Background: an optimization exercise with open tools, aiming at a short achievable clock period and few clock cycles. Do not read the settings as production practice.
RTL that was checked went through simulation tests only; none was proved equivalent to the original.
The series may have gaps, and a smaller design here may also do less where the tests do not look.
Function not checked in runs 2 to 10: the RTL went through the layout flow alone.

**flow/config.mk**
```make
export PLATFORM = sky130hd
export DESIGN_NAME = w450
export DESIGN_NICKNAME = w450
export VERILOG_FILES = /design/flow/design.v
export SDC_FILE = /design/flow/constraint.sdc
export NUM_CORES = 4
export LEC_CHECK = 0
export ABC_AREA = 1
export CAP_MARGIN = 20
export CORE_MARGIN = 2
export CORE_UTILIZATION = 40
export PLACE_DENSITY = 0.6
export SETUP_SLACK_MARGIN = 2.5
export SLEW_MARGIN = 20
```
**flow/constraint.sdc**
```tcl
create_clock -name core_clock -period 4.5 [get_ports {clk}]
set_input_delay 0.9000 -clock core_clock [delete_from_list [all_inputs] [get_ports {clk}]]
set_output_delay 0.9000 -clock core_clock [all_outputs]
set_load 0.01 [all_outputs]
```
**flow/design.v**
```verilog
module w450(mem_wr_data, mem_wr_addr, mem_wr_en, mem_rd_data1, mem_rd_addr1,
	mem_rd_data2, mem_rd_addr2, reset, clk);
	output [7:0] mem_wr_data;
	output [7:0] mem_wr_addr;
	output mem_wr_en;
	input [7:0] mem_rd_data1;
	output [7:0] mem_rd_addr1;
	input [7:0] mem_rd_data2;
	output [7:0] mem_rd_addr2;
	input reset;
	input clk;
	localparam DW = 4 + 4 + 4 + 4 + 16;
	function [DW-1:0] dec;
		input [7:0] b;
		input fw;
		reg [2:0] op; reg [1:0] fa, fb; reg d;
		reg immop, isbr, fb0, memwr, rwe, late, add, sub, mov, lm, lw;
		reg [3:0] sa, sb, we;
		reg [1:0] rdst;
		reg [15:0] rt;
		begin
			op = b[7:5]; fa = b[4:3]; fb = b[2:1]; d = b[0];
			immop = op[0] | (op[2] & op[1]);
			isbr = op[2] & op[1];
			fb0 = (fb == 2'd0);
			memwr = ~immop & ~d & fb0;
			rwe = ~isbr & ~memwr;
			rdst = (immop | d) ? fa : fb;
			sa = 4'b0001 << fa;
			sb = 4'b0001 << fb;
			we = rwe ? (4'b0001 << rdst) : 4'b0000;
			add = (op[2:1] == 2'b00);
			sub = (op[2:1] == 2'b01);
			mov = op[2];
			late = ~immop & fb0 & ~(mov & ~d);        
			lm = late & ~fw;
			lw = late & fw;
			rt[0]  = immop & add;
			rt[1]  = immop & sub;
			rt[2]  = immop & mov;
			rt[3]  = lm & add;
			rt[4]  = lm & sub & ~d;
			rt[5]  = lm & sub & d;
			rt[6]  = lm & mov;
			rt[7]  = lw & add;
			rt[8]  = lw & sub & ~d;
			rt[9]  = lw & sub & d;
			rt[10] = lw & mov;
			rt[11] = ~immop & ~late & add;
			rt[12] = ~immop & ~late & sub & ~d;
			rt[13] = ~immop & ~late & sub & d;
			rt[14] = ~immop & ~late & mov & ~d;
			rt[15] = ~immop & ~late & mov & d;
			dec = {immop, isbr, op[0], memwr, we, sa, sb, rt};
		end
	endfunction
	reg        c_immop, c_isbr, c_blt, c_memwr;
	reg [3:0]  c_we;
	reg [15:0] c_rt;
	reg [15:0] c_s0, c_s1, c_s2, c_s3;   
	reg [7:0] a1;               
	reg [7:0] pc2, pc3, pc4;    
	reg [7:0] a2;               
	reg       v;                
	reg [7:0] r0, r1, r2, r3;
	reg [7:0] ra_q, rb_q;       
	reg       wen;
	reg [7:0] waddr, wdata;
	assign mem_wr_en = wen;
	assign mem_wr_addr = waddr;
	assign mem_wr_data = wdata;
	assign mem_rd_addr1 = a1;
	assign mem_rd_addr2 = a2;
	localparam BI = 4;
	localparam BN = 1 << BI;
	reg [BN-1:0] bt_v;
	reg [7-BI:0] bt_tag [0:BN-1];
	reg [7:0]    bt_op  [0:BN-1];
	reg          fill;          
	reg [7:0]    bpc;           
	reg          bhit;          
	reg [7:0]    btop;          
	wire [7:0] d1 = mem_rd_data1;
	wire [7:0] d2 = mem_rd_data2;
	wire [7:0] ra = ra_q;
	wire [7:0] rb = rb_q;
	wire [7:0] wd = wdata;
	wire [7:0] tv [0:15];
	assign tv[0]  = d1 + ra;
	assign tv[1]  = ra - d1;
	assign tv[2]  = d1;
	assign tv[3]  = d2 + ra;
	assign tv[4]  = d2 - ra;
	assign tv[5]  = ra - d2;
	assign tv[6]  = d2;
	assign tv[7]  = wd + ra;
	assign tv[8]  = wd - ra;
	assign tv[9]  = ra - wd;
	assign tv[10] = wd;
	assign tv[11] = ra + rb;
	assign tv[12] = rb - ra;
	assign tv[13] = ra - rb;
	assign tv[14] = ra;
	assign tv[15] = rb;
	function [7:0] pick;
		input [15:0] s;
		input [127:0] t;
		integer i;
		begin
			pick = 8'h00;
			for (i = 0; i < 16; i = i + 1)
				pick = pick | ({8{s[i]}} & t[8*i +: 8]);
		end
	endfunction
	wire [127:0] tvv = {tv[15], tv[14], tv[13], tv[12], tv[11], tv[10], tv[9],
	                    tv[8], tv[7], tv[6], tv[5], tv[4], tv[3], tv[2], tv[1],
	                    tv[0]};
	wire [7:0] res = pick(c_rt, tvv);
	wire [3:0] wv = c_we & {4{v}};
	wire [7:0] r0_n = pick(c_s0 & {16{v}}, tvv) | ({8{~wv[0]}} & r0);
	wire [7:0] r1_n = pick(c_s1 & {16{v}}, tvv) | ({8{~wv[1]}} & r1);
	wire [7:0] r2_n = pick(c_s2 & {16{v}}, tvv) | ({8{~wv[2]}} & r2);
	wire [7:0] r3_n = pick(c_s3 & {16{v}}, tvv) | ({8{~wv[3]}} & r3);
	wire cond = c_blt ? (ra < rb) : (ra == rb);
	wire taken = v & c_isbr & cond;
	wire pt = v & c_isbr & bhit;                
	wire [7:0] tgt  = pc2 + d1;
	wire [7:0] tgt1 = pc3 + d1;
	wire [7:0] tgt2 = pc4 + d1;
	wire       seq1 = ~v | ~c_immop;              
	wire [7:0] nbs = seq1 ? d1 : d2;
	wire       wen_n = v & c_memwr;
	wire [DW-1:0] dn = pt ? dec(btop, 1'b0) : dec(nbs, wen_n);
	wire       n_immop = dn[DW-1];
	wire [3:0] n_we = dn[DW-5:DW-8];
	wire [3:0] n_sa = dn[DW-9:DW-12];
	wire [3:0] n_sb = dn[DW-13:DW-16];
	wire [15:0] n_rt = dn[15:0];
	wire       v_n = ~v | ~c_isbr | (cond == bhit);
	wire [3:0] fa_w = n_sa & wv;
	wire [3:0] fb_w = n_sb & wv;
	wire       fwa = |fa_w;
	wire       fwb = |fb_w;
	wire [7:0] ra_n = pick(c_rt & {16{fwa}}, tvv) |
		({8{n_sa[0] & ~fwa}} & r0) | ({8{n_sa[1] & ~fwa}} & r1) |
		({8{n_sa[2] & ~fwa}} & r2) | ({8{n_sa[3] & ~fwa}} & r3);
	wire [7:0] rb_n = pick(c_rt & {16{fwb}}, tvv) |
		({8{n_sb[0] & ~fwb}} & r0) | ({8{n_sb[1] & ~fwb}} & r1) |
		({8{n_sb[2] & ~fwb}} & r2) | ({8{n_sb[3] & ~fwb}} & r3);
	wire [7:0] pc2_n = !v ? a1 + 8'd2 : pt ? tgt2 :
	                   c_immop ? pc4 : pc3;
	wire [7:0] pc3_n = !v ? a1 + 8'd3 : pt ? tgt2 + 8'd1 :
	                   c_immop ? pc4 + 8'd1 : pc4;
	wire [7:0] pc4_n = !v ? a1 + 8'd4 : pt ? tgt2 + 8'd2 :
	                   c_immop ? pc4 + 8'd2 : pc4 + 8'd1;
	wire [7:0] a2_n = ({8{n_immop}} & pc2_n) |
		pick(c_s0 & {16{v & ~n_immop}}, tvv) | ({8{~n_immop & ~wv[0]}} & r0);
	wire [7:0] a1_t = bhit ? tgt1 : tgt;
	wire [7:0] a1_s = !v ? a1 + 8'd1 : (c_isbr & bhit) ? pc2 :
	                  c_immop ? pc3 : pc2;
	wire [7:0] a1_n = taken ? a1_t : a1_s;
	wire [7:0] lpc = !v ? a1 + 8'd1 : c_immop ? pc3 : pc2;
	wire [BI-1:0] lidx = lpc[BI-1:0];
	wire lhit = bt_v[lidx] & (bt_tag[lidx] == lpc[7:BI]);
	always @(posedge clk or posedge reset) begin
		if (reset) begin
			a1 <= 8'h00;
			v <= 1'b0;
			wen <= 1'b0;
			fill <= 1'b0;
			bhit <= 1'b0;
			bt_v <= {BN{1'b0}};
		end else begin
			v <= v_n;
			wen <= wen_n;
			a1 <= a1_n;
			bhit <= lhit & ~pt;
			fill <= taken & ~bhit;
			if (!v & fill) bt_v[bpc[BI-1:0]] <= 1'b1;
		end
	end
	always @(posedge clk) begin
		c_immop <= n_immop;
		c_isbr <= dn[DW-2];
		c_blt <= dn[DW-3];
		c_memwr <= dn[DW-4];
		c_we <= n_we;
		c_rt <= n_rt;
		c_s0 <= n_rt & {16{n_we[0]}};
		c_s1 <= n_rt & {16{n_we[1]}};
		c_s2 <= n_rt & {16{n_we[2]}};
		c_s3 <= n_rt & {16{n_we[3]}};
		ra_q <= ra_n;
		rb_q <= rb_n;
		pc2 <= pc2_n;
		pc3 <= pc3_n;
		pc4 <= pc4_n;
		a2 <= a2_n;
		btop <= bt_op[lidx];
		if (v & c_isbr) bpc <= a1;
		if (!v & fill) begin
			bt_tag[bpc[BI-1:0]] <= bpc[7:BI];
			bt_op[bpc[BI-1:0]] <= d1;
		end
		waddr <= r0;
		wdata <= res;
		r0 <= r0_n;
		r1 <= r1_n;
		r2 <= r2_n;
		r3 <= r3_n;
	end
endmodule
```
**flow/run.sh**
```bash
#!/bin/bash
# synth_recipe.tcl (not shown) runs the flow's synth.tcl, then flattens the netlist and writes it again
# the make line also repeats each setting of config.mk as NAME=value (left out here)
make -C /OpenROAD-flow-scripts/flow DESIGN_CONFIG=/design/flow/config.mk WORK_HOME=/design/flow/orfs CLKGATE_MAP_FILE= SYNTH_SCRIPT=/design/flow/synth_recipe.tcl finish
```
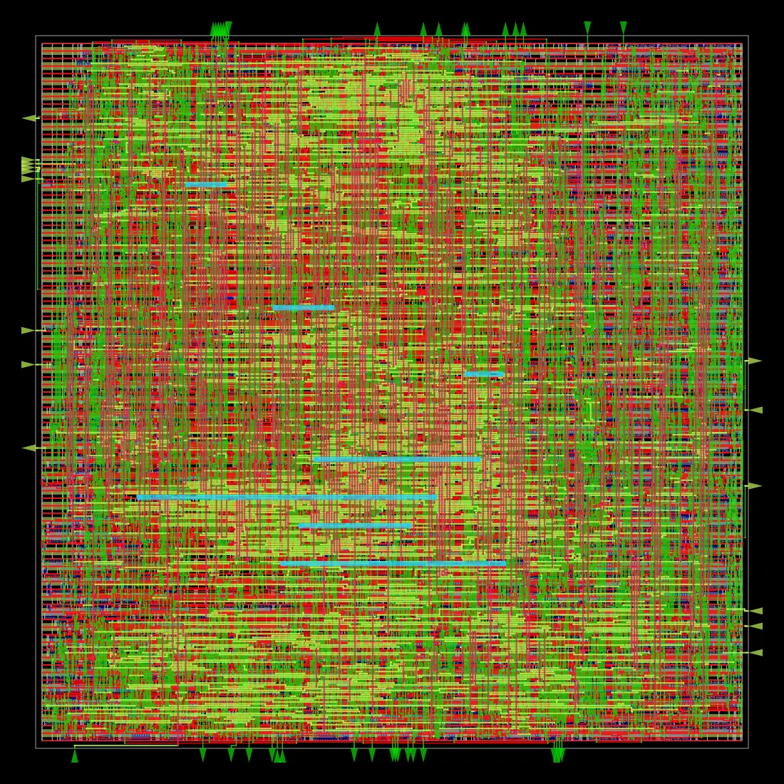
*The routed nets, run 1*
via count: 30500
metal3 WL: 22800 um

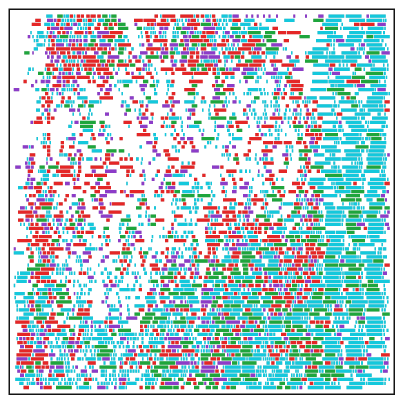
*Cell sizes after repair, run 1*
Scale: 1.5 px per um.
colour	size	cells
purple	_2 cells	558
red	_3 and _4 cells	845
green	_6 and larger	390
cyan	_0 and _1 cells	2201

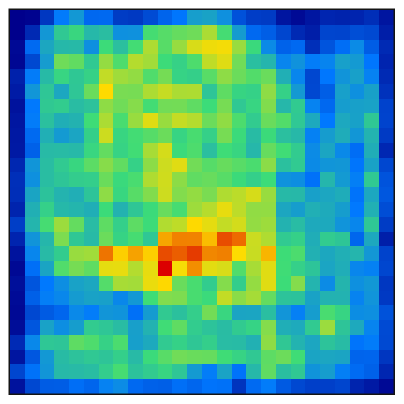
*Signal metal coverage by tile, run 1*
Scale: 1.5 px per um. 26 x 26 tiles, from dark blue (low) to red (high), scaled to the fullest tile. Values are wire area over tile area, all layers added.
mean over tiles	0.48
fullest tile	1.2
nearly empty tiles	1.2%
tiles over half the peak	32%
densest ninth of the die	middle
emptiest ninth of the die	top right

==> results by group, run 1 <==
Clock tree
  • Num CTS Buffers: 48
  • CTS sink count: 420
  • Postcts setup bufs: 320
  • Clock buffer depth: 3
  • Post-cts resize count: 1124
  • Hold_buf cts: 0
  • Clk pin slew, worst setup/hold paths: 0.06 ns

Timing
  • Worst Skew: 0.0435 ns
  • FMAX: 384 MHz
  • Slew headroom: 22.7%
  • Final worst slack: 1.90 ns
  • Worst Tran Pin Value: 1.16 ns

Logic synthesis
  • Sequential element share of the synthesized area: 41.7%
  • Compound-Gate Fraction of Synth Area: 15.7%
  • Post-synthesis adder-cell area fraction: 6.31%
  • Post-synth top cells: nand2_1, inv_1, nor2_1, nand3_1, edfxtp_1
  • Largest family of logic cells by synthesized area: simple AND/OR/NAND/NOR gates
  • Yosys cell types: 65
  • Xor/xnor share of the synthesized area: 2.28%
  • Post-synthesis instance total: 3283
  • Mean Syn Cell Area: 7.72 um2
  • Yosys top cell by area: edfxtp_1
  • Synth area leaders: edfxtp_1, dfxtp_1, nand2_1
  • Post-synthesis simple-gate area fraction: 26.0%
  • Seq cells post-synth: 420

Layout
  • Multi-input combinational area share: 44.4%
  • Antenna diode count: 3
  • Area of the multi-input gates: 18200 um2
  • Multi-input combinational cell count: 2388
  • NonClk Buf Share: 18.1%
  • Area Overhead vs Synth: 61.3%
  • Fin util: 65.1%
  • Final cell count without fillers: 4843
  • Top cell category: multi-input gates
  • Non-clock inverters: 400
  • Clock buffer count: 68

Floorplan
  • Die Area: 65400 um2
  • Chip width: 256 um

Placed design
  • Final Wtd Congestion: 1.10
  • Placed Area: 28300 um2
  • Post-DP HPWL: 110000 um
  • Pre-CTS setup slack: 0.558 ns
  • Placed cells: 4215
  • Port bufs: 50

Routing
  • Met1 wire length: 58800 um
  • Pre-Repair DR Iteration Count: 9
  • Wire per inst: 34.4 um
  • Vias per Instance: 6.30
  • Met2 routed WL: 67700 um
  • Initial DRC count: 4463
  • DRT Wirelength: 167000 um

Hold path
  • Hold-critical path depth: 0
  • Hold_sp: r0[0]

Worst setup path
  • Setup CP Type: reg2reg
  • CP cell instances: buf_12 > buf_16 > nor2_4 > inv_2 > o21ai_4 > buf_4 > buf_12 > nand3_1 > nand3_2 > nand3_4 > nand3_1 > nand2_1 > nor2_1 > nand2_1 > nor2_1
  • Reg2reg path depth: 15
  • Crit-path leading delay family: simple AND/OR/NAND/NOR gates
  • R2r setup slk: 1.90 ns
  • CP Launch Type: flop
  • Critical path origin: v
  • CP arrival: 3.15 ns

Status
  • Outcome: finished clean

Global route
  • Met3 Use GR: 17.0%
  • Met1 usage: 58.1%
  • Overall Global Routing Usage: 47.8%
  • Top Usage Layer GRT: met2
  • Initial antenna violation count: 5
  • First-pass GRT wire length: 219000 um
  • Met2 GRT Util: 68.8%
  • Number of global-route vias before repair: 28000
Testbench counts for the RTL of run 1, summed over its fixed seeds: cycles 21,021.
## Run 2: what changed since run 1
==> flow/design.v (replaced) <==
module w450(mem_wr_data, mem_wr_addr, mem_wr_en, mem_rd_data1, mem_rd_addr1,
	mem_rd_data2, mem_rd_addr2, reset, clk);
	output [7:0] mem_wr_data;
	output [7:0] mem_wr_addr;
	output mem_wr_en;
	input [7:0] mem_rd_data1;
	output [7:0] mem_rd_addr1;
	input [7:0] mem_rd_data2;
	output [7:0] mem_rd_addr2;
	input reset;
	input clk;
	reg [7:0] pc, pc1, pc2;    
	reg [7:0] nb;              
	reg       v;
	reg [7:0] r0, r1, r2, r3;
	reg       wen;
	reg [7:0] waddr, wdata;
	assign mem_wr_en = wen;
	assign mem_wr_addr = waddr;
	assign mem_wr_data = wdata;
	wire [2:0] op = nb[7:5];
	wire [1:0] fa = nb[4:3];
	wire [1:0] fb = nb[2:1];
	wire       d  = nb[0];
	wire immop = op[0] | (op[2] & op[1]);
	assign mem_rd_addr1 = v ? pc1 : pc;
	assign mem_rd_addr2 = (immop | ~v) ? pc2 : r0;
	reg [7:0] ra, rb;
	always @* begin
		case (fa)
			2'd0: ra = r0; 2'd1: ra = r1; 2'd2: ra = r2; default: ra = r3;
		endcase
		case (fb)
			2'd0: rb = r0; 2'd1: rb = r1; 2'd2: rb = r2; default: rb = r3;
		endcase
	end
	wire [7:0] mval = wen ? wdata : mem_rd_data2;
	wire [7:0] imm  = mem_rd_data1;
	wire       fb0  = (fb == 2'd0);
	reg [7:0] x, y;
	always @* begin
		if (immop) begin
			x = ra; y = imm;
		end else if (d) begin
			x = ra; y = fb0 ? mval : rb;
		end else begin
			x = fb0 ? mval : rb; y = ra;
		end
	end
	reg [7:0] res;
	always @* begin
		case (op[2:1])
			2'b00: res = x + y;
			2'b01: res = x - y;
			default: res = y;
		endcase
	end
	wire isbr  = op[2] & op[1];
	wire taken = isbr & (op[0] ? (ra < rb) : (ra == rb));
	wire memwr = ~immop & ~d & fb0;
	wire rwe   = ~isbr & ~memwr;
	wire [1:0] rdst = (immop | d) ? fa : fb;
	always @(posedge clk or posedge reset) begin
		if (reset) begin
			pc <= 8'h00; pc1 <= 8'h01; pc2 <= 8'h02;
			v <= 1'b0;
			wen <= 1'b0;
			nb <= 8'h00;
		end else if (!v) begin
			nb <= mem_rd_data1;
			v <= 1'b1;
			pc1 <= pc + 8'd1;
			pc2 <= pc + 8'd2;
			wen <= 1'b0;
		end else begin
			wen <= memwr;
			if (taken) begin
				pc <= pc2 + imm;
				v <= 1'b0;
			end else if (immop) begin
				pc <= pc2;
				pc1 <= pc + 8'd3;
				pc2 <= pc + 8'd4;
				nb <= mem_rd_data2;
			end else begin
				pc <= pc1;
				pc1 <= pc2;
				pc2 <= pc + 8'd3;
				nb <= mem_rd_data1;
			end
		end
	end
	always @(posedge clk) begin
		if (v & memwr) begin
			waddr <= r0;
			wdata <= res;
		end
		if (v & rwe) begin
			case (rdst)
				2'd0: r0 <= res;
				2'd1: r1 <= res;
				2'd2: r2 <= res;
				default: r3 <= res;
			endcase
		end
	end
endmodule
--- a/flow/config.mk
+++ b/flow/config.mk
@@ -6,9 +6,7 @@
 export NUM_CORES = 4
 export LEC_CHECK = 0
-export ABC_AREA = 1
 export CAP_MARGIN = 20
 export CORE_MARGIN = 2
 export CORE_UTILIZATION = 40
 export PLACE_DENSITY = 0.6
-export SETUP_SLACK_MARGIN = 2.5
 export SLEW_MARGIN = 20
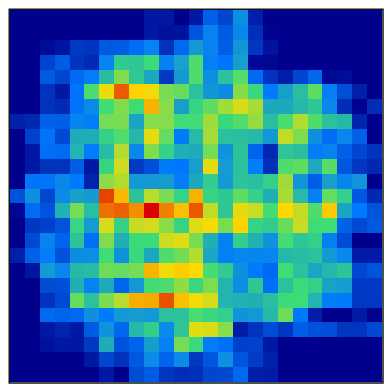
*Signal metal coverage by tile, run 2*
Scale: 3 px per um. 25 x 25 tiles, from dark blue (low) to red (high), scaled to the fullest tile. Values are wire area over tile area, all layers added.
densest ninth of the die	middle
nearly empty tiles	20%
mean over tiles	0.16
DRT Wirelength: 15300 um
Overall Global Routing Usage: 21.3%
via count: 4430
wire per inst: 19.1 um

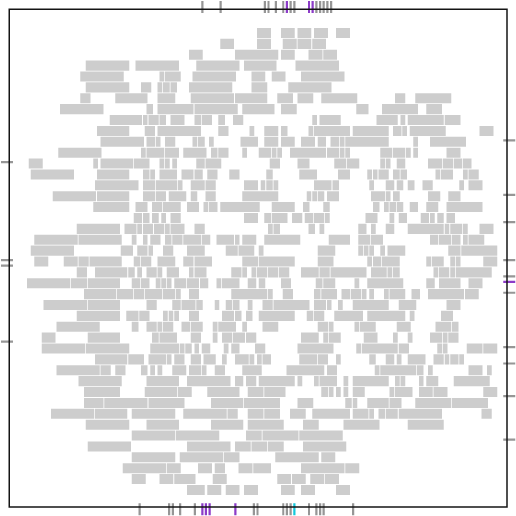
*Pin placement, run 2*
Scale: 4 px per um. Pins as bars across the die edge, other pins in grey.
colour	port	pins	direction	edge
cyan	mem_wr_en	1	output	bottom
purple	mem_rd_data1	8	input	4 bottom, 3 top, 1 right
all pins by edge	20 bottom, 16 top, 11 right, 4 left

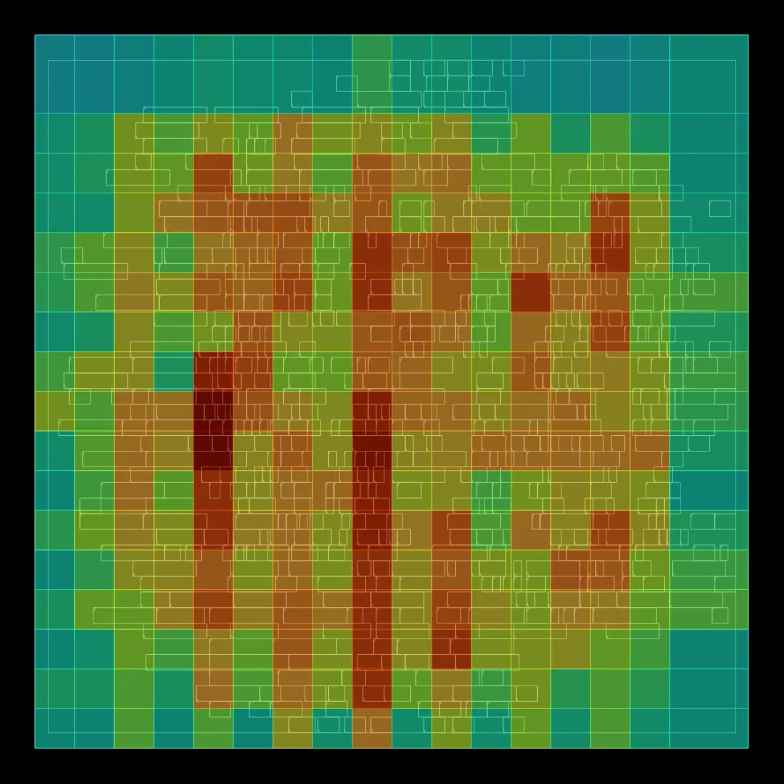
*Routing congestion, run 2*
Top Usage Layer GRT: met2
fin util: 50.6%

==> run 2 against run 1 <==
Net effect:
- still clean on timing, DRC and antenna
- die area shrank 76%
- global-route usage shrank 26 points
- sequential cell count shrank 338
- via count shrank 85%
- first-iteration DRC count shrank 92%
- synthesized cell count shrank 83%
- synthesized area shrank 77%
- non-clock buffer count shrank 604
- critical endpoint is now r1[7]
==> results by group, run 2 <==
Status
  • Outcome: finished clean

Worst setup path
  • CP max stage cell: mux4_2
  • R2r endpoint: r1[7]
  • Setup CP Type: in2reg
  • CP Launch Type: input port
  • Crit-path leading delay family: multiplexers
  • CP arrival: 4.35 ns
  • Crit path to: r1[7]
  • CP cell instances: clkdlybuf4s50_1 > mux2_2 > mux4_2 > mux2i_1 > o21ai_1 > nor4_2 > buf_4 > nor2_1 > xor2_1 > ha_1 > nor2_1 > nor2_1 > a31oi_2 > xnor2_2 > mux2i_1 > nand4_1
  • Critical-path maximum fanout: 5
  • CP peak stage delay: 0.48 ns
  • Reg2reg path depth: 16
  • Critical path depth in cells: 16
  • RR Startpoint: wen
  • Crit end category: flop
  • Critical Path Most Common Cell: nor2_1
  • CP bufs+invs: 2
  • R2r setup slk: 0.36 ns
  • WP data required: 4.54 ns
  • Critical path origin: mem_rd_data2[4]

Global route
  • Largest net degree at the start of global routing: 59
  • Initial antenna violation count: 0
  • Number of global-route vias before repair: 4499
  • Met2 GRT Util: 35.6%
  • First-pass GRT wire length: 24200 um
  • GRT Residual Overflow: 0
  • Met1 usage: 26.8%
  • Met3 Use GR: 4.26%

Clock tree
  • H-tree levels: 3
  • Worst-Skew Late Latency: 0.36 ns
  • Postcts setup bufs: 0
  • Clk pin slew, worst setup/hold paths: 0.06 ns
  • CTS tree: done
  • Num CTS Buffers: 9
  • Post-cts resize count: 0
  • CTS sink count: 82
  • Root Buffer: clkbuf_16
  • Clock buffer depth: 2
  • Hold_buf cts: 0

Layout
  • Area Overhead vs Synth: 22.7%
  • Non-clock inverters: 19
  • Commonest cells after routing, fill and taps aside: nand2_1, clkdlybuf4s50_1, edfxtp_1
  • Multi-input combinational area share: 46.9%
  • Num sequential: 82
  • Layout cells sized above 1: 22.7%
  • Storage cell area: 2300 um2
  • Antenna diode count: 0
  • NonClk Buf Share: 11.6%
  • Most common cell after layout, fill and taps aside: nand2_1
  • Nets: 657
  • Design Area, Final: 7080 um2
  • Clk cell area share: 4.86%
  • Area of the multi-input gates: 3320 um2
  • Fillcell total: 1259
  • Clock buffer count: 11
  • Multi-input combinational cell count: 408
  • Fraction of area in registers: 32.4%
  • Final cell count without fillers: 797
  • Top cell category: multi-input gates
  • Nonclk buf count: 92

Timing
  • Final Hold Fails: 0
  • Final worst slack: 0.193 ns
  • Final Cycle Share: 95.7%
  • Slew headroom: 31.7%
  • Hold Slack: 0.513 ns
  • Final min period: 4.31 ns
  • Setup violations, final: 0
  • Max-slew violations: 0
  • FMAX: 232 MHz
  • Fin Setup TNS: 0 ns
  • Worst Skew: 0.00794 ns
  • Worst Tran Pin Value: 1.02 ns

Placed design
  • Pre-CTS setup slack: -0.356 ns
  • Placed cells: 775
  • Port bufs: 50
  • Post-DP HPWL: 11000 um
  • Placed Area: 6620 um2
  • Final Wtd Congestion: 0.945

Routing
  • DR top layer: met4
  • Vias per Instance: 5.56
  • Antenna-violating nets left: 0
  • Metal3 WL: 646 um
  • Met2 routed WL: 7620 um
  • Pre-Repair DR Iteration Count: 4
  • Initial DRC count: 355
  • DRC violations left: 0
  • Met1 wire length: 6650 um

Hold path
  • Worst Hold End: waddr[7]
  • Hold-critical path depth: 0
  • Hold_sp: r0[7]
  • Min-Delay Path Class: reg2reg

Logic synthesis
  • Mapped Area: 5770 um2
  • Top FF cell, synth: edfxtp_1
  • Yosys top cell by area: edfxtp_1
  • Synthesis Warnings: 1
  • Post-synthesis simple-gate area fraction: 13.0%
  • Mean Syn Cell Area: 10.6 um2
  • EDFF count, synth: 48
  • Mux cell area share after synthesis: 20.7%
  • Compound-Gate Fraction of Synth Area: 10.9%
  • Async SR Flop Fraction: 41.5%
  • Xor/xnor share of the synthesized area: 5.77%
  • Post-synthesis adder-cell area fraction: 6.12%
  • Synth area leaders: edfxtp_1, dfrtp_1, mux4_2
  • Top cell type's share of synthesized area: 25.0%
  • Largest family of logic cells by synthesized area: multiplexers
  • Seq cells post-synth: 82
  • Post-synth top cells: nand2_1, edfxtp_1, nor2_1, mux2_2, dfrtp_1
  • Yosys cell types: 50
  • Most frequent cell after synthesis: nand2_1
  • Sequential element share of the synthesized area: 39.8%
  • Post-synthesis instance total: 542

Floorplan
  • Die span in y: 124 um
  • Initial core utilization: 41.2%
  • Placeable Area: 14000 um2
  • Tap cell count: 180
  • Num rows: 43
  • # IOs: 51
  • Chip width: 124 um
  • Die Area: 15400 um2

Flow run
  • Max-capacitance violation count: 0
## Run 3: what changed since run 2
--- a/flow/config.mk
+++ b/flow/config.mk
@@ -6,7 +6,9 @@
 export NUM_CORES = 4
 export LEC_CHECK = 0
+export ABC_CLOCK_PERIOD_IN_PS = 1500
 export CAP_MARGIN = 20
 export CORE_MARGIN = 2
 export CORE_UTILIZATION = 40
 export PLACE_DENSITY = 0.6
+export SETUP_SLACK_MARGIN = 2.5
 export SLEW_MARGIN = 20
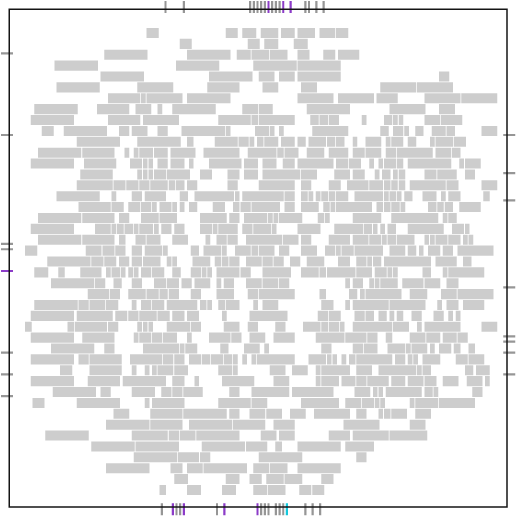
*Pin placement, run 3*
Scale: 4 px per um. Pins as bars across the die edge, other pins in grey.
colour	port	pins	direction	edge
purple	mem_rd_data1	8	input	4 bottom, 3 top, 1 left
cyan	mem_wr_en	1	output	bottom
all pins by edge	18 bottom, 17 top, 8 left, 8 right

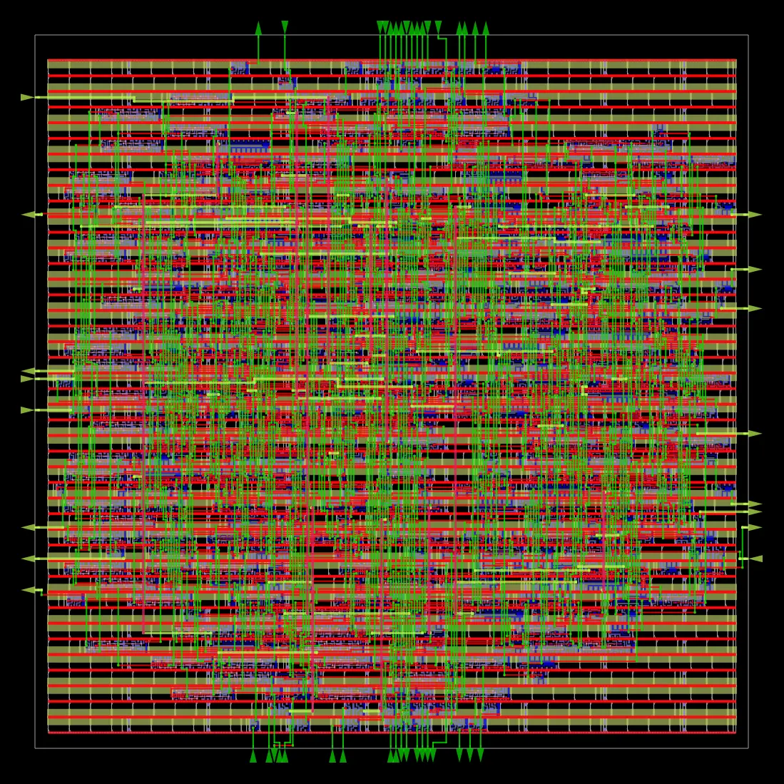
*The routed nets, run 3*
metal3 WL: 668 um
DRT Wirelength: 17200 um

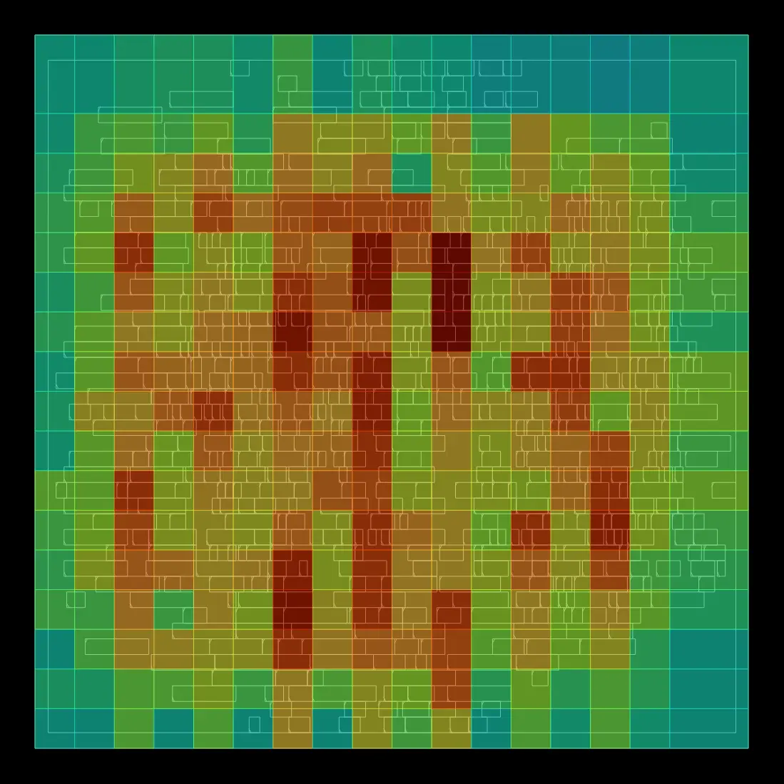
*Routing congestion, run 3*
fin util: 58.3%
wire per inst: 20.1 um
Overall Global Routing Usage: 23.7%

==> run 3 against run 2 <==
Net effect:
- critical endpoint is now wdata[7]
- maximum frequency is 7.6% higher
- design area is 15% higher
- cell count is 7.4% higher
- non-clock buffer count is 58 higher
- via count is 7.2% higher
- clock skew is 0.0035 ns lower
- sequential share of layout area is 4.1 points lower
==> results by group, run 3 <==
Status
  • Outcome: finished clean

Floorplan
  • Initial core utilization: 41.2%
  • # IOs: 51
  • Tap cell count: 180
  • Chip width: 124 um

Global route
  • Met1 usage: 29.1%
  • Met3 Use GR: 4.49%
  • GRT Residual Overflow: 0
  • Initial antenna violation count: 0
  • Met2 GRT Util: 40.4%

Logic synthesis
  • Post-synthesis instance total: 542
  • Yosys cell types: 50
  • Mux cell area share after synthesis: 20.7%
  • Yosys top cell by area: edfxtp_1
  • Most frequent cell after synthesis: nand2_1
  • Seq cells post-synth: 82
  • Post-synthesis simple-gate area fraction: 13.0%
  • EDFF count, synth: 48
  • Largest family of logic cells by synthesized area: multiplexers
  • Mapped Area: 5770 um2
  • Post-synth top cells: nand2_1, edfxtp_1, nor2_1, mux2_2, dfrtp_1
  • Sequential element share of the synthesized area: 39.8%

Timing
  • Final Cycle Share: 89.0%
  • Slew headroom: 60.8%
  • Max-slew violations: 0
  • Setup violations, final: 0
  • FMAX: 250 MHz
  • Final min period: 4.00 ns
  • Final worst slack: 0.497 ns
  • Fin Setup TNS: 0 ns

Hold path
  • Hold_sp: r0[1]
  • Worst Hold End: waddr[1]
  • Hold-critical path depth: 0

Layout
  • Storage cell area: 2310 um2
  • Most common cell after layout, fill and taps aside: nand2_1
  • Design Area, Final: 8150 um2
  • Non-clock inverters: 19
  • Antenna diode count: 0
  • Fillcell total: 1126
  • Multi-input combinational cell count: 409
  • Clock buffer count: 9
  • Commonest cells after routing, fill and taps aside: nand2_1, buf_4, edfxtp_1
  • Area of the multi-input gates: 3700 um2
  • Nonclk buf count: 150
  • Num sequential: 82
  • Area Overhead vs Synth: 41.4%
  • NonClk Buf Share: 18.6%
  • Nets: 716
  • Final cell count without fillers: 856
  • Multi-input combinational area share: 45.4%

Clock tree
  • Hold_buf cts: 0
  • H-tree levels: 3
  • CTS sink count: 82
  • Clk pin slew, worst setup/hold paths: 0.06 ns

Worst setup path
  • CP Launch Type: input port
  • Critical-path maximum fanout: 5
  • Reg2reg path depth: 15
  • Crit path to: wdata[7]
  • CP max stage cell: mux4_2
  • CP cell instances: buf_6 > mux2_4 > mux4_2 > mux2i_2 > o21ai_2 > or2_4 > o21ai_2 > xor2_1 > ha_1 > nand2_1 > o211ai_1 > a31oi_2 > xnor2_2 > mux2i_1 > nand4_1
  • Crit-path leading delay family: multiplexers
  • CP bufs+invs: 1
  • Critical path origin: mem_rd_data2[0]
  • CP peak stage delay: 0.48 ns
  • Setup CP Type: in2reg
  • R2r endpoint: wdata[7]

Placed design
  • Placed Area: 6770 um2
  • Pre-CTS setup slack: -0.208 ns
  • Port bufs: 50

Routing
  • Vias per Instance: 5.55
  • DR top layer: met4
  • Via count: 4751
  • Pre-Repair DR Iteration Count: 5
  • Met2 routed WL: 8760 um
  • DRC violations left: 0
  • Met1 wire length: 7290 um

Flow run
  • Max-capacitance violation count: 0
## Run 4: what changed since run 3
--- a/flow/design.v
+++ b/flow/design.v
@@ -14,4 +14,13 @@
 	reg       v;
 	reg [7:0] r0, r1, r2, r3;
+	localparam BI = 4;
+	localparam BN = 1 << BI;
+	reg [BN-1:0] bt_v;
+	reg [7-BI:0] bt_tag [0:BN-1];
+	reg [7:0]    bt_op  [0:BN-1];
+	reg          fill;         
+	reg [7:0]    bpc;          
+	wire [BI-1:0] bidx = pc[BI-1:0];
+	wire bhit = bt_v[bidx] & (bt_tag[bidx] == pc[7:BI]);
 	reg       wen;
 	reg [7:0] waddr, wdata;
@@ -67,4 +76,6 @@
 			wen <= 1'b0;
 			nb <= 8'h00;
+			fill <= 1'b0;
+			bt_v <= {BN{1'b0}};
 		end else if (!v) begin
 			nb <= mem_rd_data1;
@@ -73,9 +84,15 @@
 			pc2 <= pc + 8'd2;
 			wen <= 1'b0;
+			fill <= 1'b0;
+			if (fill) bt_v[bpc[BI-1:0]] <= 1'b1;
 		end else begin
 			wen <= memwr;
 			if (taken) begin
 				pc <= pc2 + imm;
-				v <= 1'b0;
+				pc1 <= pc + 8'd3 + imm;
+				pc2 <= pc + 8'd4 + imm;
+				v <= bhit;
+				nb <= bt_op[bidx];
+				fill <= ~bhit;
 			end else if (immop) begin
 				pc <= pc2;
@@ -92,4 +109,9 @@
 	end
 	always @(posedge clk) begin
+		if (v & taken) bpc <= pc;
+		if (!v & fill) begin
+			bt_tag[bpc[BI-1:0]] <= bpc[7:BI];
+			bt_op[bpc[BI-1:0]] <= mem_rd_data1;
+		end
 		if (v & memwr) begin
 			waddr <= r0;
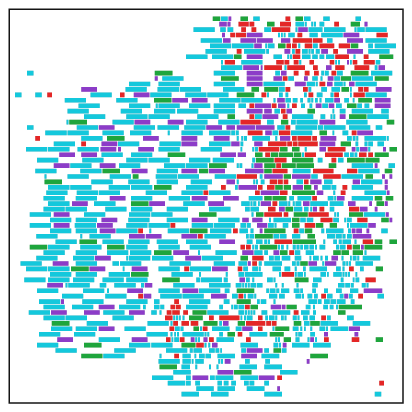
*Cell sizes after repair, run 4*
Scale: 2 px per um.
colour	size	cells
cyan	_0 and _1 cells	749
green	_6 and larger	129
purple	_2 cells	194
red	_3 and _4 cells	167

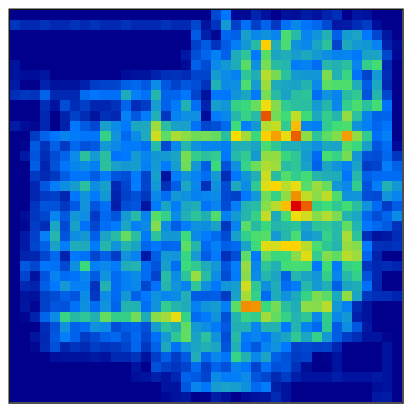
*Signal metal coverage by tile, run 4*
Scale: 2 px per um. 39 x 39 tiles, from dark blue (low) to red (high), scaled to the fullest tile. Values are wire area over tile area, all layers added.
mean over tiles	0.17
tiles over half the peak	9.7%
emptiest ninth of the die	top left
nearly empty tiles	19%
fullest tile	0.72
densest ninth of the die	right middle

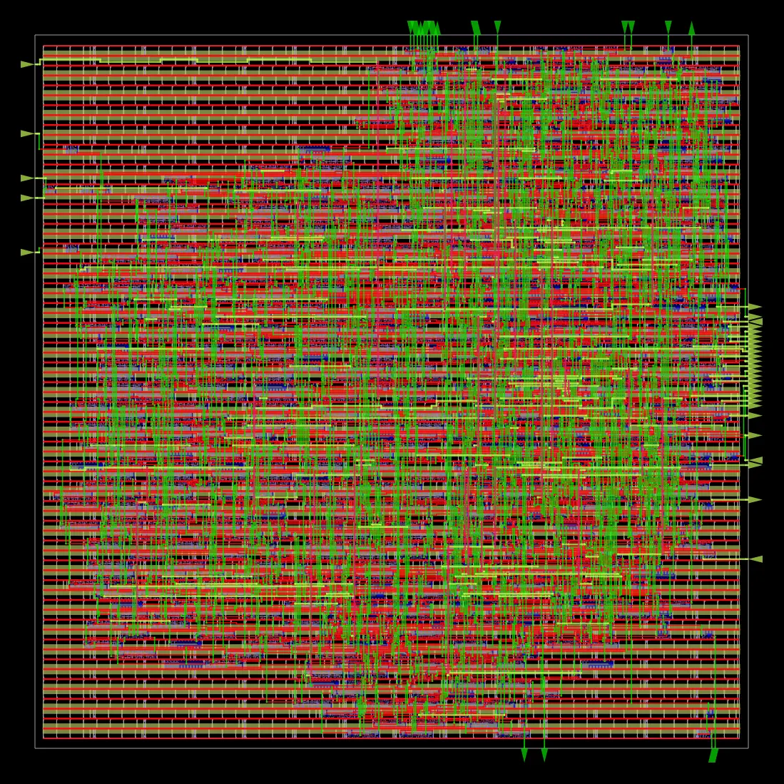
*The routed nets, run 4*
wire per inst: 23.9 um
metal3 WL: 2650 um
via count: 9677

==> run 4 against run 3 <==
Net effect:
- die area is 150% higher
- register-to-register slack improved by 0.36 ns
- maximum frequency grew 11%
- global-route usage shrank 2.1 points
- synthesized area increased to 2.6 times the previous value
- critical path depth fell by 1
- largest cell class is now flip-flops and latches
==> results by group, run 4 <==
Status
  • Outcome: finished clean

Timing
  • Final Cycle Share: 80.3%
  • Worst Tran Pin Value: 0.688 ns
  • FMAX: 277 MHz
  • Final min period: 3.61 ns
  • Max-slew violations: 0
  • Slew headroom: 54.0%
  • Setup violations, final: 0
  • Final Hold Fails: 0
  • Fin Setup TNS: 0 ns

Worst setup path
  • Crit path to: r0[4]
  • Critical-path maximum fanout: 5
  • Crit-path leading delay family: multiplexers
  • CP cell instances: dlygate4sd2_1 > mux2_4 > mux4_2 > a21oi_4 > buf_4 > inv_1 > ha_1 > fa_1 > nor2b_1 > o21a_1 > nor2_1 > xnor2_1 > nor2_1 > a21oi_1
  • CP arrival: 3.87 ns
  • R2r endpoint: wdata[7]
  • Critical path depth in cells: 14
  • R2r setup slk: 0.89 ns
  • Crit end category: flop
  • Reg2reg path depth: 14
  • CP Launch Type: input port
  • RR Startpoint: wen
  • Setup CP Type: in2reg

Routing
  • Initial DRC count: 835
  • Met1 wire length: 17600 um
  • DRC violations left: 0
  • DRT Wirelength: 40700 um
  • Vias per Instance: 5.67

Floorplan
  • Die Area: 38500 um2
  • # IOs: 51
  • Tap cell count: 468
  • Num rows: 70
  • Placeable Area: 36400 um2

Placed design
  • Final Wtd Congestion: 0.844
  • Post-DP HPWL: 25100 um
  • Placed cells: 1529
  • Placed Area: 16300 um2

Layout
  • Top cell category: flip-flops and latches
  • Nets: 1281
  • Design Area, Final: 19200 um2
  • Area Overhead vs Synth: 30.1%
  • Storage cell area: 8760 um2
  • Num sequential: 299
  • Fillcell total: 2976
  • Antenna diode count: 0
  • Fraction of area in registers: 45.6%
  • Fin util: 52.7%
  • NonClk Buf Share: 11.3%
  • Multi-input combinational area share: 33.4%
  • Non-clock inverters: 32
  • Multi-input combinational cell count: 626

Logic synthesis
  • Post-synthesis simple-gate area fraction: 6.79%
  • Compound-Gate Fraction of Synth Area: 7.86%
  • Synthesis Warnings: 1
  • Synth area leaders: edfxtp_1, mux4_2, dfrtp_1
  • Mapped Area: 14800 um2
  • Post-synthesis adder-cell area fraction: 4.50%
  • Largest family of logic cells by synthesized area: multiplexers
  • Async SR Flop Fraction: 17.1%
  • Top cell type's share of synthesized area: 50.4%
  • Seq cells post-synth: 299
  • Xor/xnor share of the synthesized area: 3.80%
  • Yosys cell types: 69

Hold path
  • Hold-critical path depth: 1
  • Min-Delay Path Class: reg2reg

Clock tree
  • Worst-Skew Late Latency: 0.52 ns
  • Root Buffer: clkbuf_16
  • CTS sink count: 299
  • Postcts setup bufs: 88

Global route
  • Met2 GRT Util: 34.9%
  • Initial antenna violation count: 0
  • Top Usage Layer GRT: met2
  • Met1 usage: 30.0%

Flow run
  • Max-capacitance violation count: 0
## Run 5: what changed since run 4
==> flow/design.v (replaced) <==
module w450(mem_wr_data, mem_wr_addr, mem_wr_en, mem_rd_data1, mem_rd_addr1,
	mem_rd_data2, mem_rd_addr2, reset, clk);
	output [7:0] mem_wr_data;
	output [7:0] mem_wr_addr;
	output mem_wr_en;
	input [7:0] mem_rd_data1;
	output [7:0] mem_rd_addr1;
	input [7:0] mem_rd_data2;
	output [7:0] mem_rd_addr2;
	input reset;
	input clk;
	reg [7:0] pc, pc1, pc2;    
	reg [7:0] a1;              
	reg       s2;              
	reg [7:0] nb;              
	reg       v;
	reg [7:0] r0, r1, r2, r3;
	reg       wen;
	reg [7:0] waddr, wdata;
	localparam BI = 4;
	localparam BN = 1 << BI;
	reg [BN-1:0] bt_v;
	reg [7-BI:0] bt_tag [0:BN-1];
	reg [7:0]    bt_op  [0:BN-1];
	reg          fill;         
	reg [7:0]    bpc;          
	wire [BI-1:0] bidx = pc[BI-1:0];
	wire bhit = bt_v[bidx] & (bt_tag[bidx] == pc[7:BI]);
	assign mem_wr_en = wen;
	assign mem_wr_addr = waddr;
	assign mem_wr_data = wdata;
	assign mem_rd_addr1 = a1;
	assign mem_rd_addr2 = s2 ? pc2 : r0;
	wire [2:0] op = nb[7:5];
	wire [1:0] fa = nb[4:3];
	wire [1:0] fb = nb[2:1];
	wire       d  = nb[0];
	wire immop = op[0] | (op[2] & op[1]);
	wire isbr  = op[2] & op[1];
	wire fb0   = (fb == 2'd0);
	reg [7:0] ra, rb;
	always @* begin
		case (fa)
			2'd0: ra = r0; 2'd1: ra = r1; 2'd2: ra = r2; default: ra = r3;
		endcase
		case (fb)
			2'd0: rb = r0; 2'd1: rb = r1; 2'd2: rb = r2; default: rb = r3;
		endcase
	end
	wire [7:0] imm = mem_rd_data1;
	wire [7:0] lop = immop ? mem_rd_data1 : wen ? wdata : mem_rd_data2;
	wire isadd = (op[2:1] == 2'b00);
	wire issub = (op[2:1] == 2'b01);
	wire lsub  = issub & ~immop & ~d;      
	wire linv  = issub & (immop | d);      
	wire [7:0] k = isadd ? ra : issub ? ~ra : 8'h00;
	wire [7:0] ls = lop + k + {7'b0, lsub};
	wire [7:0] lres = linv ? ~ls : ls;
	wire [7:0] ex = d ? ra : rb;
	wire [7:0] ey = d ? rb : ra;
	wire [7:0] eres = isadd ? ex + ey : issub ? ex - ey : ey;
	wire uselate = immop | (fb0 & ~(op[2] & ~d));
	wire [7:0] res = uselate ? lres : eres;
	wire taken = isbr & (op[0] ? (ra < rb) : (ra == rb));
	wire memwr = ~immop & ~d & fb0;
	wire rwe   = ~isbr & ~memwr;
	wire [1:0] rdst = (immop | d) ? fa : fb;
	reg [7:0] nb_n;
	reg       v_n;
	always @* begin
		if (!v) begin
			nb_n = mem_rd_data1; v_n = 1'b1;
		end else if (taken) begin
			nb_n = bt_op[bidx]; v_n = bhit;
		end else if (immop) begin
			nb_n = mem_rd_data2; v_n = 1'b1;
		end else begin
			nb_n = mem_rd_data1; v_n = 1'b1;
		end
	end
	wire immop_n = nb_n[5] | (nb_n[7] & nb_n[6]);
	always @(posedge clk or posedge reset) begin
		if (reset) begin
			pc <= 8'h00; pc1 <= 8'h01; pc2 <= 8'h02;
			a1 <= 8'h00;
			s2 <= 1'b1;
			v <= 1'b0;
			wen <= 1'b0;
			nb <= 8'h00;
			fill <= 1'b0;
			bt_v <= {BN{1'b0}};
		end else begin
			nb <= nb_n;
			v <= v_n;
			s2 <= ~v_n | immop_n;
			if (!v) begin
				pc1 <= pc + 8'd1;
				pc2 <= pc + 8'd2;
				a1 <= pc + 8'd1;
				wen <= 1'b0;
				fill <= 1'b0;
				if (fill) bt_v[bpc[BI-1:0]] <= 1'b1;
			end else begin
				wen <= memwr;
				if (taken) begin
					pc <= pc2 + imm;
					pc1 <= pc + 8'd3 + imm;
					pc2 <= pc + 8'd4 + imm;
					a1 <= bhit ? pc + 8'd3 + imm : pc2 + imm;
					fill <= ~bhit;
				end else if (immop) begin
					pc <= pc2;
					pc1 <= pc + 8'd3;
					pc2 <= pc + 8'd4;
					a1 <= pc + 8'd3;
				end else begin
					pc <= pc1;
					pc1 <= pc2;
					pc2 <= pc + 8'd3;
					a1 <= pc2;
				end
			end
		end
	end
	always @(posedge clk) begin
		if (v & taken) bpc <= pc;
		if (!v & fill) begin
			bt_tag[bpc[BI-1:0]] <= bpc[7:BI];
			bt_op[bpc[BI-1:0]] <= mem_rd_data1;
		end
		if (v & memwr) begin
			waddr <= r0;
			wdata <= res;
		end
		if (v & rwe) begin
			case (rdst)
				2'd0: r0 <= res;
				2'd1: r1 <= res;
				2'd2: r2 <= res;
				default: r3 <= res;
			endcase
		end
	end
endmodule
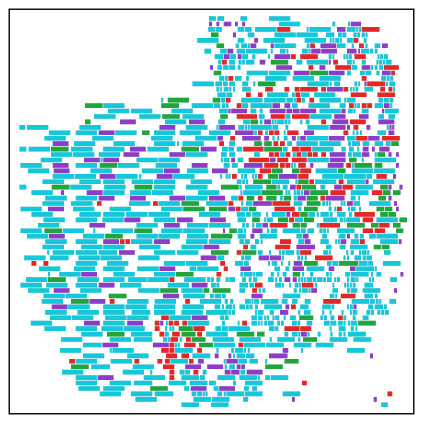
*Cell sizes after repair, run 5*
Scale: 2 px per um.
colour	size	cells
cyan	_0 and _1 cells	876
green	_6 and larger	101
red	_3 and _4 cells	161
purple	_2 cells	191
Design Area, Final: 19700 um2
nonclk buf count: 190
final worst slack: 1.29 ns
Area Overhead vs Synth: 26.6%

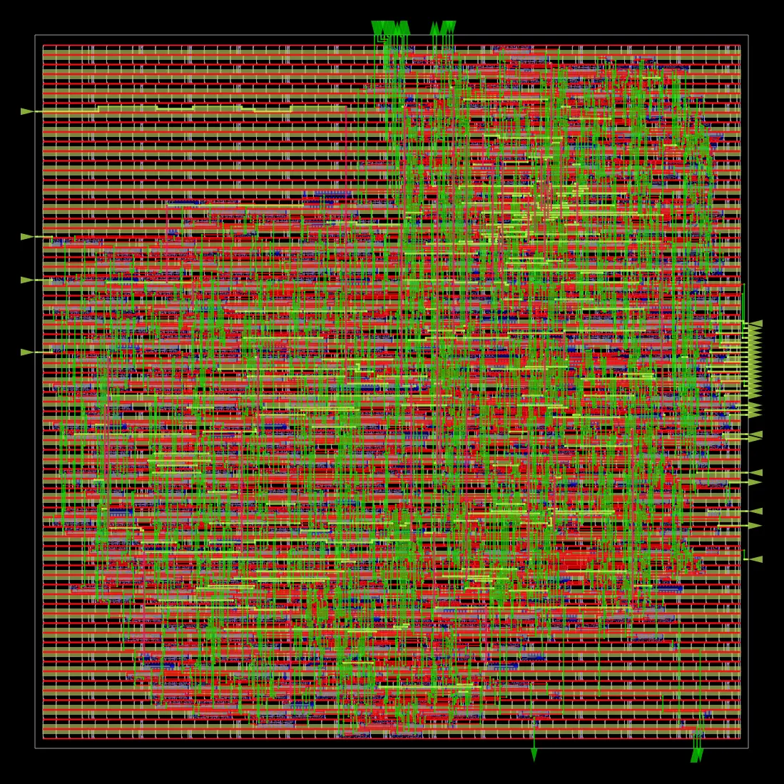
*The routed nets, run 5*
Overall Global Routing Usage: 21.1%
DR top layer: met4
metal3 WL: 2450 um

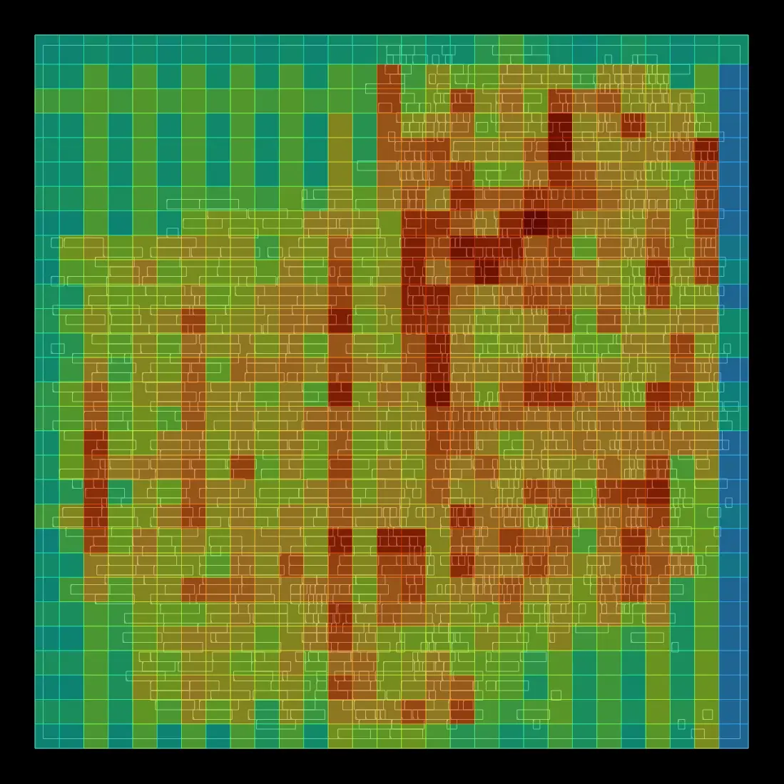
*Routing congestion, run 5*
met1 usage: 29.5%
fin util: 51.2%
met3 Use GR: 3.55%
met2 GRT Util: 34.0%
wire per inst: 23.0 um

==> run 5 against run 4 <==
Net effect:
- sequential share of layout area fell by 0.093 points
- utilization down 1.5 points
- register-to-register slack better by 0.40 ns
- wire length up 4.1%
- synthesized cell count is 13% higher
- highest routed layer unchanged
==> results by group, run 5 <==
Routing
  • DRT Wirelength: 42400 um
  • Vias per Instance: 5.61
  • Antenna-violating nets left: 0
  • Met2 routed WL: 20300 um
  • Pre-Repair DR Iteration Count: 5
  • Initial DRC count: 915
  • Met1 wire length: 18500 um
  • Via count: 10400
  • DRC violations left: 0

Layout
  • Area of the multi-input gates: 7000 um2
  • Storage cell area: 8980 um2
  • Commonest cells after routing, fill and taps aside: edfxtp_1, buf_4, nand2_1
  • Clock buffer count: 40
  • Clk cell area share: 5.70%
  • Final cell count without fillers: 1847
  • Layout cells sized above 1: 34.1%
  • Top cell category: flip-flops and latches
  • Fraction of area in registers: 45.5%
  • Number of flip-flops in the largest register: 128
  • Multi-input combinational cell count: 713
  • Fillcell total: 3277
  • Num sequential: 308
  • NonClk Buf Share: 8.90%
  • Non-clock inverters: 55
  • Nets: 1387
  • Multi-input combinational area share: 35.4%
  • Most common cell after layout, fill and taps aside: edfxtp_1
  • Antenna diode count: 0

Placed design
  • Placed Area: 17100 um2
  • Placed cells: 1681
  • Final Wtd Congestion: 0.828
  • Post-DP HPWL: 26900 um
  • Port bufs: 50
  • Pre-CTS setup slack: 0.678 ns

Global route
  • GRT Residual Overflow: 0
  • Initial antenna violation count: 0
  • First-pass GRT wire length: 65000 um
  • Largest net degree at the start of global routing: 62
  • Top Usage Layer GRT: met2
  • Number of global-route vias before repair: 10400

Logic synthesis
  • Mean Syn Cell Area: 13.7 um2
  • Synth area leaders: edfxtp_1, mux4_2, dfrtp_1
  • Seq cells post-synth: 308
  • Yosys cell types: 60
  • Synthesis Warnings: 1
  • Sequential element share of the synthesized area: 57.4%
  • Post-synthesis instance total: 1135
  • Async SR Flop Fraction: 19.5%
  • EDFF count, synth: 248
  • Mapped Area: 15600 um2
  • Mux cell area share after synthesis: 14.3%
  • Largest family of logic cells by synthesized area: multiplexers
  • Xor/xnor share of the synthesized area: 3.87%
  • Most frequent cell after synthesis: edfxtp_1
  • Top cell type's share of synthesized area: 47.7%
  • Post-synthesis simple-gate area fraction: 7.38%
  • Post-synthesis adder-cell area fraction: 5.63%
  • Top FF cell, synth: edfxtp_1
  • Compound-Gate Fraction of Synth Area: 8.32%
  • Yosys top cell by area: edfxtp_1
  • Post-synth top cells: edfxtp_1, nand2_1, nor2_1, mux4_2

Worst setup path
  • R2r setup slk: 1.29 ns
  • CP max stage cell: mux4_2
  • Critical path origin: nb[3]
  • RR Startpoint: nb[3]
  • Crit path to: wdata[7]
  • Critical-path maximum fanout: 6
  • Crit end category: flop
  • R2r endpoint: wdata[7]
  • Critical Path Most Common Cell: a21o_1
  • Critical path depth in cells: 12
  • CP bufs+invs: 3
  • Crit-path leading delay family: compound AO/OA/AOI/OAI gates
  • Setup CP Type: reg2reg
  • Reg2reg path depth: 12
  • CP peak stage delay: 0.58 ns
  • CP Launch Type: flop
  • CP cell instances: mux4_2 > mux2i_2 > inv_2 > ha_4 > inv_4 > o31ai_4 > a21o_1 > nand4_1 > buf_4 > a21o_1 > a41o_1 > o22ai_4
  • WP data required: 4.85 ns
  • CP arrival: 3.56 ns

Clock tree
  • Postcts setup bufs: 77
  • Hold_buf cts: 0
  • Root Buffer: clkbuf_16
  • Num CTS Buffers: 35
  • Worst-Skew Late Latency: 0.54 ns
  • CTS sink count: 308
  • Clock buffer depth: 3
  • H-tree levels: 2
  • CTS tree: done
  • Clk pin slew, worst setup/hold paths: 0.06 ns
  • Post-cts resize count: 302

Timing
  • Final Hold Fails: 0
  • Fin Setup TNS: 0 ns
  • Setup violations, final: 0
  • Max-slew violations: 0
  • Unrepaired setup endpoints after global routing: yes
  • Worst Tran Pin Value: 0.951 ns
  • Final Cycle Share: 71.4%
  • Hold Slack: 0.457 ns
  • Slew headroom: 36.5%
  • Worst Skew: 0.0323 ns
  • Final min period: 3.21 ns
  • FMAX: 311 MHz

Floorplan
  • # IOs: 51
  • Initial core utilization: 40.5%
  • Num rows: 72
  • Chip width: 201 um
  • Tap cell count: 518
  • Placeable Area: 38600 um2
  • Die Area: 40600 um2
  • Die span in y: 201 um

Hold path
  • Hold_sp: bt_v[5]
  • Worst Hold End: bt_v[5]
  • Hold-critical path depth: 1
  • Min-Delay Path Class: reg2reg

Status
  • Outcome: finished clean

Flow run
  • Max-capacitance violation count: 0
## Run 6: files that changed since run 5, shown whole
==> flow/design.v <==
module w450(mem_wr_data, mem_wr_addr, mem_wr_en, mem_rd_data1, mem_rd_addr1,
	mem_rd_data2, mem_rd_addr2, reset, clk);
	output [7:0] mem_wr_data;
	output [7:0] mem_wr_addr;
	output mem_wr_en;
	input [7:0] mem_rd_data1;
	output [7:0] mem_rd_addr1;
	input [7:0] mem_rd_data2;
	output [7:0] mem_rd_addr2;
	input reset;
	input clk;
	localparam DW = 30;
	function [DW-1:0] dec;
		input [7:0] b;
		reg [2:0] op; reg [1:0] fa, fb; reg d;
		reg immop, isbr, fb0, memwr, rwe, late, add, sub, mov;
		reg [3:0] sa, sb, we;
		reg [1:0] rdst;
		reg [8:0] rs;
		begin
			op = b[7:5]; fa = b[4:3]; fb = b[2:1]; d = b[0];
			immop = op[0] | (op[2] & op[1]);
			isbr = op[2] & op[1];
			fb0 = (fb == 2'd0);
			memwr = ~immop & ~d & fb0;
			rwe = ~isbr & ~memwr;
			rdst = (immop | d) ? fa : fb;
			sa = 4'b0001 << fa;
			sb = 4'b0001 << fb;
			we = rwe ? (4'b0001 << rdst) : 4'b0000;
			add = (op[2:1] == 2'b00);
			sub = (op[2:1] == 2'b01);
			mov = op[2];
			late = immop | (fb0 & ~(mov & ~d));
			rs[0] = late & add;                       
			rs[1] = late & sub & ~immop & ~d;         
			rs[2] = late & sub & (immop | d);         
			rs[3] = late & mov;                       
			rs[4] = ~late & add;                      
			rs[5] = ~late & sub & ~d;                 
			rs[6] = ~late & sub & d;                  
			rs[7] = ~late & mov & ~d;                 
			rs[8] = ~late & mov & d;                  
			dec = {immop, isbr, op[0], memwr, we, sa, sb, rs, 5'b0};
		end
	endfunction
	reg        c_immop, c_isbr, c_blt, c_memwr;
	reg [3:0]  c_we, c_sa, c_sb;
	reg [8:0]  c_rs;
	reg        c_lw, c_lm;      
	reg [7:0] pc;               
	reg [7:0] a1;               
	reg [7:0] pc2;              
	reg [7:0] a2;               
	reg       v;                
	reg [7:0] r0, r1, r2, r3;
	reg       wen;
	reg [7:0] waddr, wdata;
	assign mem_wr_en = wen;
	assign mem_wr_addr = waddr;
	assign mem_wr_data = wdata;
	assign mem_rd_addr1 = a1;
	assign mem_rd_addr2 = a2;
	localparam BI = 4;
	localparam BN = 1 << BI;
	reg [BN-1:0] bt_v;
	reg [7-BI:0] bt_tag [0:BN-1];
	reg [7:0]    bt_op  [0:BN-1];
	reg          fill;          
	reg [7:0]    bpc;           
	reg          bhit;          
	reg [7:0]    btop;          
	wire [7:0] ra = ({8{c_sa[0]}} & r0) | ({8{c_sa[1]}} & r1) |
	                ({8{c_sa[2]}} & r2) | ({8{c_sa[3]}} & r3);
	wire [7:0] rb = ({8{c_sb[0]}} & r0) | ({8{c_sb[1]}} & r1) |
	                ({8{c_sb[2]}} & r2) | ({8{c_sb[3]}} & r3);
	wire [7:0] imm = mem_rd_data1;
	wire [7:0] lop = ({8{c_immop}} & mem_rd_data1) | ({8{c_lw}} & wdata) |
	                 ({8{c_lm}} & mem_rd_data2);
	wire [7:0] res =
		({8{c_rs[0]}} & (lop + ra)) |
		({8{c_rs[1]}} & (lop - ra)) |
		({8{c_rs[2]}} & (ra - lop)) |
		({8{c_rs[3]}} & lop) |
		({8{c_rs[4]}} & (ra + rb)) |
		({8{c_rs[5]}} & (rb - ra)) |
		({8{c_rs[6]}} & (ra - rb)) |
		({8{c_rs[7]}} & ra) |
		({8{c_rs[8]}} & rb);
	wire taken = v & c_isbr & (c_blt ? (ra < rb) : (ra == rb));
	wire [7:0] tgt = pc2 + imm;
	wire       seq1 = ~v | ~c_immop;              
	wire [7:0] nbs = seq1 ? mem_rd_data1 : mem_rd_data2;
	wire [DW-1:0] dn = taken ? dec(btop) : dec(nbs);
	wire       v_n = ~taken | bhit;
	wire       wen_n = v & c_memwr;
	wire [7:0] pc2_n = !v ? pc + 8'd2 : taken ? tgt + 8'd2 :
	                   c_immop ? pc + 8'd4 : pc + 8'd3;
	wire       wr0 = v & c_we[0];
	wire [7:0] r0_n = wr0 ? res : r0;
	wire       s2_n = ~v_n | dn[DW-1];
	wire [7:0] lpc = !v ? pc : c_immop ? pc2 : a1;
	wire [BI-1:0] lidx = lpc[BI-1:0];
	wire lhit = bt_v[lidx] & (bt_tag[lidx] == lpc[7:BI]);
	always @(posedge clk or posedge reset) begin
		if (reset) begin
			pc <= 8'h00;
			a1 <= 8'h00;
			v <= 1'b0;
			wen <= 1'b0;
			fill <= 1'b0;
			bhit <= 1'b0;
			bt_v <= {BN{1'b0}};
		end else begin
			v <= v_n;
			wen <= wen_n;
			bhit <= lhit & ~taken;
			if (!v) begin
				a1 <= pc + 8'd1;
				fill <= 1'b0;
				if (fill) bt_v[bpc[BI-1:0]] <= 1'b1;
			end else if (taken) begin
				pc <= tgt;
				a1 <= bhit ? tgt + 8'd1 : tgt;
				fill <= ~bhit;
			end else if (c_immop) begin
				pc <= pc2;
				a1 <= pc + 8'd3;
			end else begin
				pc <= a1;
				a1 <= pc2;
			end
		end
	end
	always @(posedge clk) begin
		{c_immop, c_isbr, c_blt, c_memwr, c_we, c_sa, c_sb, c_rs} <= dn[DW-1:5];
		c_lw <= wen_n & ~dn[DW-1];
		c_lm <= ~wen_n & ~dn[DW-1];
		pc2 <= pc2_n;
		a2 <= s2_n ? pc2_n : r0_n;
		btop <= bt_op[lidx];
		if (taken) bpc <= pc;
		if (!v & fill) begin
			bt_tag[bpc[BI-1:0]] <= bpc[7:BI];
			bt_op[bpc[BI-1:0]] <= mem_rd_data1;
		end
		if (wen_n) begin
			waddr <= r0;
			wdata <= res;
		end
		if (v & c_we[0]) r0 <= res;
		if (v & c_we[1]) r1 <= res;
		if (v & c_we[2]) r2 <= res;
		if (v & c_we[3]) r3 <= res;
	end
endmodule
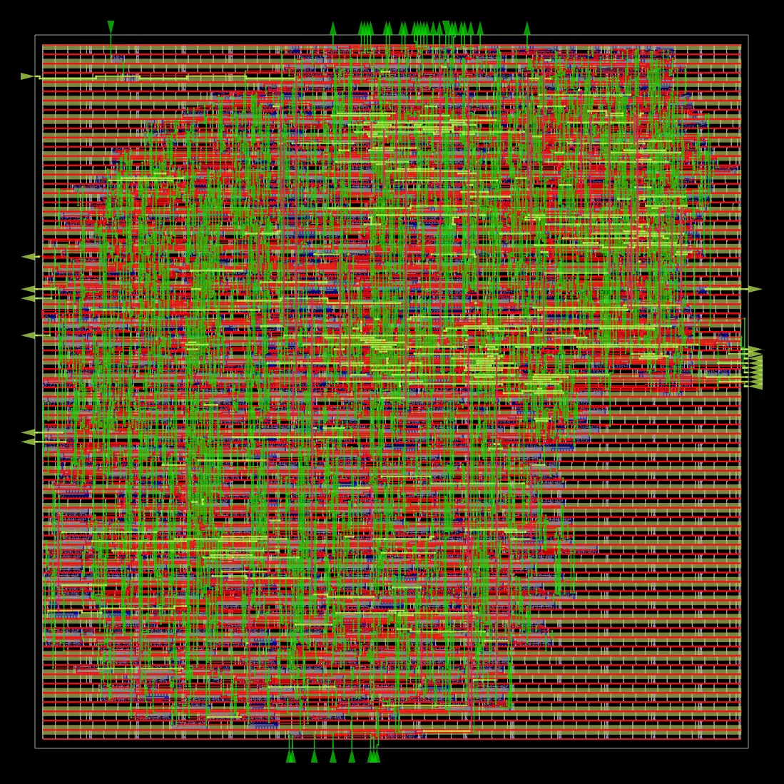
*The routed nets, run 6*
met1 wire length: 22300 um
metal3 WL: 2970 um
via count: 12500
DRT Wirelength: 51900 um
Overall Global Routing Usage: 23.2%

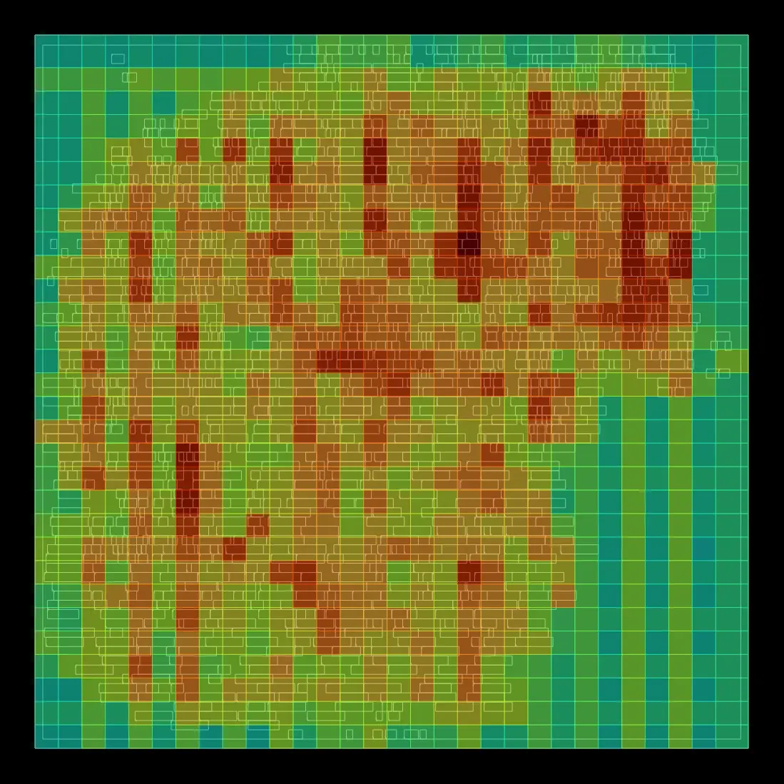
*Routing congestion, run 6*
met2 GRT Util: 38.3%
wire per inst: 24.0 um
met3 Use GR: 3.47%
fin util: 54.1%
met1 usage: 31.6%

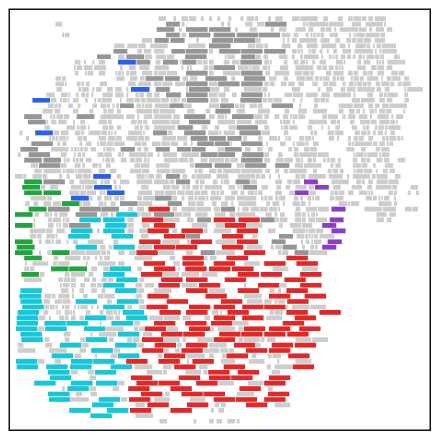
*Sequential cells grouped by signal name, run 6*
Scale: 2 px per um.
colour	signal	placed flops
green	bt_v	16
red	bt_op	128
blue	pc	8
cyan	bt_tag	64
purple	c_rs	9
Storage cell area: 9340 um2

==> run 6 against run 5 <==
Net effect:
- die area rose by 8.3%
- first-iteration DRC count up 27%
- setup slack worse by 0.0099 ns
- sequential share of layout area down 4.3 points
- synthesized area increased by 8.5%
- maximum frequency fell by 0.31%
- design area up 15%
- sequential cell count up 27
- critical path depth increased by 1
==> results by group, run 6 <==
Layout
  • Most common cell after layout, fill and taps aside: edfxtp_1
  • Design Area, Final: 22600 um2
  • Clk cell area share: 5.21%
  • Fillcell total: 3460
  • Nets: 1686
  • Area of the multi-input gates: 8500 um2
  • Clock buffer count: 51
  • Antenna diode count: 0
  • Multi-input combinational cell count: 888
  • Fraction of area in registers: 41.2%
  • Nonclk buf count: 273
  • Multi-input combinational area share: 37.5%

Worst setup path
  • Critical path origin: c_sa[0]
  • Critical path depth in cells: 13
  • CP Launch Type: flop
  • Reg2reg path depth: 13
  • CP arrival: 3.64 ns
  • Crit path to: a2[0]
  • CP peak stage delay: 0.39 ns
  • Crit end category: flop
  • Critical-path maximum fanout: 8
  • CP cell instances: a22o_1 > a221o_2 > ha_4 > nor2_4 > a221oi_4 > o31ai_4 > a31oi_4 > nor2_4 > clkinv_4 > buf_12 > a31oi_4 > buf_12 > mux2_4
  • WP data required: 4.92 ns
  • RR Startpoint: c_sa[0]
  • Setup CP Type: reg2reg

Routing
  • Vias per Instance: 5.77
  • Antenna-violating nets left: 0
  • Met2 routed WL: 25100 um
  • Initial DRC count: 1165
  • Pre-Repair DR Iteration Count: 7
  • DRC violations left: 0

Logic synthesis
  • Mux cell area share after synthesis: 10.7%
  • Most frequent cell after synthesis: edfxtp_1
  • Mapped Area: 16900 um2
  • Post-synthesis instance total: 1362
  • Yosys top cell by area: edfxtp_1
  • Seq cells post-synth: 335
  • EDFF count, synth: 240
  • Compound-Gate Fraction of Synth Area: 13.3%
  • Async SR Flop Fraction: 10.7%
  • Synthesis Warnings: 1
  • Post-synthesis adder-cell area fraction: 5.23%
  • Yosys cell types: 85
  • Post-synthesis simple-gate area fraction: 9.07%
  • Sequential element share of the synthesized area: 54.9%

Timing
  • Worst Tran Pin Value: 0.974 ns
  • Worst Skew: 0.0183 ns
  • Hold Slack: 0.459 ns
  • Setup violations, final: 0
  • Final Hold Fails: 0
  • Final worst slack: 1.28 ns
  • Final Cycle Share: 71.7%
  • FMAX: 310 MHz

Floorplan
  • Die Area: 44000 um2
  • Die span in y: 210 um
  • Tap cell count: 539

Clock tree
  • Root Buffer: clkbuf_16
  • Hold_buf cts: 0
  • CTS tree: done
  • Post-cts resize count: 405
  • Clock buffer depth: 3
  • Num CTS Buffers: 36

Global route
  • Largest net degree at the start of global routing: 41
  • Top Usage Layer GRT: met2
  • GRT Residual Overflow: 0
  • Initial antenna violation count: 0
  • First-pass GRT wire length: 76500 um

Status
  • Outcome: finished clean

Placed design
  • Placed cells: 1934
  • Pre-CTS setup slack: 0.247 ns
  • Final Wtd Congestion: 0.919
  • Port bufs: 50

Hold path
  • Worst Hold End: bt_v[6]
  • Hold_sp: bt_v[6]
==> run 7: a larger rewrite; changed files in full <==
==> flow/design.v <==
module w450(mem_wr_data, mem_wr_addr, mem_wr_en, mem_rd_data1, mem_rd_addr1,
	mem_rd_data2, mem_rd_addr2, reset, clk);
	output [7:0] mem_wr_data;
	output [7:0] mem_wr_addr;
	output mem_wr_en;
	input [7:0] mem_rd_data1;
	output [7:0] mem_rd_addr1;
	input [7:0] mem_rd_data2;
	output [7:0] mem_rd_addr2;
	input reset;
	input clk;
	localparam DW = 4 + 4 + 4 + 4 + 8 + 9;
	function [DW-1:0] dec;
		input [7:0] b;
		input fw;
		reg [2:0] op; reg [1:0] fa, fb; reg d;
		reg immop, isbr, fb0, memwr, rwe, late, add, sub, mov;
		reg [3:0] sa, sb, we;
		reg [1:0] rdst;
		reg [7:0] rt;
		reg [8:0] es;
		begin
			op = b[7:5]; fa = b[4:3]; fb = b[2:1]; d = b[0];
			immop = op[0] | (op[2] & op[1]);
			isbr = op[2] & op[1];
			fb0 = (fb == 2'd0);
			memwr = ~immop & ~d & fb0;
			rwe = ~isbr & ~memwr;
			rdst = (immop | d) ? fa : fb;
			sa = 4'b0001 << fa;
			sb = 4'b0001 << fb;
			we = rwe ? (4'b0001 << rdst) : 4'b0000;
			add = (op[2:1] == 2'b00);
			sub = (op[2:1] == 2'b01);
			mov = op[2];
			late = ~immop & fb0 & ~(mov & ~d);        
			rt[0] = immop & add;
			rt[1] = immop & sub;
			rt[2] = immop & mov;
			rt[3] = late & ~fw & add;
			rt[4] = late & ~fw & sub & ~d;
			rt[5] = late & ~fw & sub & d;
			rt[6] = late & ~fw & mov;
			rt[7] = ~immop & ~(late & ~fw);
			es[0] = late & fw & add;
			es[1] = late & fw & sub & ~d;
			es[2] = late & fw & sub & d;
			es[3] = late & fw & mov;
			es[4] = ~late & add;
			es[5] = ~late & sub & ~d;
			es[6] = ~late & sub & d;
			es[7] = ~late & mov & ~d;
			es[8] = ~late & mov & d;
			dec = {immop, isbr, op[0], memwr, we, sa, sb, rt, es};
		end
	endfunction
	reg        c_immop, c_isbr, c_blt, c_memwr;
	reg [3:0]  c_we, c_sa, c_sb;
	reg [7:0]  c_rt;
	reg [8:0]  c_es;
	reg [7:0]  c_s0, c_s1, c_s2, c_s3;    
	reg [7:0] pc;               
	reg [7:0] a1;               
	reg [7:0] pc2;              
	reg [7:0] a2;               
	reg       v;                
	reg [7:0] r0, r1, r2, r3;
	reg       wen;
	reg [7:0] waddr, wdata;
	assign mem_wr_en = wen;
	assign mem_wr_addr = waddr;
	assign mem_wr_data = wdata;
	assign mem_rd_addr1 = a1;
	assign mem_rd_addr2 = a2;
	localparam BI = 4;
	localparam BN = 1 << BI;
	reg [BN-1:0] bt_v;
	reg [7-BI:0] bt_tag [0:BN-1];
	reg [7:0]    bt_op  [0:BN-1];
	reg          fill;          
	reg [7:0]    bpc;           
	reg          bhit;          
	reg [7:0]    btop;          
	wire [7:0] ra = ({8{c_sa[0]}} & r0) | ({8{c_sa[1]}} & r1) |
	                ({8{c_sa[2]}} & r2) | ({8{c_sa[3]}} & r3);
	wire [7:0] rb = ({8{c_sb[0]}} & r0) | ({8{c_sb[1]}} & r1) |
	                ({8{c_sb[2]}} & r2) | ({8{c_sb[3]}} & r3);
	wire [7:0] d1 = mem_rd_data1;
	wire [7:0] d2 = mem_rd_data2;
	wire [7:0] ev =
		({8{c_es[0]}} & (wdata + ra)) |
		({8{c_es[1]}} & (wdata - ra)) |
		({8{c_es[2]}} & (ra - wdata)) |
		({8{c_es[3]}} & wdata) |
		({8{c_es[4]}} & (ra + rb)) |
		({8{c_es[5]}} & (rb - ra)) |
		({8{c_es[6]}} & (ra - rb)) |
		({8{c_es[7]}} & ra) |
		({8{c_es[8]}} & rb);
	wire [7:0] t0 = d1 + ra;
	wire [7:0] t1 = ra - d1;
	wire [7:0] t3 = d2 + ra;
	wire [7:0] t4 = d2 - ra;
	wire [7:0] t5 = ra - d2;
	function [7:0] pick;
		input [7:0] s;
		input [7:0] a0, a1, a2, a3, a4, a5, a6, a7;
		pick = ({8{s[0]}} & a0) | ({8{s[1]}} & a1) | ({8{s[2]}} & a2) |
		       ({8{s[3]}} & a3) | ({8{s[4]}} & a4) | ({8{s[5]}} & a5) |
		       ({8{s[6]}} & a6) | ({8{s[7]}} & a7);
	endfunction
	wire [7:0] res  = pick(c_rt, t0, t1, d1, t3, t4, t5, d2, ev);
	wire [7:0] r0_n = pick(c_s0 & {8{v}}, t0, t1, d1, t3, t4, t5, d2, ev) |
	                  ({8{~(v & c_we[0])}} & r0);
	wire [7:0] r1_n = pick(c_s1 & {8{v}}, t0, t1, d1, t3, t4, t5, d2, ev) |
	                  ({8{~(v & c_we[1])}} & r1);
	wire [7:0] r2_n = pick(c_s2 & {8{v}}, t0, t1, d1, t3, t4, t5, d2, ev) |
	                  ({8{~(v & c_we[2])}} & r2);
	wire [7:0] r3_n = pick(c_s3 & {8{v}}, t0, t1, d1, t3, t4, t5, d2, ev) |
	                  ({8{~(v & c_we[3])}} & r3);
	wire taken = v & c_isbr & (c_blt ? (ra < rb) : (ra == rb));
	wire [7:0] tgt = pc2 + d1;
	wire       seq1 = ~v | ~c_immop;              
	wire [7:0] nbs = seq1 ? mem_rd_data1 : mem_rd_data2;
	wire       wen_n = v & c_memwr;
	wire [DW-1:0] dn = taken ? dec(btop, 1'b0) : dec(nbs, wen_n);
	wire       v_n = ~taken | bhit;
	wire [7:0] pc2_n = !v ? pc + 8'd2 : taken ? tgt + 8'd2 :
	                   c_immop ? pc + 8'd4 : pc + 8'd3;
	wire       s2_n = ~v_n | dn[DW-1];
	wire [3:0] we_n = dn[DW-5:DW-8];
	wire [7:0] rt_n = dn[16:9];
	wire [7:0] lpc = !v ? pc : c_immop ? pc2 : a1;
	wire [BI-1:0] lidx = lpc[BI-1:0];
	wire lhit = bt_v[lidx] & (bt_tag[lidx] == lpc[7:BI]);
	always @(posedge clk or posedge reset) begin
		if (reset) begin
			pc <= 8'h00;
			a1 <= 8'h00;
			v <= 1'b0;
			wen <= 1'b0;
			fill <= 1'b0;
			bhit <= 1'b0;
			bt_v <= {BN{1'b0}};
		end else begin
			v <= v_n;
			wen <= wen_n;
			bhit <= lhit & ~taken;
			if (!v) begin
				a1 <= pc + 8'd1;
				fill <= 1'b0;
				if (fill) bt_v[bpc[BI-1:0]] <= 1'b1;
			end else if (taken) begin
				pc <= tgt;
				a1 <= bhit ? tgt + 8'd1 : tgt;
				fill <= ~bhit;
			end else if (c_immop) begin
				pc <= pc2;
				a1 <= pc + 8'd3;
			end else begin
				pc <= a1;
				a1 <= pc2;
			end
		end
	end
	always @(posedge clk) begin
		{c_immop, c_isbr, c_blt, c_memwr, c_we, c_sa, c_sb, c_rt, c_es} <= dn;
		c_s0 <= rt_n & {8{we_n[0]}};
		c_s1 <= rt_n & {8{we_n[1]}};
		c_s2 <= rt_n & {8{we_n[2]}};
		c_s3 <= rt_n & {8{we_n[3]}};
		pc2 <= pc2_n;
		a2 <= s2_n ? pc2_n : r0_n;
		btop <= bt_op[lidx];
		if (taken) bpc <= pc;
		if (!v & fill) begin
			bt_tag[bpc[BI-1:0]] <= bpc[7:BI];
			bt_op[bpc[BI-1:0]] <= mem_rd_data1;
		end
		waddr <= r0;
		wdata <= res;
		r0 <= r0_n;
		r1 <= r1_n;
		r2 <= r2_n;
		r3 <= r3_n;
	end
endmodule
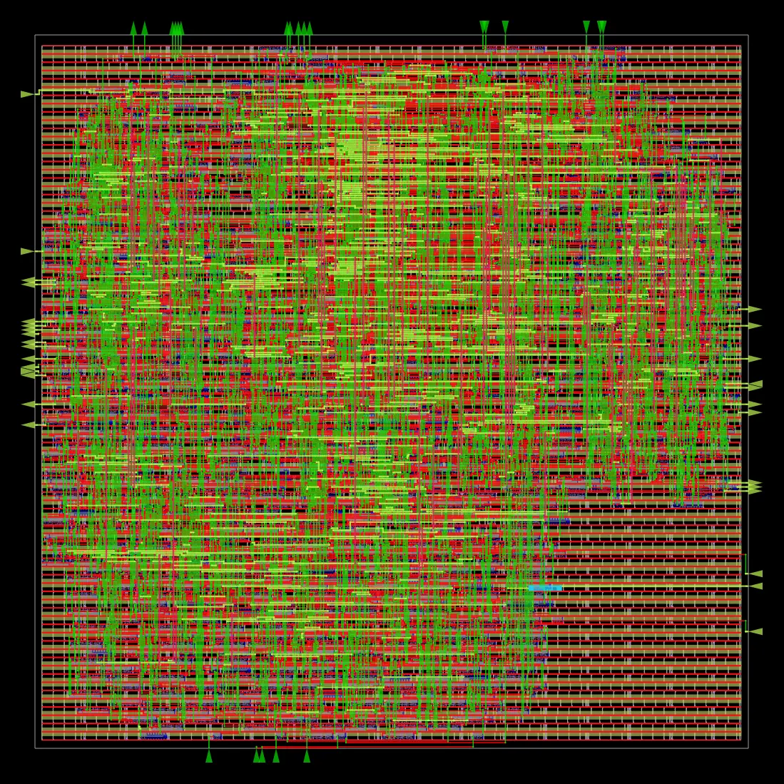
*The routed nets, run 7*
Overall Global Routing Usage: 29.4%
DRT Wirelength: 85700 um
met1 wire length: 34500 um
DR top layer: met5
met2 routed WL: 39500 um

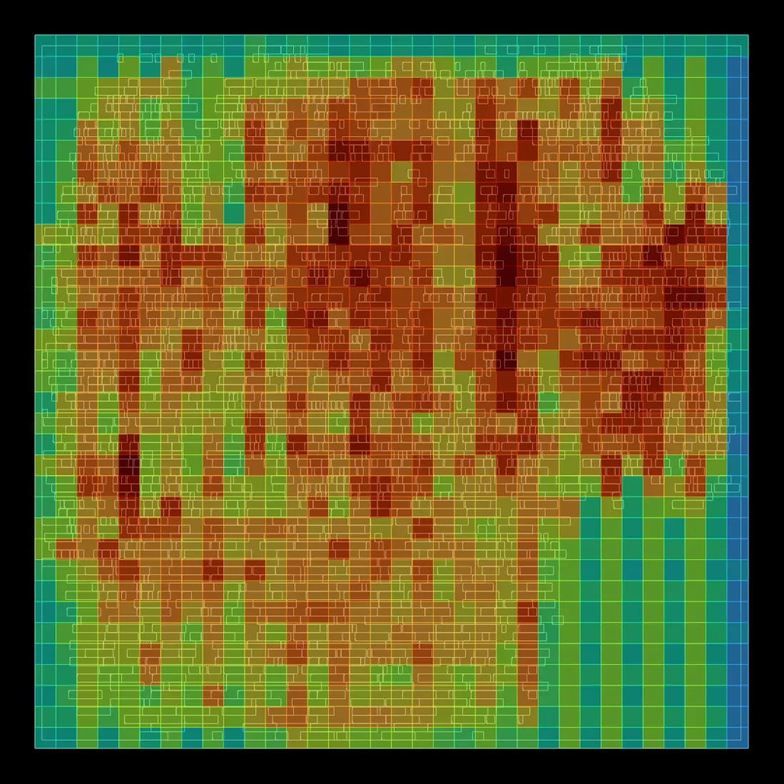
*Routing congestion, run 7*
met2 GRT Util: 46.8%
wire per inst: 29.2 um
met3 Use GR: 6.54%

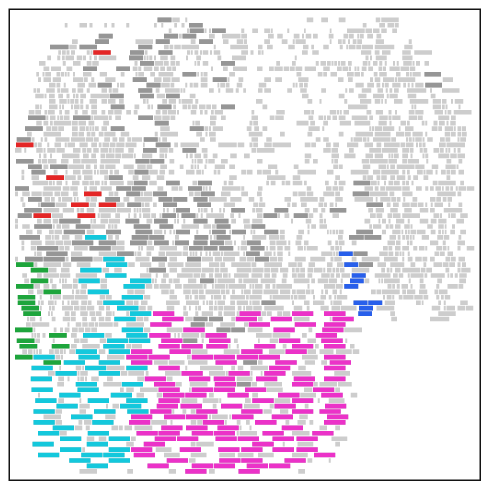
*Sequential cells grouped by signal name, run 7*
Scale: 2 px per um.
colour	signal	placed flops
cyan	bt_tag	64
green	bt_v	16
red	pc	8
magenta	bt_op	128
blue	c_es	9
not coloured	148

==> run 7 against run 6 <==
Net effect:
- design area grew 24%
- setup slack worse by 0.38 ns
- utilization decreased by 0.88 points
- die area grew 25%
- sequential share of layout area shrank 6.5 points
- global-route usage up 6.2 points
- highest routed layer is now met5
==> results by group, run 7 <==
Timing
  • Worst Skew: 0.0276 ns
  • Final Hold Fails: 0
  • Hold Slack: 0.389 ns
  • Slew headroom: 40.2%
  • Final min period: 3.61 ns
  • Unrepaired setup endpoints after global routing: yes
  • Final worst slack: 0.894 ns
  • Worst Tran Pin Value: 0.896 ns
  • FMAX: 277 MHz
  • Fin Setup TNS: 0 ns
  • Max-slew violations: 0
  • Final Cycle Share: 80.1%
  • Setup violations, final: 0

Layout
  • Non-clock inverters: 115
  • Nonclk buf count: 281
  • Layout cells sized above 1: 34.5%
  • Top cell category: multi-input gates
  • Antenna diode count: 2
  • Multi-input combinational cell count: 1405
  • Fin util: 53.2%
  • Most common cell after layout, fill and taps aside: edfxtp_1
  • Commonest cells after routing, fill and taps aside: edfxtp_1, nand2_1, buf_4
  • Storage cell area: 9720 um2
  • Final cell count without fillers: 2939
  • Fraction of area in registers: 34.7%
  • Area Overhead vs Synth: 31.3%
  • Fillcell total: 4541
  • Area of the multi-input gates: 12800 um2
  • Num sequential: 373
  • Number of flip-flops in the largest register: 128
  • Design Area, Final: 28000 um2
  • NonClk Buf Share: 10.0%
  • Clock buffer count: 54
  • Multi-input combinational area share: 45.8%
  • Clk cell area share: 4.50%
  • Nets: 2346

Clock tree
  • CTS tree: done
  • Num CTS Buffers: 41
  • Clk pin slew, worst setup/hold paths: 0.06 ns
  • Root Buffer: clkbuf_16
  • Postcts setup bufs: 83
  • H-tree levels: 2
  • Clock buffer depth: 3
  • CTS sink count: 373
  • Post-cts resize count: 436
  • Hold_buf cts: 0
  • Worst-Skew Late Latency: 0.59 ns

Logic synthesis
  • Mapped Area: 21300 um2
  • Post-synthesis simple-gate area fraction: 11.6%
  • Mean Syn Cell Area: 10.6 um2
  • Synthesis Warnings: 1
  • Compound-Gate Fraction of Synth Area: 19.9%
  • Yosys cell types: 92
  • Mux cell area share after synthesis: 7.43%
  • Seq cells post-synth: 373
  • Top FF cell, synth: edfxtp_1
  • Post-synthesis adder-cell area fraction: 6.91%
  • Sequential element share of the synthesized area: 45.3%
  • EDFF count, synth: 200
  • Async SR Flop Fraction: 9.65%
  • Yosys top cell by area: edfxtp_1
  • Top cell type's share of synthesized area: 28.2%
  • Largest family of logic cells by synthesized area: compound AO/OA/AOI/OAI gates
  • Most frequent cell after synthesis: edfxtp_1
  • Post-synthesis instance total: 2007
  • Synth area leaders: edfxtp_1, dfxtp_1, ha_1
  • Post-synth top cells: edfxtp_1, nand2_1, dfxtp_1, nor2_1, inv_1
  • Xor/xnor share of the synthesized area: 3.50%

Global route
  • Met1 usage: 39.0%
  • Initial antenna violation count: 2
  • GRT Residual Overflow: 0
  • Top Usage Layer GRT: met2
  • First-pass GRT wire length: 121000 um
  • Number of global-route vias before repair: 17900
  • Largest net degree at the start of global routing: 65

Placed design
  • Placed Area: 23200 um2
  • Pre-CTS setup slack: 0.143 ns
  • Final Wtd Congestion: 0.962
  • Post-DP HPWL: 57500 um
  • Port bufs: 50
  • Placed cells: 2704

Hold path
  • Hold_sp: r0[5]
  • Min-Delay Path Class: reg2reg
  • Worst Hold End: waddr[5]
  • Hold-critical path depth: 0

Floorplan
  • Die span in y: 235 um
  • Chip width: 235 um
  • Placeable Area: 52600 um2
  • Die Area: 55100 um2
  • Tap cell count: 688
  • Initial core utilization: 40.5%
  • Num rows: 84
  • # IOs: 51

Status
  • Outcome: finished clean

Worst setup path
  • Critical path depth in cells: 13
  • CP Launch Type: flop
  • Crit-path leading delay family: compound AO/OA/AOI/OAI gates
  • WP data required: 4.98 ns
  • CP arrival: 4.08 ns
  • Critical path origin: c_sa[2]
  • CP max stage cell: or4_4
  • R2r setup slk: 0.89 ns
  • CP bufs+invs: 1
  • Crit path to: a2[6]
  • CP cell instances: a22oi_2 > nand2_4 > ha_4 > inv_2 > fa_2 > nor3b_4 > o21ai_2 > mux2i_2 > or4_4 > a221oi_4 > o2111ai_4 > a221o_1 > mux2_4
  • Critical-path maximum fanout: 8
  • R2r endpoint: a2[6]
  • CP peak stage delay: 0.55 ns
  • RR Startpoint: c_sa[2]
  • Crit end category: flop
  • Reg2reg path depth: 13
  • Setup CP Type: reg2reg

Routing
  • Metal3 WL: 7960 um
  • Vias per Instance: 6.35
  • Initial DRC count: 2222
  • Via count: 18700
  • Pre-Repair DR Iteration Count: 9
  • DRC violations left: 0
  • Antenna-violating nets left: 0

Flow run
  • Max-capacitance violation count: 0
## Run 8: what changed since run 7
--- a/flow/design.v
+++ b/flow/design.v
@@ -60,5 +60,4 @@
 	reg [8:0]  c_es;
 	reg [7:0]  c_s0, c_s1, c_s2, c_s3;    
-	reg [7:0] pc;               
 	reg [7:0] a1;               
 	reg [7:0] pc2;              
@@ -119,22 +118,27 @@
 	wire [7:0] r3_n = pick(c_s3 & {8{v}}, t0, t1, d1, t3, t4, t5, d2, ev) |
 	                  ({8{~(v & c_we[3])}} & r3);
-	wire taken = v & c_isbr & (c_blt ? (ra < rb) : (ra == rb));
+	wire cond = c_blt ? (ra < rb) : (ra == rb);
+	wire taken = v & c_isbr & cond;
+	wire pt = v & c_isbr & bhit;                
 	wire [7:0] tgt = pc2 + d1;
 	wire       seq1 = ~v | ~c_immop;              
 	wire [7:0] nbs = seq1 ? mem_rd_data1 : mem_rd_data2;
 	wire       wen_n = v & c_memwr;
-	wire [DW-1:0] dn = taken ? dec(btop, 1'b0) : dec(nbs, wen_n);
-	wire       v_n = ~taken | bhit;
-	wire [7:0] pc2_n = !v ? pc + 8'd2 : taken ? tgt + 8'd2 :
-	                   c_immop ? pc + 8'd4 : pc + 8'd3;
-	wire       s2_n = ~v_n | dn[DW-1];
+	wire [DW-1:0] dn = pt ? dec(btop, 1'b0) : dec(nbs, wen_n);
+	wire       v_n = ~v | ~c_isbr | (cond == bhit);
+	wire [7:0] pc2_n = !v ? a1 + 8'd2 : pt ? tgt + 8'd2 :
+	                   c_immop ? pc2 + 8'd2 : pc2 + 8'd1;
+	wire       s2_n = dn[DW-1];
+	wire [7:0] a1_t = bhit ? tgt + 8'd1 : tgt;
+	wire [7:0] a1_s = !v ? a1 + 8'd1 : (c_isbr & bhit) ? pc2 :
+	                  c_immop ? pc2 + 8'd1 : pc2;
+	wire [7:0] a1_n = taken ? a1_t : a1_s;
 	wire [3:0] we_n = dn[DW-5:DW-8];
 	wire [7:0] rt_n = dn[16:9];
-	wire [7:0] lpc = !v ? pc : c_immop ? pc2 : a1;
+	wire [7:0] lpc = !v ? a1 + 8'd1 : c_immop ? pc2 + 8'd1 : pc2;
 	wire [BI-1:0] lidx = lpc[BI-1:0];
 	wire lhit = bt_v[lidx] & (bt_tag[lidx] == lpc[7:BI]);
 	always @(posedge clk or posedge reset) begin
 		if (reset) begin
-			pc <= 8'h00;
 			a1 <= 8'h00;
 			v <= 1'b0;
@@ -146,20 +150,8 @@
 			v <= v_n;
 			wen <= wen_n;
-			bhit <= lhit & ~taken;
-			if (!v) begin
-				a1 <= pc + 8'd1;
-				fill <= 1'b0;
-				if (fill) bt_v[bpc[BI-1:0]] <= 1'b1;
-			end else if (taken) begin
-				pc <= tgt;
-				a1 <= bhit ? tgt + 8'd1 : tgt;
-				fill <= ~bhit;
-			end else if (c_immop) begin
-				pc <= pc2;
-				a1 <= pc + 8'd3;
-			end else begin
-				pc <= a1;
-				a1 <= pc2;
-			end
+			a1 <= a1_n;
+			bhit <= lhit & ~pt;
+			fill <= taken & ~bhit;
+			if (!v & fill) bt_v[bpc[BI-1:0]] <= 1'b1;
 		end
 	end
@@ -173,5 +165,5 @@
 		a2 <= s2_n ? pc2_n : r0_n;
 		btop <= bt_op[lidx];
-		if (taken) bpc <= pc;
+		if (v & c_isbr) bpc <= a1;
 		if (!v & fill) begin
 			bt_tag[bpc[BI-1:0]] <= bpc[7:BI];
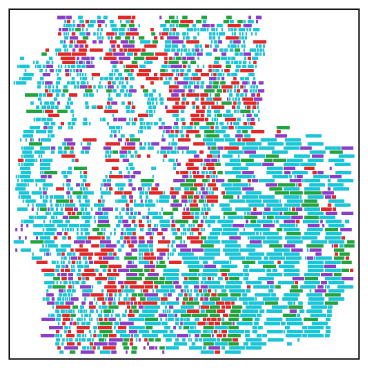
*Cell sizes after repair, run 8*
Scale: 1.5 px per um.
colour	size	cells
purple	_2 cells	317
green	_6 and larger	202
cyan	_0 and _1 cells	1390
red	_3 and _4 cells	370
Area Overhead vs Synth: 39.0%
final worst slack: 1.07 ns
Design Area, Final: 28900 um2

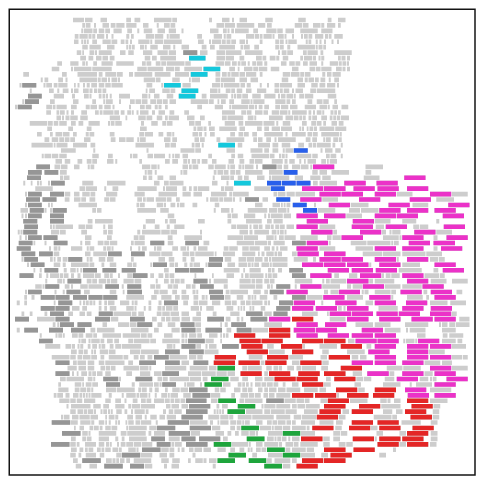
*Sequential cells grouped by signal name, run 8*
Scale: 2 px per um.
colour	signal	placed flops
cyan	wdata	8
green	bt_v	16
blue	c_es	9
magenta	bt_op	128
red	bt_tag	64
not coloured	140
Storage cell area: 9540 um2
fin util: 56.3%
fraction of area in registers: 33.0%

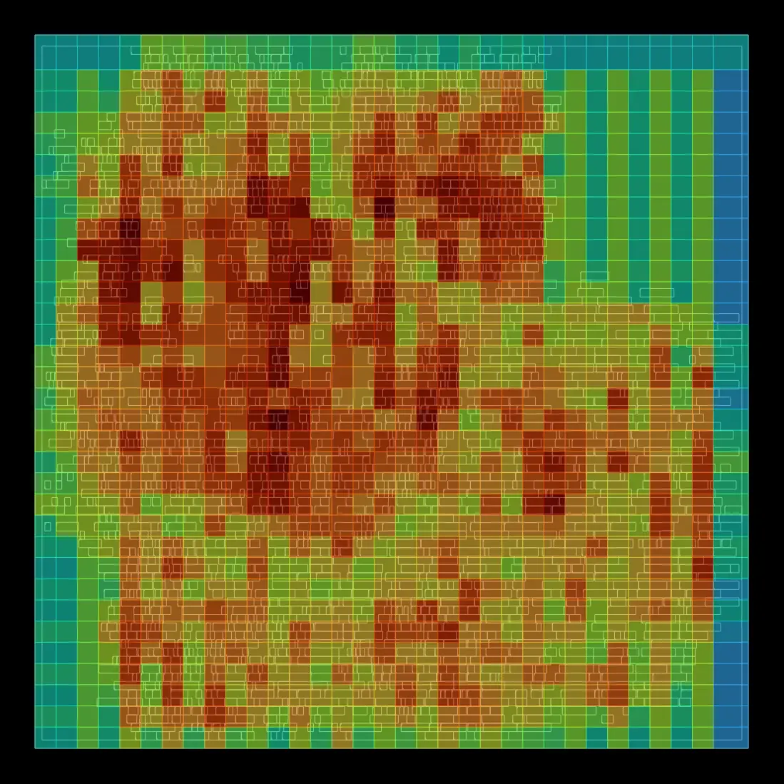
*Routing congestion, run 8*
met1 usage: 40.9%
wire per inst: 28.7 um
Overall Global Routing Usage: 31.0%
met3 Use GR: 7.00%
met2 GRT Util: 48.8%

==> run 8 against run 7 <==
Net effect:
- maximum frequency rose by 5.3%
- hold slack improved by 0.025 ns
- still clean
- register-to-register slack improved by 0.18 ns
- critical path type unchanged
==> results by group, run 8 <==
Status
  • Outcome: finished clean

Placed design
  • Pre-CTS setup slack: 0.432 ns
  • Placed cells: 2638
  • Post-DP HPWL: 55100 um
  • Port bufs: 50
  • Placed Area: 22800 um2

Worst setup path
  • CP bufs+invs: 3
  • CP arrival: 3.91 ns
  • Reg2reg path depth: 14
  • Setup CP Type: reg2reg
  • Crit end category: flop
  • Crit path to: a2[7]
  • Critical path origin: c_sa[0]
  • RR Startpoint: c_sa[0]
  • CP Launch Type: flop
  • CP max stage cell: a2111oi_4
  • Critical path depth in cells: 14
  • R2r setup slk: 1.07 ns
  • CP cell instances: a22oi_2 > nand2_4 > buf_12 > buf_8 > buf_6 > ha_4 > nor2b_4 > o21ai_4 > a21oi_2 > a2111oi_4 > xor2_2 > a221o_1 > o31a_1 > a211o_1

Logic synthesis
  • Post-synthesis instance total: 1974
  • Top FF cell, synth: edfxtp_1
  • Most frequent cell after synthesis: edfxtp_1
  • Seq cells post-synth: 365
  • Post-synthesis adder-cell area fraction: 7.01%
  • Async SR Flop Fraction: 7.67%
  • Post-synthesis simple-gate area fraction: 11.0%
  • Mean Syn Cell Area: 10.5 um2
  • Mapped Area: 20800 um2
  • Post-synth top cells: edfxtp_1, nand2_1, dfxtp_1, nor2_1, inv_1
  • Yosys cell types: 93
  • Yosys top cell by area: edfxtp_1
  • Xor/xnor share of the synthesized area: 3.83%
  • Largest family of logic cells by synthesized area: compound AO/OA/AOI/OAI gates
  • Synth area leaders: edfxtp_1, dfxtp_1, ha_1
  • Sequential element share of the synthesized area: 45.4%
  • Compound-Gate Fraction of Synth Area: 19.3%
  • EDFF count, synth: 200

Floorplan
  • Die span in y: 232 um
  • Placeable Area: 51400 um2
  • Initial core utilization: 40.5%
  • Chip width: 232 um
  • Tap cell count: 680
  • # IOs: 51

Layout
  • Clk cell area share: 4.74%
  • Non-clock inverters: 121
  • Top cell category: multi-input gates
  • Multi-input combinational area share: 44.4%
  • Nonclk buf count: 354
  • Layout cells sized above 1: 39.0%
  • Antenna diode count: 0
  • Area of the multi-input gates: 12800 um2
  • NonClk Buf Share: 13.2%
  • Final cell count without fillers: 2959
  • Most common cell after layout, fill and taps aside: edfxtp_1
  • Clock buffer count: 56

Routing
  • DRC violations left: 0
  • DRT Wirelength: 84900 um
  • Pre-Repair DR Iteration Count: 10
  • Initial DRC count: 2193
  • Metal3 WL: 8290 um
  • Met1 wire length: 34000 um
  • DR top layer: met5

Hold path
  • Hold-critical path depth: 0
  • Min-Delay Path Class: reg2reg
  • Worst Hold End: waddr[1]

Global route
  • Number of global-route vias before repair: 18200
  • Top Usage Layer GRT: met2
  • Initial antenna violation count: 1
  • First-pass GRT wire length: 122000 um
  • Largest net degree at the start of global routing: 52

Clock tree
  • Post-cts resize count: 605
  • CTS tree: done
  • Postcts setup bufs: 186
  • H-tree levels: 2
  • Clk pin slew, worst setup/hold paths: 0.06 ns
  • Worst-Skew Late Latency: 0.60 ns
  • Root Buffer: clkbuf_16
  • Num CTS Buffers: 40
  • Clock buffer depth: 3
  • CTS sink count: 365
  • Hold_buf cts: 0

Timing
  • Worst Tran Pin Value: 0.853 ns
  • Final Cycle Share: 76.1%
  • Unrepaired setup endpoints after global routing: yes
  • FMAX: 292 MHz
  • Hold Slack: 0.414 ns
  • Fin Setup TNS: 0 ns
  • Final Hold Fails: 0
  • Final min period: 3.43 ns

Flow run
  • Max-capacitance violation count: 0
==> run 9: a larger rewrite; changed files in full <==
==> flow/design.v <==
module w450(mem_wr_data, mem_wr_addr, mem_wr_en, mem_rd_data1, mem_rd_addr1,
	mem_rd_data2, mem_rd_addr2, reset, clk);
	parameter n=8;
	output [n-1:0] mem_wr_data;
	output [n-1:0] mem_wr_addr;
	output mem_wr_en;
	input [n-1:0] mem_rd_data1;
	output [n-1:0] mem_rd_addr1;
	input [n-1:0] mem_rd_data2;
	output [n-1:0] mem_rd_addr2;
	input reset;
	input clk;
	parameter [2:0]
		st_if  = 3'b000,
		st_id  = 3'b001,
		st_l1  = 3'b010,
		st_l2  = 3'b011,
		st_ex  = 3'b100,
		st_wb  = 3'b101;
	reg[2:0] state;
	reg[n-1:0] PC;  
	reg[n-1:0] IR;  
	reg[n-1:0] REG [3:0];  
	reg[2:0] opcode;
	reg[1:0] reg1;
	reg[1:0] reg0;
	reg[0:0] dst;
	reg[n-1:0] dataFromMemory;  
	reg[0:0] memoryRead;  
	reg[n-1:0] dataToMemory;  
	reg[n-1:0] addressToWrite;  
	reg[0:0] memoryWrite;  
	reg[n-1:0] rd_addr;
	reg[n-1:0] wr_addr;
	reg[n-1:0] wr_data;
	reg wr_en;
	assign mem_rd_addr2 = rd_addr;
	assign mem_wr_addr = wr_addr;
	assign mem_wr_data = wr_data;
	assign mem_wr_en = wr_en;
	assign mem_rd_addr1 = PC;  
	parameter add = 3'b000;
	parameter addi = 3'b001;
	parameter sub = 3'b010;
	parameter subi = 3'b011;
	parameter mov = 3'b100;
	parameter movi = 3'b101;
	parameter beq = 3'b110;
	parameter blt = 3'b111;
	parameter ir_opcode_hi = 7;
	parameter ir_opcode_lo = 5;
	parameter ir_reg1_hi = 4;
	parameter ir_reg1_lo = 3;
	parameter ir_reg0_hi = 2;
	parameter ir_dst = 0;
	parameter ir_reg0_lo = 1;
	always@(posedge clk or posedge reset) begin  
		if(reset) begin
			state <= st_if;
			PC <= 8'h 00;
			wr_en <= 0;
			rd_addr <= 0;
		end
		else
		case(state)
			st_if: begin
				IR <= mem_rd_data1;
				PC <= PC + 1;
				memoryRead <= 0;
				memoryWrite <= 0;
				state <= st_id;
				wr_en <= 0;
			end
			st_id: begin
				opcode <= IR[ir_opcode_hi:ir_opcode_lo];
				reg1 <= IR[ir_reg1_hi:ir_reg1_lo];
				reg0 <= IR[ir_reg0_hi:ir_reg0_lo];
				dst <= IR[ir_dst:ir_dst];
				state <= st_l1; 
			end
			st_l1: begin
				if (opcode == add || opcode == sub || opcode == mov) begin
					if (reg0 == 0) begin
						rd_addr <= REG[0];	
						memoryRead <= 1;
					end				
				end
				else begin
					rd_addr <= PC;
					PC <= PC + 1;
					dataFromMemory <= mem_rd_data1;
				end
				state <= st_l2;
			end
			st_l2: begin
				if(memoryRead == 1) begin
					dataFromMemory <= mem_rd_data2;
				end
				state <= st_ex;
			end
			st_ex: begin
				if(opcode == add) begin
					if(dst == 0) begin
						if(reg0 == 0) begin
							dataToMemory <= dataFromMemory + REG[reg1];
							addressToWrite <= REG[0];
							memoryWrite <= 1;
						end
						else begin
							REG[reg0] <= REG[reg0] + REG[reg1];
						end
					end
					else if(dst == 1) begin
						if(reg0 == 0) begin
							REG[reg1] <= REG[reg1] + dataFromMemory;
						end
						else begin
							REG[reg1] <= REG[reg1] + REG[reg0];
						end
					end
				end
				if(opcode == addi) begin
					REG[reg1] <= REG[reg1] + dataFromMemory;
				end
				if(opcode == sub) begin
					if(dst == 0) begin
						if(reg0 == 0) begin
							dataToMemory <= dataFromMemory - REG[reg1];
							addressToWrite <= REG[0];
							memoryWrite <= 1;
						end
						else begin
							REG[reg0] <= REG[reg0] - REG[reg1];
						end
					end
					else if(dst == 1) begin
						if(reg0 == 0) begin
							REG[reg1] <= REG[reg1] - dataFromMemory;
						end
						else begin
							REG[reg1] <= REG[reg1] - REG[reg0];
						end
					end
				end
				if(opcode == subi) begin
					REG[reg1] <= REG[reg1] - dataFromMemory;
				end
				if(opcode == mov) begin
					if(dst == 0) begin
						if(reg0 == 0) begin
							dataToMemory <= REG[reg1];
							addressToWrite <= REG[0];
							memoryWrite <= 1;
						end
						else begin
							REG[reg0] <= REG[reg1];
						end
					end
					else if(dst == 1) begin
						if(reg0 == 0) begin
							REG[reg1] <= dataFromMemory;
						end
						else begin
							REG[reg1] <= REG[reg0];
						end
					end
				end
				if(opcode == movi) begin
					REG[reg1] <= dataFromMemory;
				end
				if(opcode == beq) begin
					if(REG[reg1] == REG[reg0]) begin
						PC <= PC + dataFromMemory;
					end
				end
				if(opcode == blt) begin
					if(REG[reg1] < REG[reg0]) begin
						PC <= PC + dataFromMemory;
					end
				end
				state <= st_wb;
			end
			st_wb: begin
				if(memoryWrite == 1) begin
					wr_en <= 1;
					wr_addr <= addressToWrite;
					wr_data <= dataToMemory;
				end
				state <= st_if;
			end
			default: state <= st_if;
		endcase
	end
endmodule
==> flow/config.mk <==
export PLATFORM = sky130hd
export DESIGN_NAME = w450
export DESIGN_NICKNAME = w450
export VERILOG_FILES = /design/flow/design.v
export SDC_FILE = /design/flow/constraint.sdc
export NUM_CORES = 4
export LEC_CHECK = 0
export CAP_MARGIN = 20
export CORE_MARGIN = 2
export CORE_UTILIZATION = 40
export PLACE_DENSITY = 0.6
export SLEW_MARGIN = 20
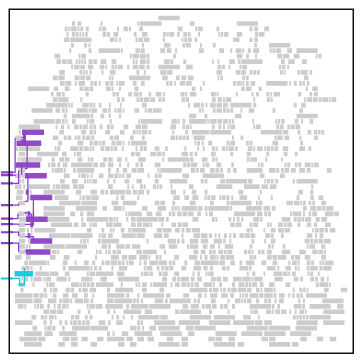
*Port wiring, run 9*
Scale: 2 px per um.
colour	port	bits	direction	edge	end cells	wire
cyan	mem_wr_en	1	output	left	1	26.2 um
purple	mem_rd_data1	8	input	left	16	148 um
# IOs: 51
port bufs: 50

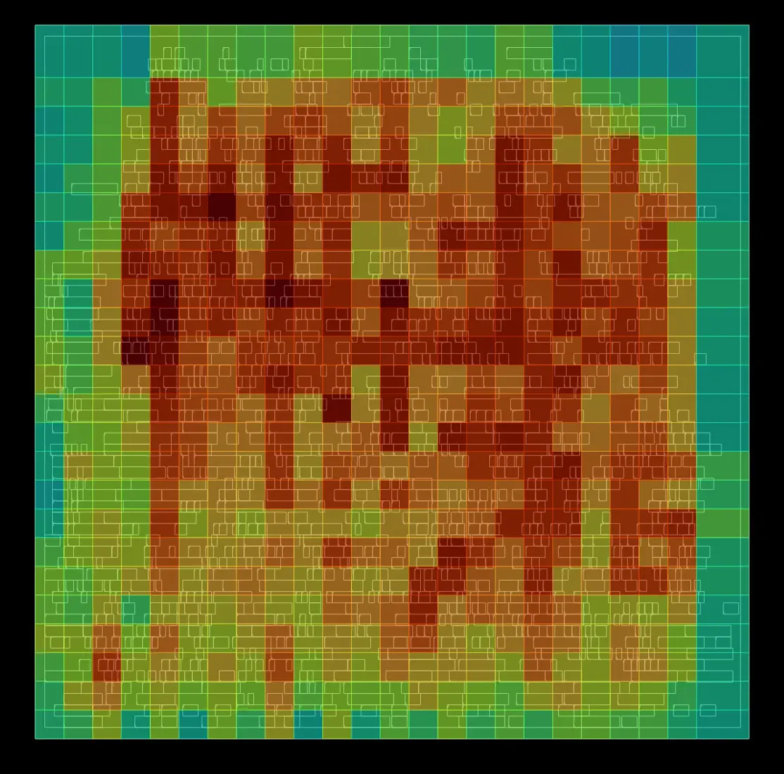
*Routing congestion, run 9*
wire per inst: 29.4 um
met1 usage: 51.4%

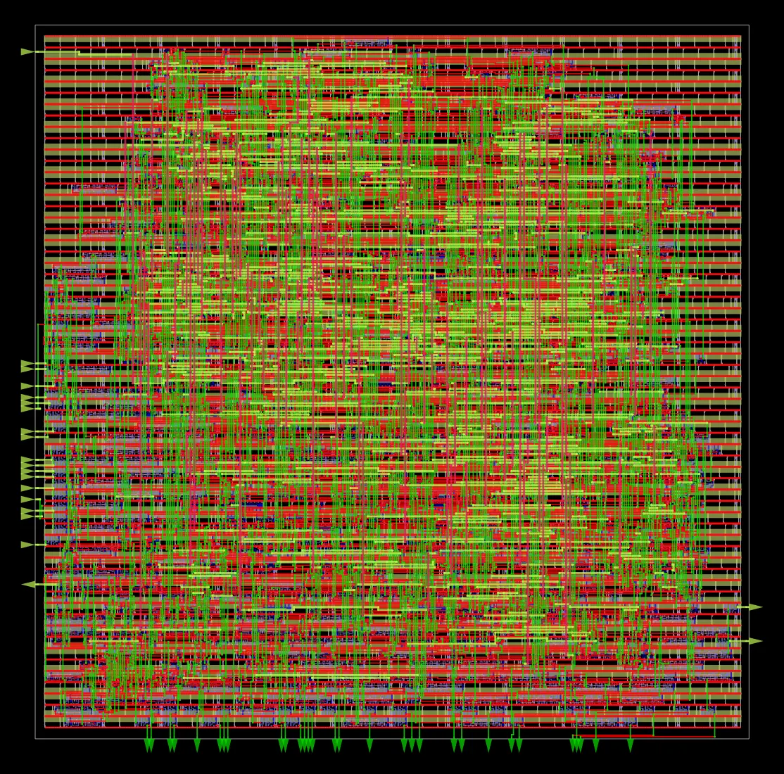
*The routed nets, run 9*
metal3 WL: 6410 um
DR top layer: met4
DRT Wirelength: 54800 um

==> run 9 against run 8 <==
Net effect:
- critical path depth is 3 lower
- first-iteration DRC count is 9.3% lower
- hold slack better by 0.011 ns
- design area is 56% lower
- sequential cell count is 255 lower
- clock-buffer cell count is 47 lower
- cell count is 37% lower
- maximum frequency is 20% lower
- setup slack worse by 0.85 ns
- critical endpoint is now REG[3][1]
==> results by group, run 9 <==
Placed design
  • Final Wtd Congestion: 1.07
  • Pre-CTS setup slack: 0.407 ns
  • Post-DP HPWL: 41500 um
  • Placed cells: 1848

Global route
  • Number of global-route vias before repair: 11900
  • GRT Residual Overflow: 0
  • Met3 Use GR: 7.66%
  • Top Usage Layer GRT: met2
  • Overall Global Routing Usage: 37.5%
  • First-pass GRT wire length: 79800 um
  • Met2 GRT Util: 55.9%
  • Largest net degree at the start of global routing: 51

Layout
  • Top cell category: multi-input gates
  • Fraction of area in registers: 24.9%
  • Area Overhead vs Synth: 14.8%
  • NonClk Buf Share: 9.72%
  • Design Area, Final: 12900 um2
  • Fin util: 46.4%
  • Antenna diode count: 0
  • Multi-input combinational area share: 57.8%
  • Num sequential: 110
  • Area of the multi-input gates: 7430 um2
  • Fillcell total: 2763
  • Nets: 1561
  • Final cell count without fillers: 1864
  • Clock buffer count: 9
  • Most common cell after layout, fill and taps aside: nand2_1
  • Storage cell area: 3200 um2

Routing
  • DRC violations left: 0
  • Met2 routed WL: 23200 um
  • Vias per Instance: 6.85
  • Initial DRC count: 1989
  • Pre-Repair DR Iteration Count: 7
  • Via count: 12800

Logic synthesis
  • Post-synthesis simple-gate area fraction: 19.9%
  • Post-synthesis instance total: 1420
  • Synth area leaders: edfxtp_1, o21ai_0, nand2_1
  • Largest family of logic cells by synthesized area: compound AO/OA/AOI/OAI gates
  • Async SR Flop Fraction: 18.2%
  • Most frequent cell after synthesis: nand2_1
  • Sequential element share of the synthesized area: 28.6%
  • Compound-Gate Fraction of Synth Area: 31.3%
  • Mux cell area share after synthesis: 4.89%
  • Post-synth top cells: nand2_1, o21ai_0, a21oi_1, nor2_1, edfxtp_1
  • Seq cells post-synth: 110
  • EDFF count, synth: 90
  • Synthesis Warnings: 2
  • Top FF cell, synth: edfxtp_1
  • Yosys top cell by area: edfxtp_1
  • Top cell type's share of synthesized area: 24.1%
  • Mapped Area: 11200 um2

Worst setup path
  • CP cell instances: mux4_2 > inv_1 > fa_1 > or3b_2 > nand3_1 > a21oi_1 > o31ai_1 > o21ai_0 > a21oi_1 > o221ai_1 > o32a_1
  • Critical path origin: reg1[0]
  • Setup CP Type: reg2reg
  • Critical-path maximum fanout: 10
  • Critical Path Most Common Cell: a21oi_1
  • Crit-path leading delay family: compound AO/OA/AOI/OAI gates
  • CP arrival: 4.39 ns
  • Critical path depth in cells: 11
  • CP peak stage delay: 0.70 ns
  • WP data required: 4.62 ns
  • CP max stage cell: edfxtp_1
  • R2r endpoint: REG[3][1]
  • CP bufs+invs: 1
  • RR Startpoint: reg1[0]
  • Crit end category: flop
  • CP Launch Type: flop
  • Reg2reg path depth: 11
  • R2r setup slk: 0.23 ns

Hold path
  • Worst Hold End: opcode[1]
  • Hold_sp: IR[6]
  • Hold-critical path depth: 0
  • Min-Delay Path Class: reg2reg

Floorplan
  • Initial core utilization: 40.4%
  • Die Area: 29300 um2
  • Placeable Area: 27700 um2
  • Die span in y: 171 um
  • Chip width: 171 um

Timing
  • Max-slew violations: 0
  • Final Cycle Share: 95.0%
  • Fin Setup TNS: 0 ns
  • Final Hold Fails: 0
  • Hold Slack: 0.425 ns
  • FMAX: 234 MHz
  • Slew headroom: 25.3%
  • Worst Tran Pin Value: 1.12 ns
  • Worst Skew: 0.0214 ns
  • Unrepaired setup endpoints after global routing: no
  • Final worst slack: 0.225 ns
  • Final min period: 4.27 ns

Status
  • Outcome: finished clean

Clock tree
  • Num CTS Buffers: 9
  • CTS tree: done
  • Post-cts resize count: 0
  • Worst-Skew Late Latency: 0.39 ns
  • H-tree levels: 3
  • Clock buffer depth: 2
  • CTS sink count: 110
  • Clk pin slew, worst setup/hold paths: 0.08 ns

Flow run
  • Max-capacitance violation count: 0
## Run 10: large edit since run 9, in outline
flow/design.v: 194 -> 292 lines; modules unchanged: 0
  w450: edited, 194 -> 292 lines
--- a/flow/config.mk
+++ b/flow/config.mk
@@ -6,7 +6,9 @@
 export NUM_CORES = 4
 export LEC_CHECK = 0
+export ABC_AREA = 1
 export CAP_MARGIN = 20
 export CORE_MARGIN = 2
 export CORE_UTILIZATION = 40
 export PLACE_DENSITY = 0.6
+export SETUP_SLACK_MARGIN = 2.5
 export SLEW_MARGIN = 20
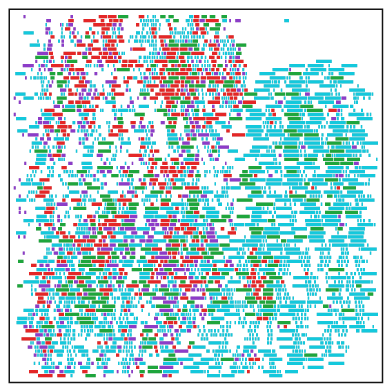
*Cell sizes after repair, run 10*
Scale: 1.5 px per um.
colour	size	cells
red	_3 and _4 cells	458
purple	_2 cells	417
green	_6 and larger	286
cyan	_0 and _1 cells	2308

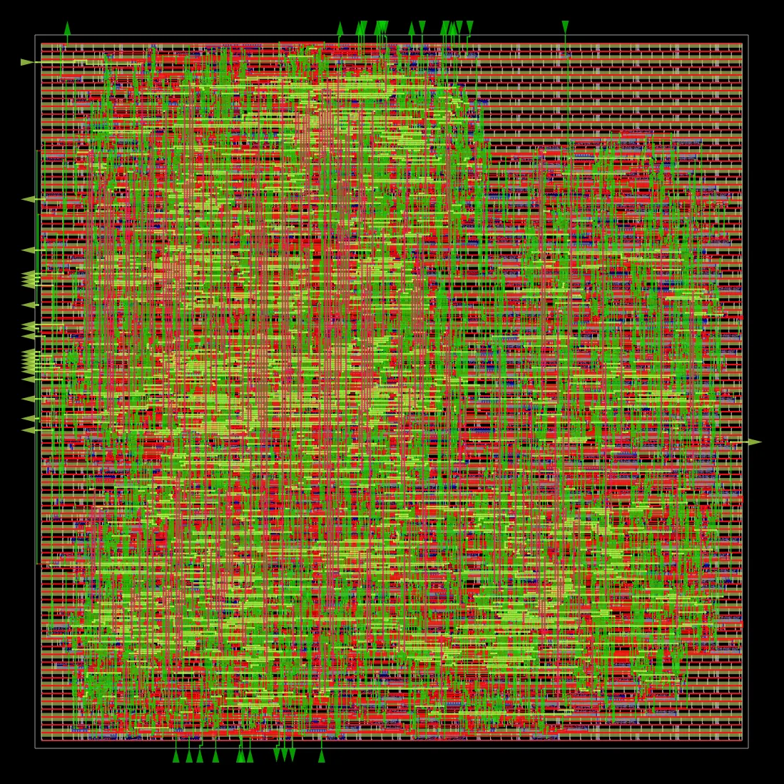
*The routed nets, run 10*
Overall Global Routing Usage: 36.4%
met1 wire length: 44700 um

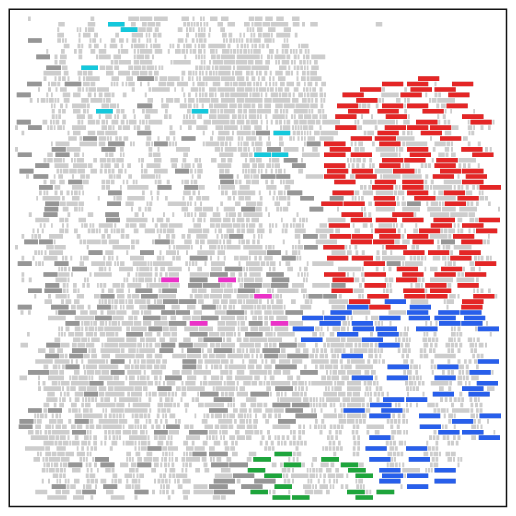
*Sequential cells grouped by signal name, run 10*
Scale: 2 px per um.
colour	signal	placed flops
red	bt_op	128
cyan	wdata	8
blue	bt_tag	64
green	bt_v	16
magenta	c_s1	5

==> run 10 against run 9 <==
Net effect:
- cell count is 130% higher
- synthesized area is 110% higher
- clock-buffer cell count rose by 53
- largest cell class unchanged
- design area rose to 2.7 times the previous value
- setup slack gained 1.7 ns
- sequential share of layout area up 4.8 points
==> results by group, run 10 <==
Flow run
  • Max-capacitance violation count: 0

Floorplan
  • # IOs: 51
  • Initial core utilization: 40.4%
  • Tap cell count: 773
  • Die span in y: 248 um
  • Die Area: 61400 um2
  • Placeable Area: 58900 um2
  • Num rows: 89

Layout
  • Layout cells sized above 1: 33.5%
  • Fillcell total: 5015
  • Commonest cells after routing, fill and taps aside: nand2_1, inv_1, nand3_1
  • NonClk Buf Share: 14.2%
  • Nets: 3520
  • Non-clock inverters: 379
  • Clk cell area share: 4.59%
  • Fraction of area in registers: 29.7%
  • Multi-input combinational cell count: 2223
  • Num sequential: 393
  • Most common cell after layout, fill and taps aside: nand2_1
  • Antenna diode count: 3
  • Top cell category: multi-input gates
  • Number of flip-flops in the largest register: 128
  • Design Area, Final: 34600 um2
  • Storage cell area: 10300 um2
  • Clock buffer count: 62
  • Nonclk buf count: 391
  • Final cell count without fillers: 4245

Global route
  • Met2 GRT Util: 54.8%
  • GRT Residual Overflow: 0
  • Met3 Use GR: 7.52%
  • Number of global-route vias before repair: 24900
  • Largest net degree at the start of global routing: 73
  • First-pass GRT wire length: 164000 um

Timing
  • Final min period: 2.54 ns
  • Worst Skew: 0.0280 ns
  • Fin Setup TNS: 0 ns
  • Worst Tran Pin Value: 1.24 ns
  • Slew headroom: 17.0%
  • Final worst slack: 1.96 ns
  • Setup violations, final: 0
  • Hold Slack: 0.410 ns
  • Max-slew violations: 0

Clock tree
  • Num CTS Buffers: 45
  • Worst-Skew Late Latency: 0.62 ns
  • Clk pin slew, worst setup/hold paths: 0.06 ns
  • Hold_buf cts: 0
  • Clock buffer depth: 3

Routing
  • Met2 routed WL: 50600 um
  • Vias per Instance: 6.26
  • Via count: 26600
  • Metal3 WL: 12500 um
  • Wire per inst: 27.6 um

Hold path
  • Min-Delay Path Class: reg2reg
  • Hold_sp: r0[2]
  • Worst Hold End: waddr[2]

Logic synthesis
  • Yosys top cell by area: edfxtp_1
  • Top FF cell, synth: edfxtp_1
  • Mux cell area share after synthesis: 0.0474%
  • Async SR Flop Fraction: 15.8%
  • Yosys cell types: 64
  • Compound-Gate Fraction of Synth Area: 19.5%
  • Post-synthesis simple-gate area fraction: 23.5%
  • Mapped Area: 23800 um2
  • Post-synthesis adder-cell area fraction: 3.79%
  • Top cell type's share of synthesized area: 25.4%
  • Most frequent cell after synthesis: nand2_1
  • Sequential element share of the synthesized area: 42.9%
  • Synth area leaders: edfxtp_1, dfxtp_1, nand2_1
  • EDFF count, synth: 201
  • Synthesis Warnings: 1
  • Post-synthesis instance total: 3119
  • Largest family of logic cells by synthesized area: simple AND/OR/NAND/NOR gates

Worst setup path
  • Critical Path Most Common Cell: nor2_4
  • CP arrival: 3.03 ns
  • Critical-path maximum fanout: 7
  • WP data required: 5.00 ns
  • Crit end category: flop
  • CP bufs+invs: 4
  • R2r endpoint: a2[3]
  • Setup CP Type: reg2reg
  • Critical path origin: ra_q[6]
  • Crit-path leading delay family: simple AND/OR/NAND/NOR gates
  • Crit path to: a2[3]
  • CP max stage cell: dfxtp_4

Placed design
  • Post-DP HPWL: 74200 um
  • Pre-CTS setup slack: 0.725 ns
  • Placed cells: 3874
  • Final Wtd Congestion: 1.07

Status
  • Outcome: finished clean

==> layout pictures side by side <==
Cell sizes after repair.
picture 1
Scale: 3 px per um.
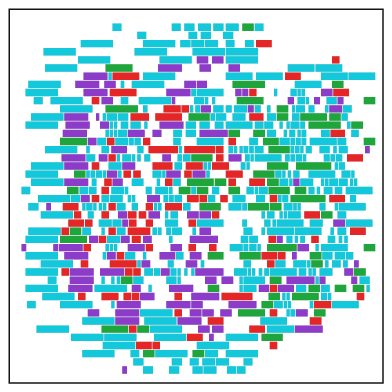
picture 2
Scale: 1.5 px per um.
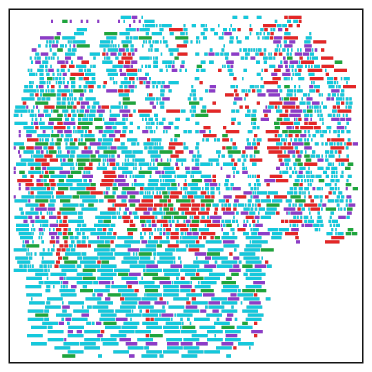
picture 3
Scale: 2 px per um.
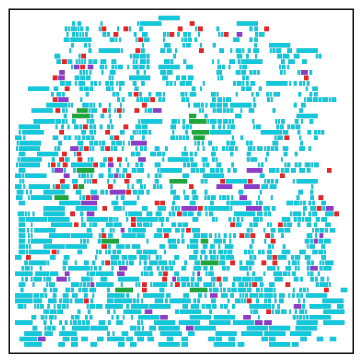
picture 4
Scale: 2 px per um.
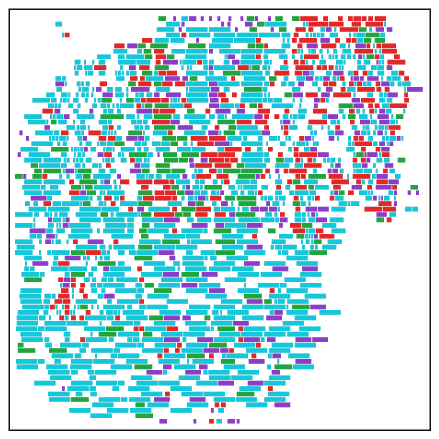
For run 3, see picture 1.
For run 9, see picture 3.
For run 6, see picture 4.
For run 7, see picture 2.
Of these, smallest die: picture 1
Of these, largest die: picture 2

Key to picture 3:
colour	size	cells
red	_3 and _4 cells	98
cyan	_0 and _1 cells	1327
purple	_2 cells	46
green	_6 and larger	15


==> notes/layouts.md <==
Pictures saved along the way, in no particular order.

Routing congestion.
(a)
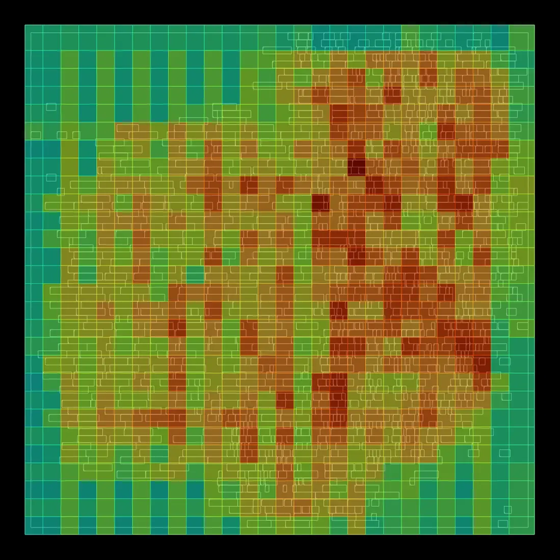
(b)
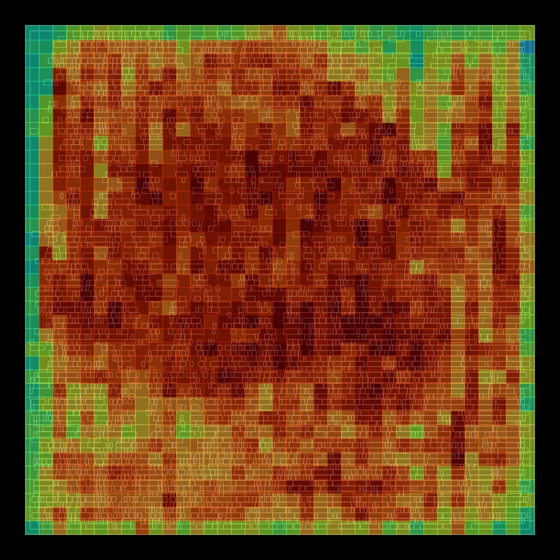
(c)
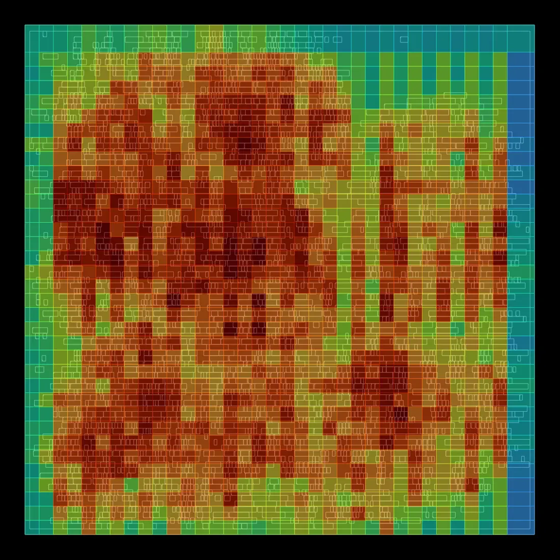
The one with the least wire per cell is (a).
The one with the lowest track usage is (a).
| picture | from |
|---|---|
| (a) | run 4 |
| (b) | run 1 |
| (c) | run 10 |

## port drivers added, routing unchanged
The results above use ideal ports. As a check the final layouts listed here were re-extracted and re-timed, cells and wires unchanged.
Step 1, drivers: a clkbuf_16 drives clk and a buf_2 each remaining input, both assumed.
Step 2 moves the port delays by t, midway between the first and last clock arrival at a register: inputs arrive t later, outputs are due t later. That takes back most of the time a late clock gives input paths.
a / b / c = no drivers / after step 1 / after step 2; a / b = the first two.
run | shift t [ns] | setup WS [ns] | worst setup path at the end | worst slew at a driven data input, ns
run 1 | 0.685 | 1.897 / 1.897 / 1.215 | input to register | 0.11
run 2 | 0.391 | 0.193 / 0.210 / -0.181 | input to register | 0.03
run 3 | 0.393 | 0.497 / 0.502 / 0.109 | input to register | 0.04
run 4 | 0.561 | 0.885 / 0.893 / 0.352 | input to register | 0.04
run 5 | 0.575 | 1.286 / 1.286 / 0.878 | input to register | 0.04
run 6 | 0.581 | 1.276 / 1.276 / 0.841 | input to register | 0.04
run 7 | 0.629 | 0.894 / 0.894 / 0.337 | input to register | 0.07
run 8 | 0.639 | 1.074 / 1.074 / 0.730 | input to register | 0.07
run 9 | 0.428 | 0.225 / 0.225 / 0.225 | register to register | 0.04
run 10 | 0.673 | 1.963 / 1.922 / 1.249 | input to register | 0.30
Met with ideal ports but missed after step 2: setup timing in run 2. The setup slack of run 10, which loses most, moves by -0.041 ns with the drivers and by -0.714 ns with both steps.
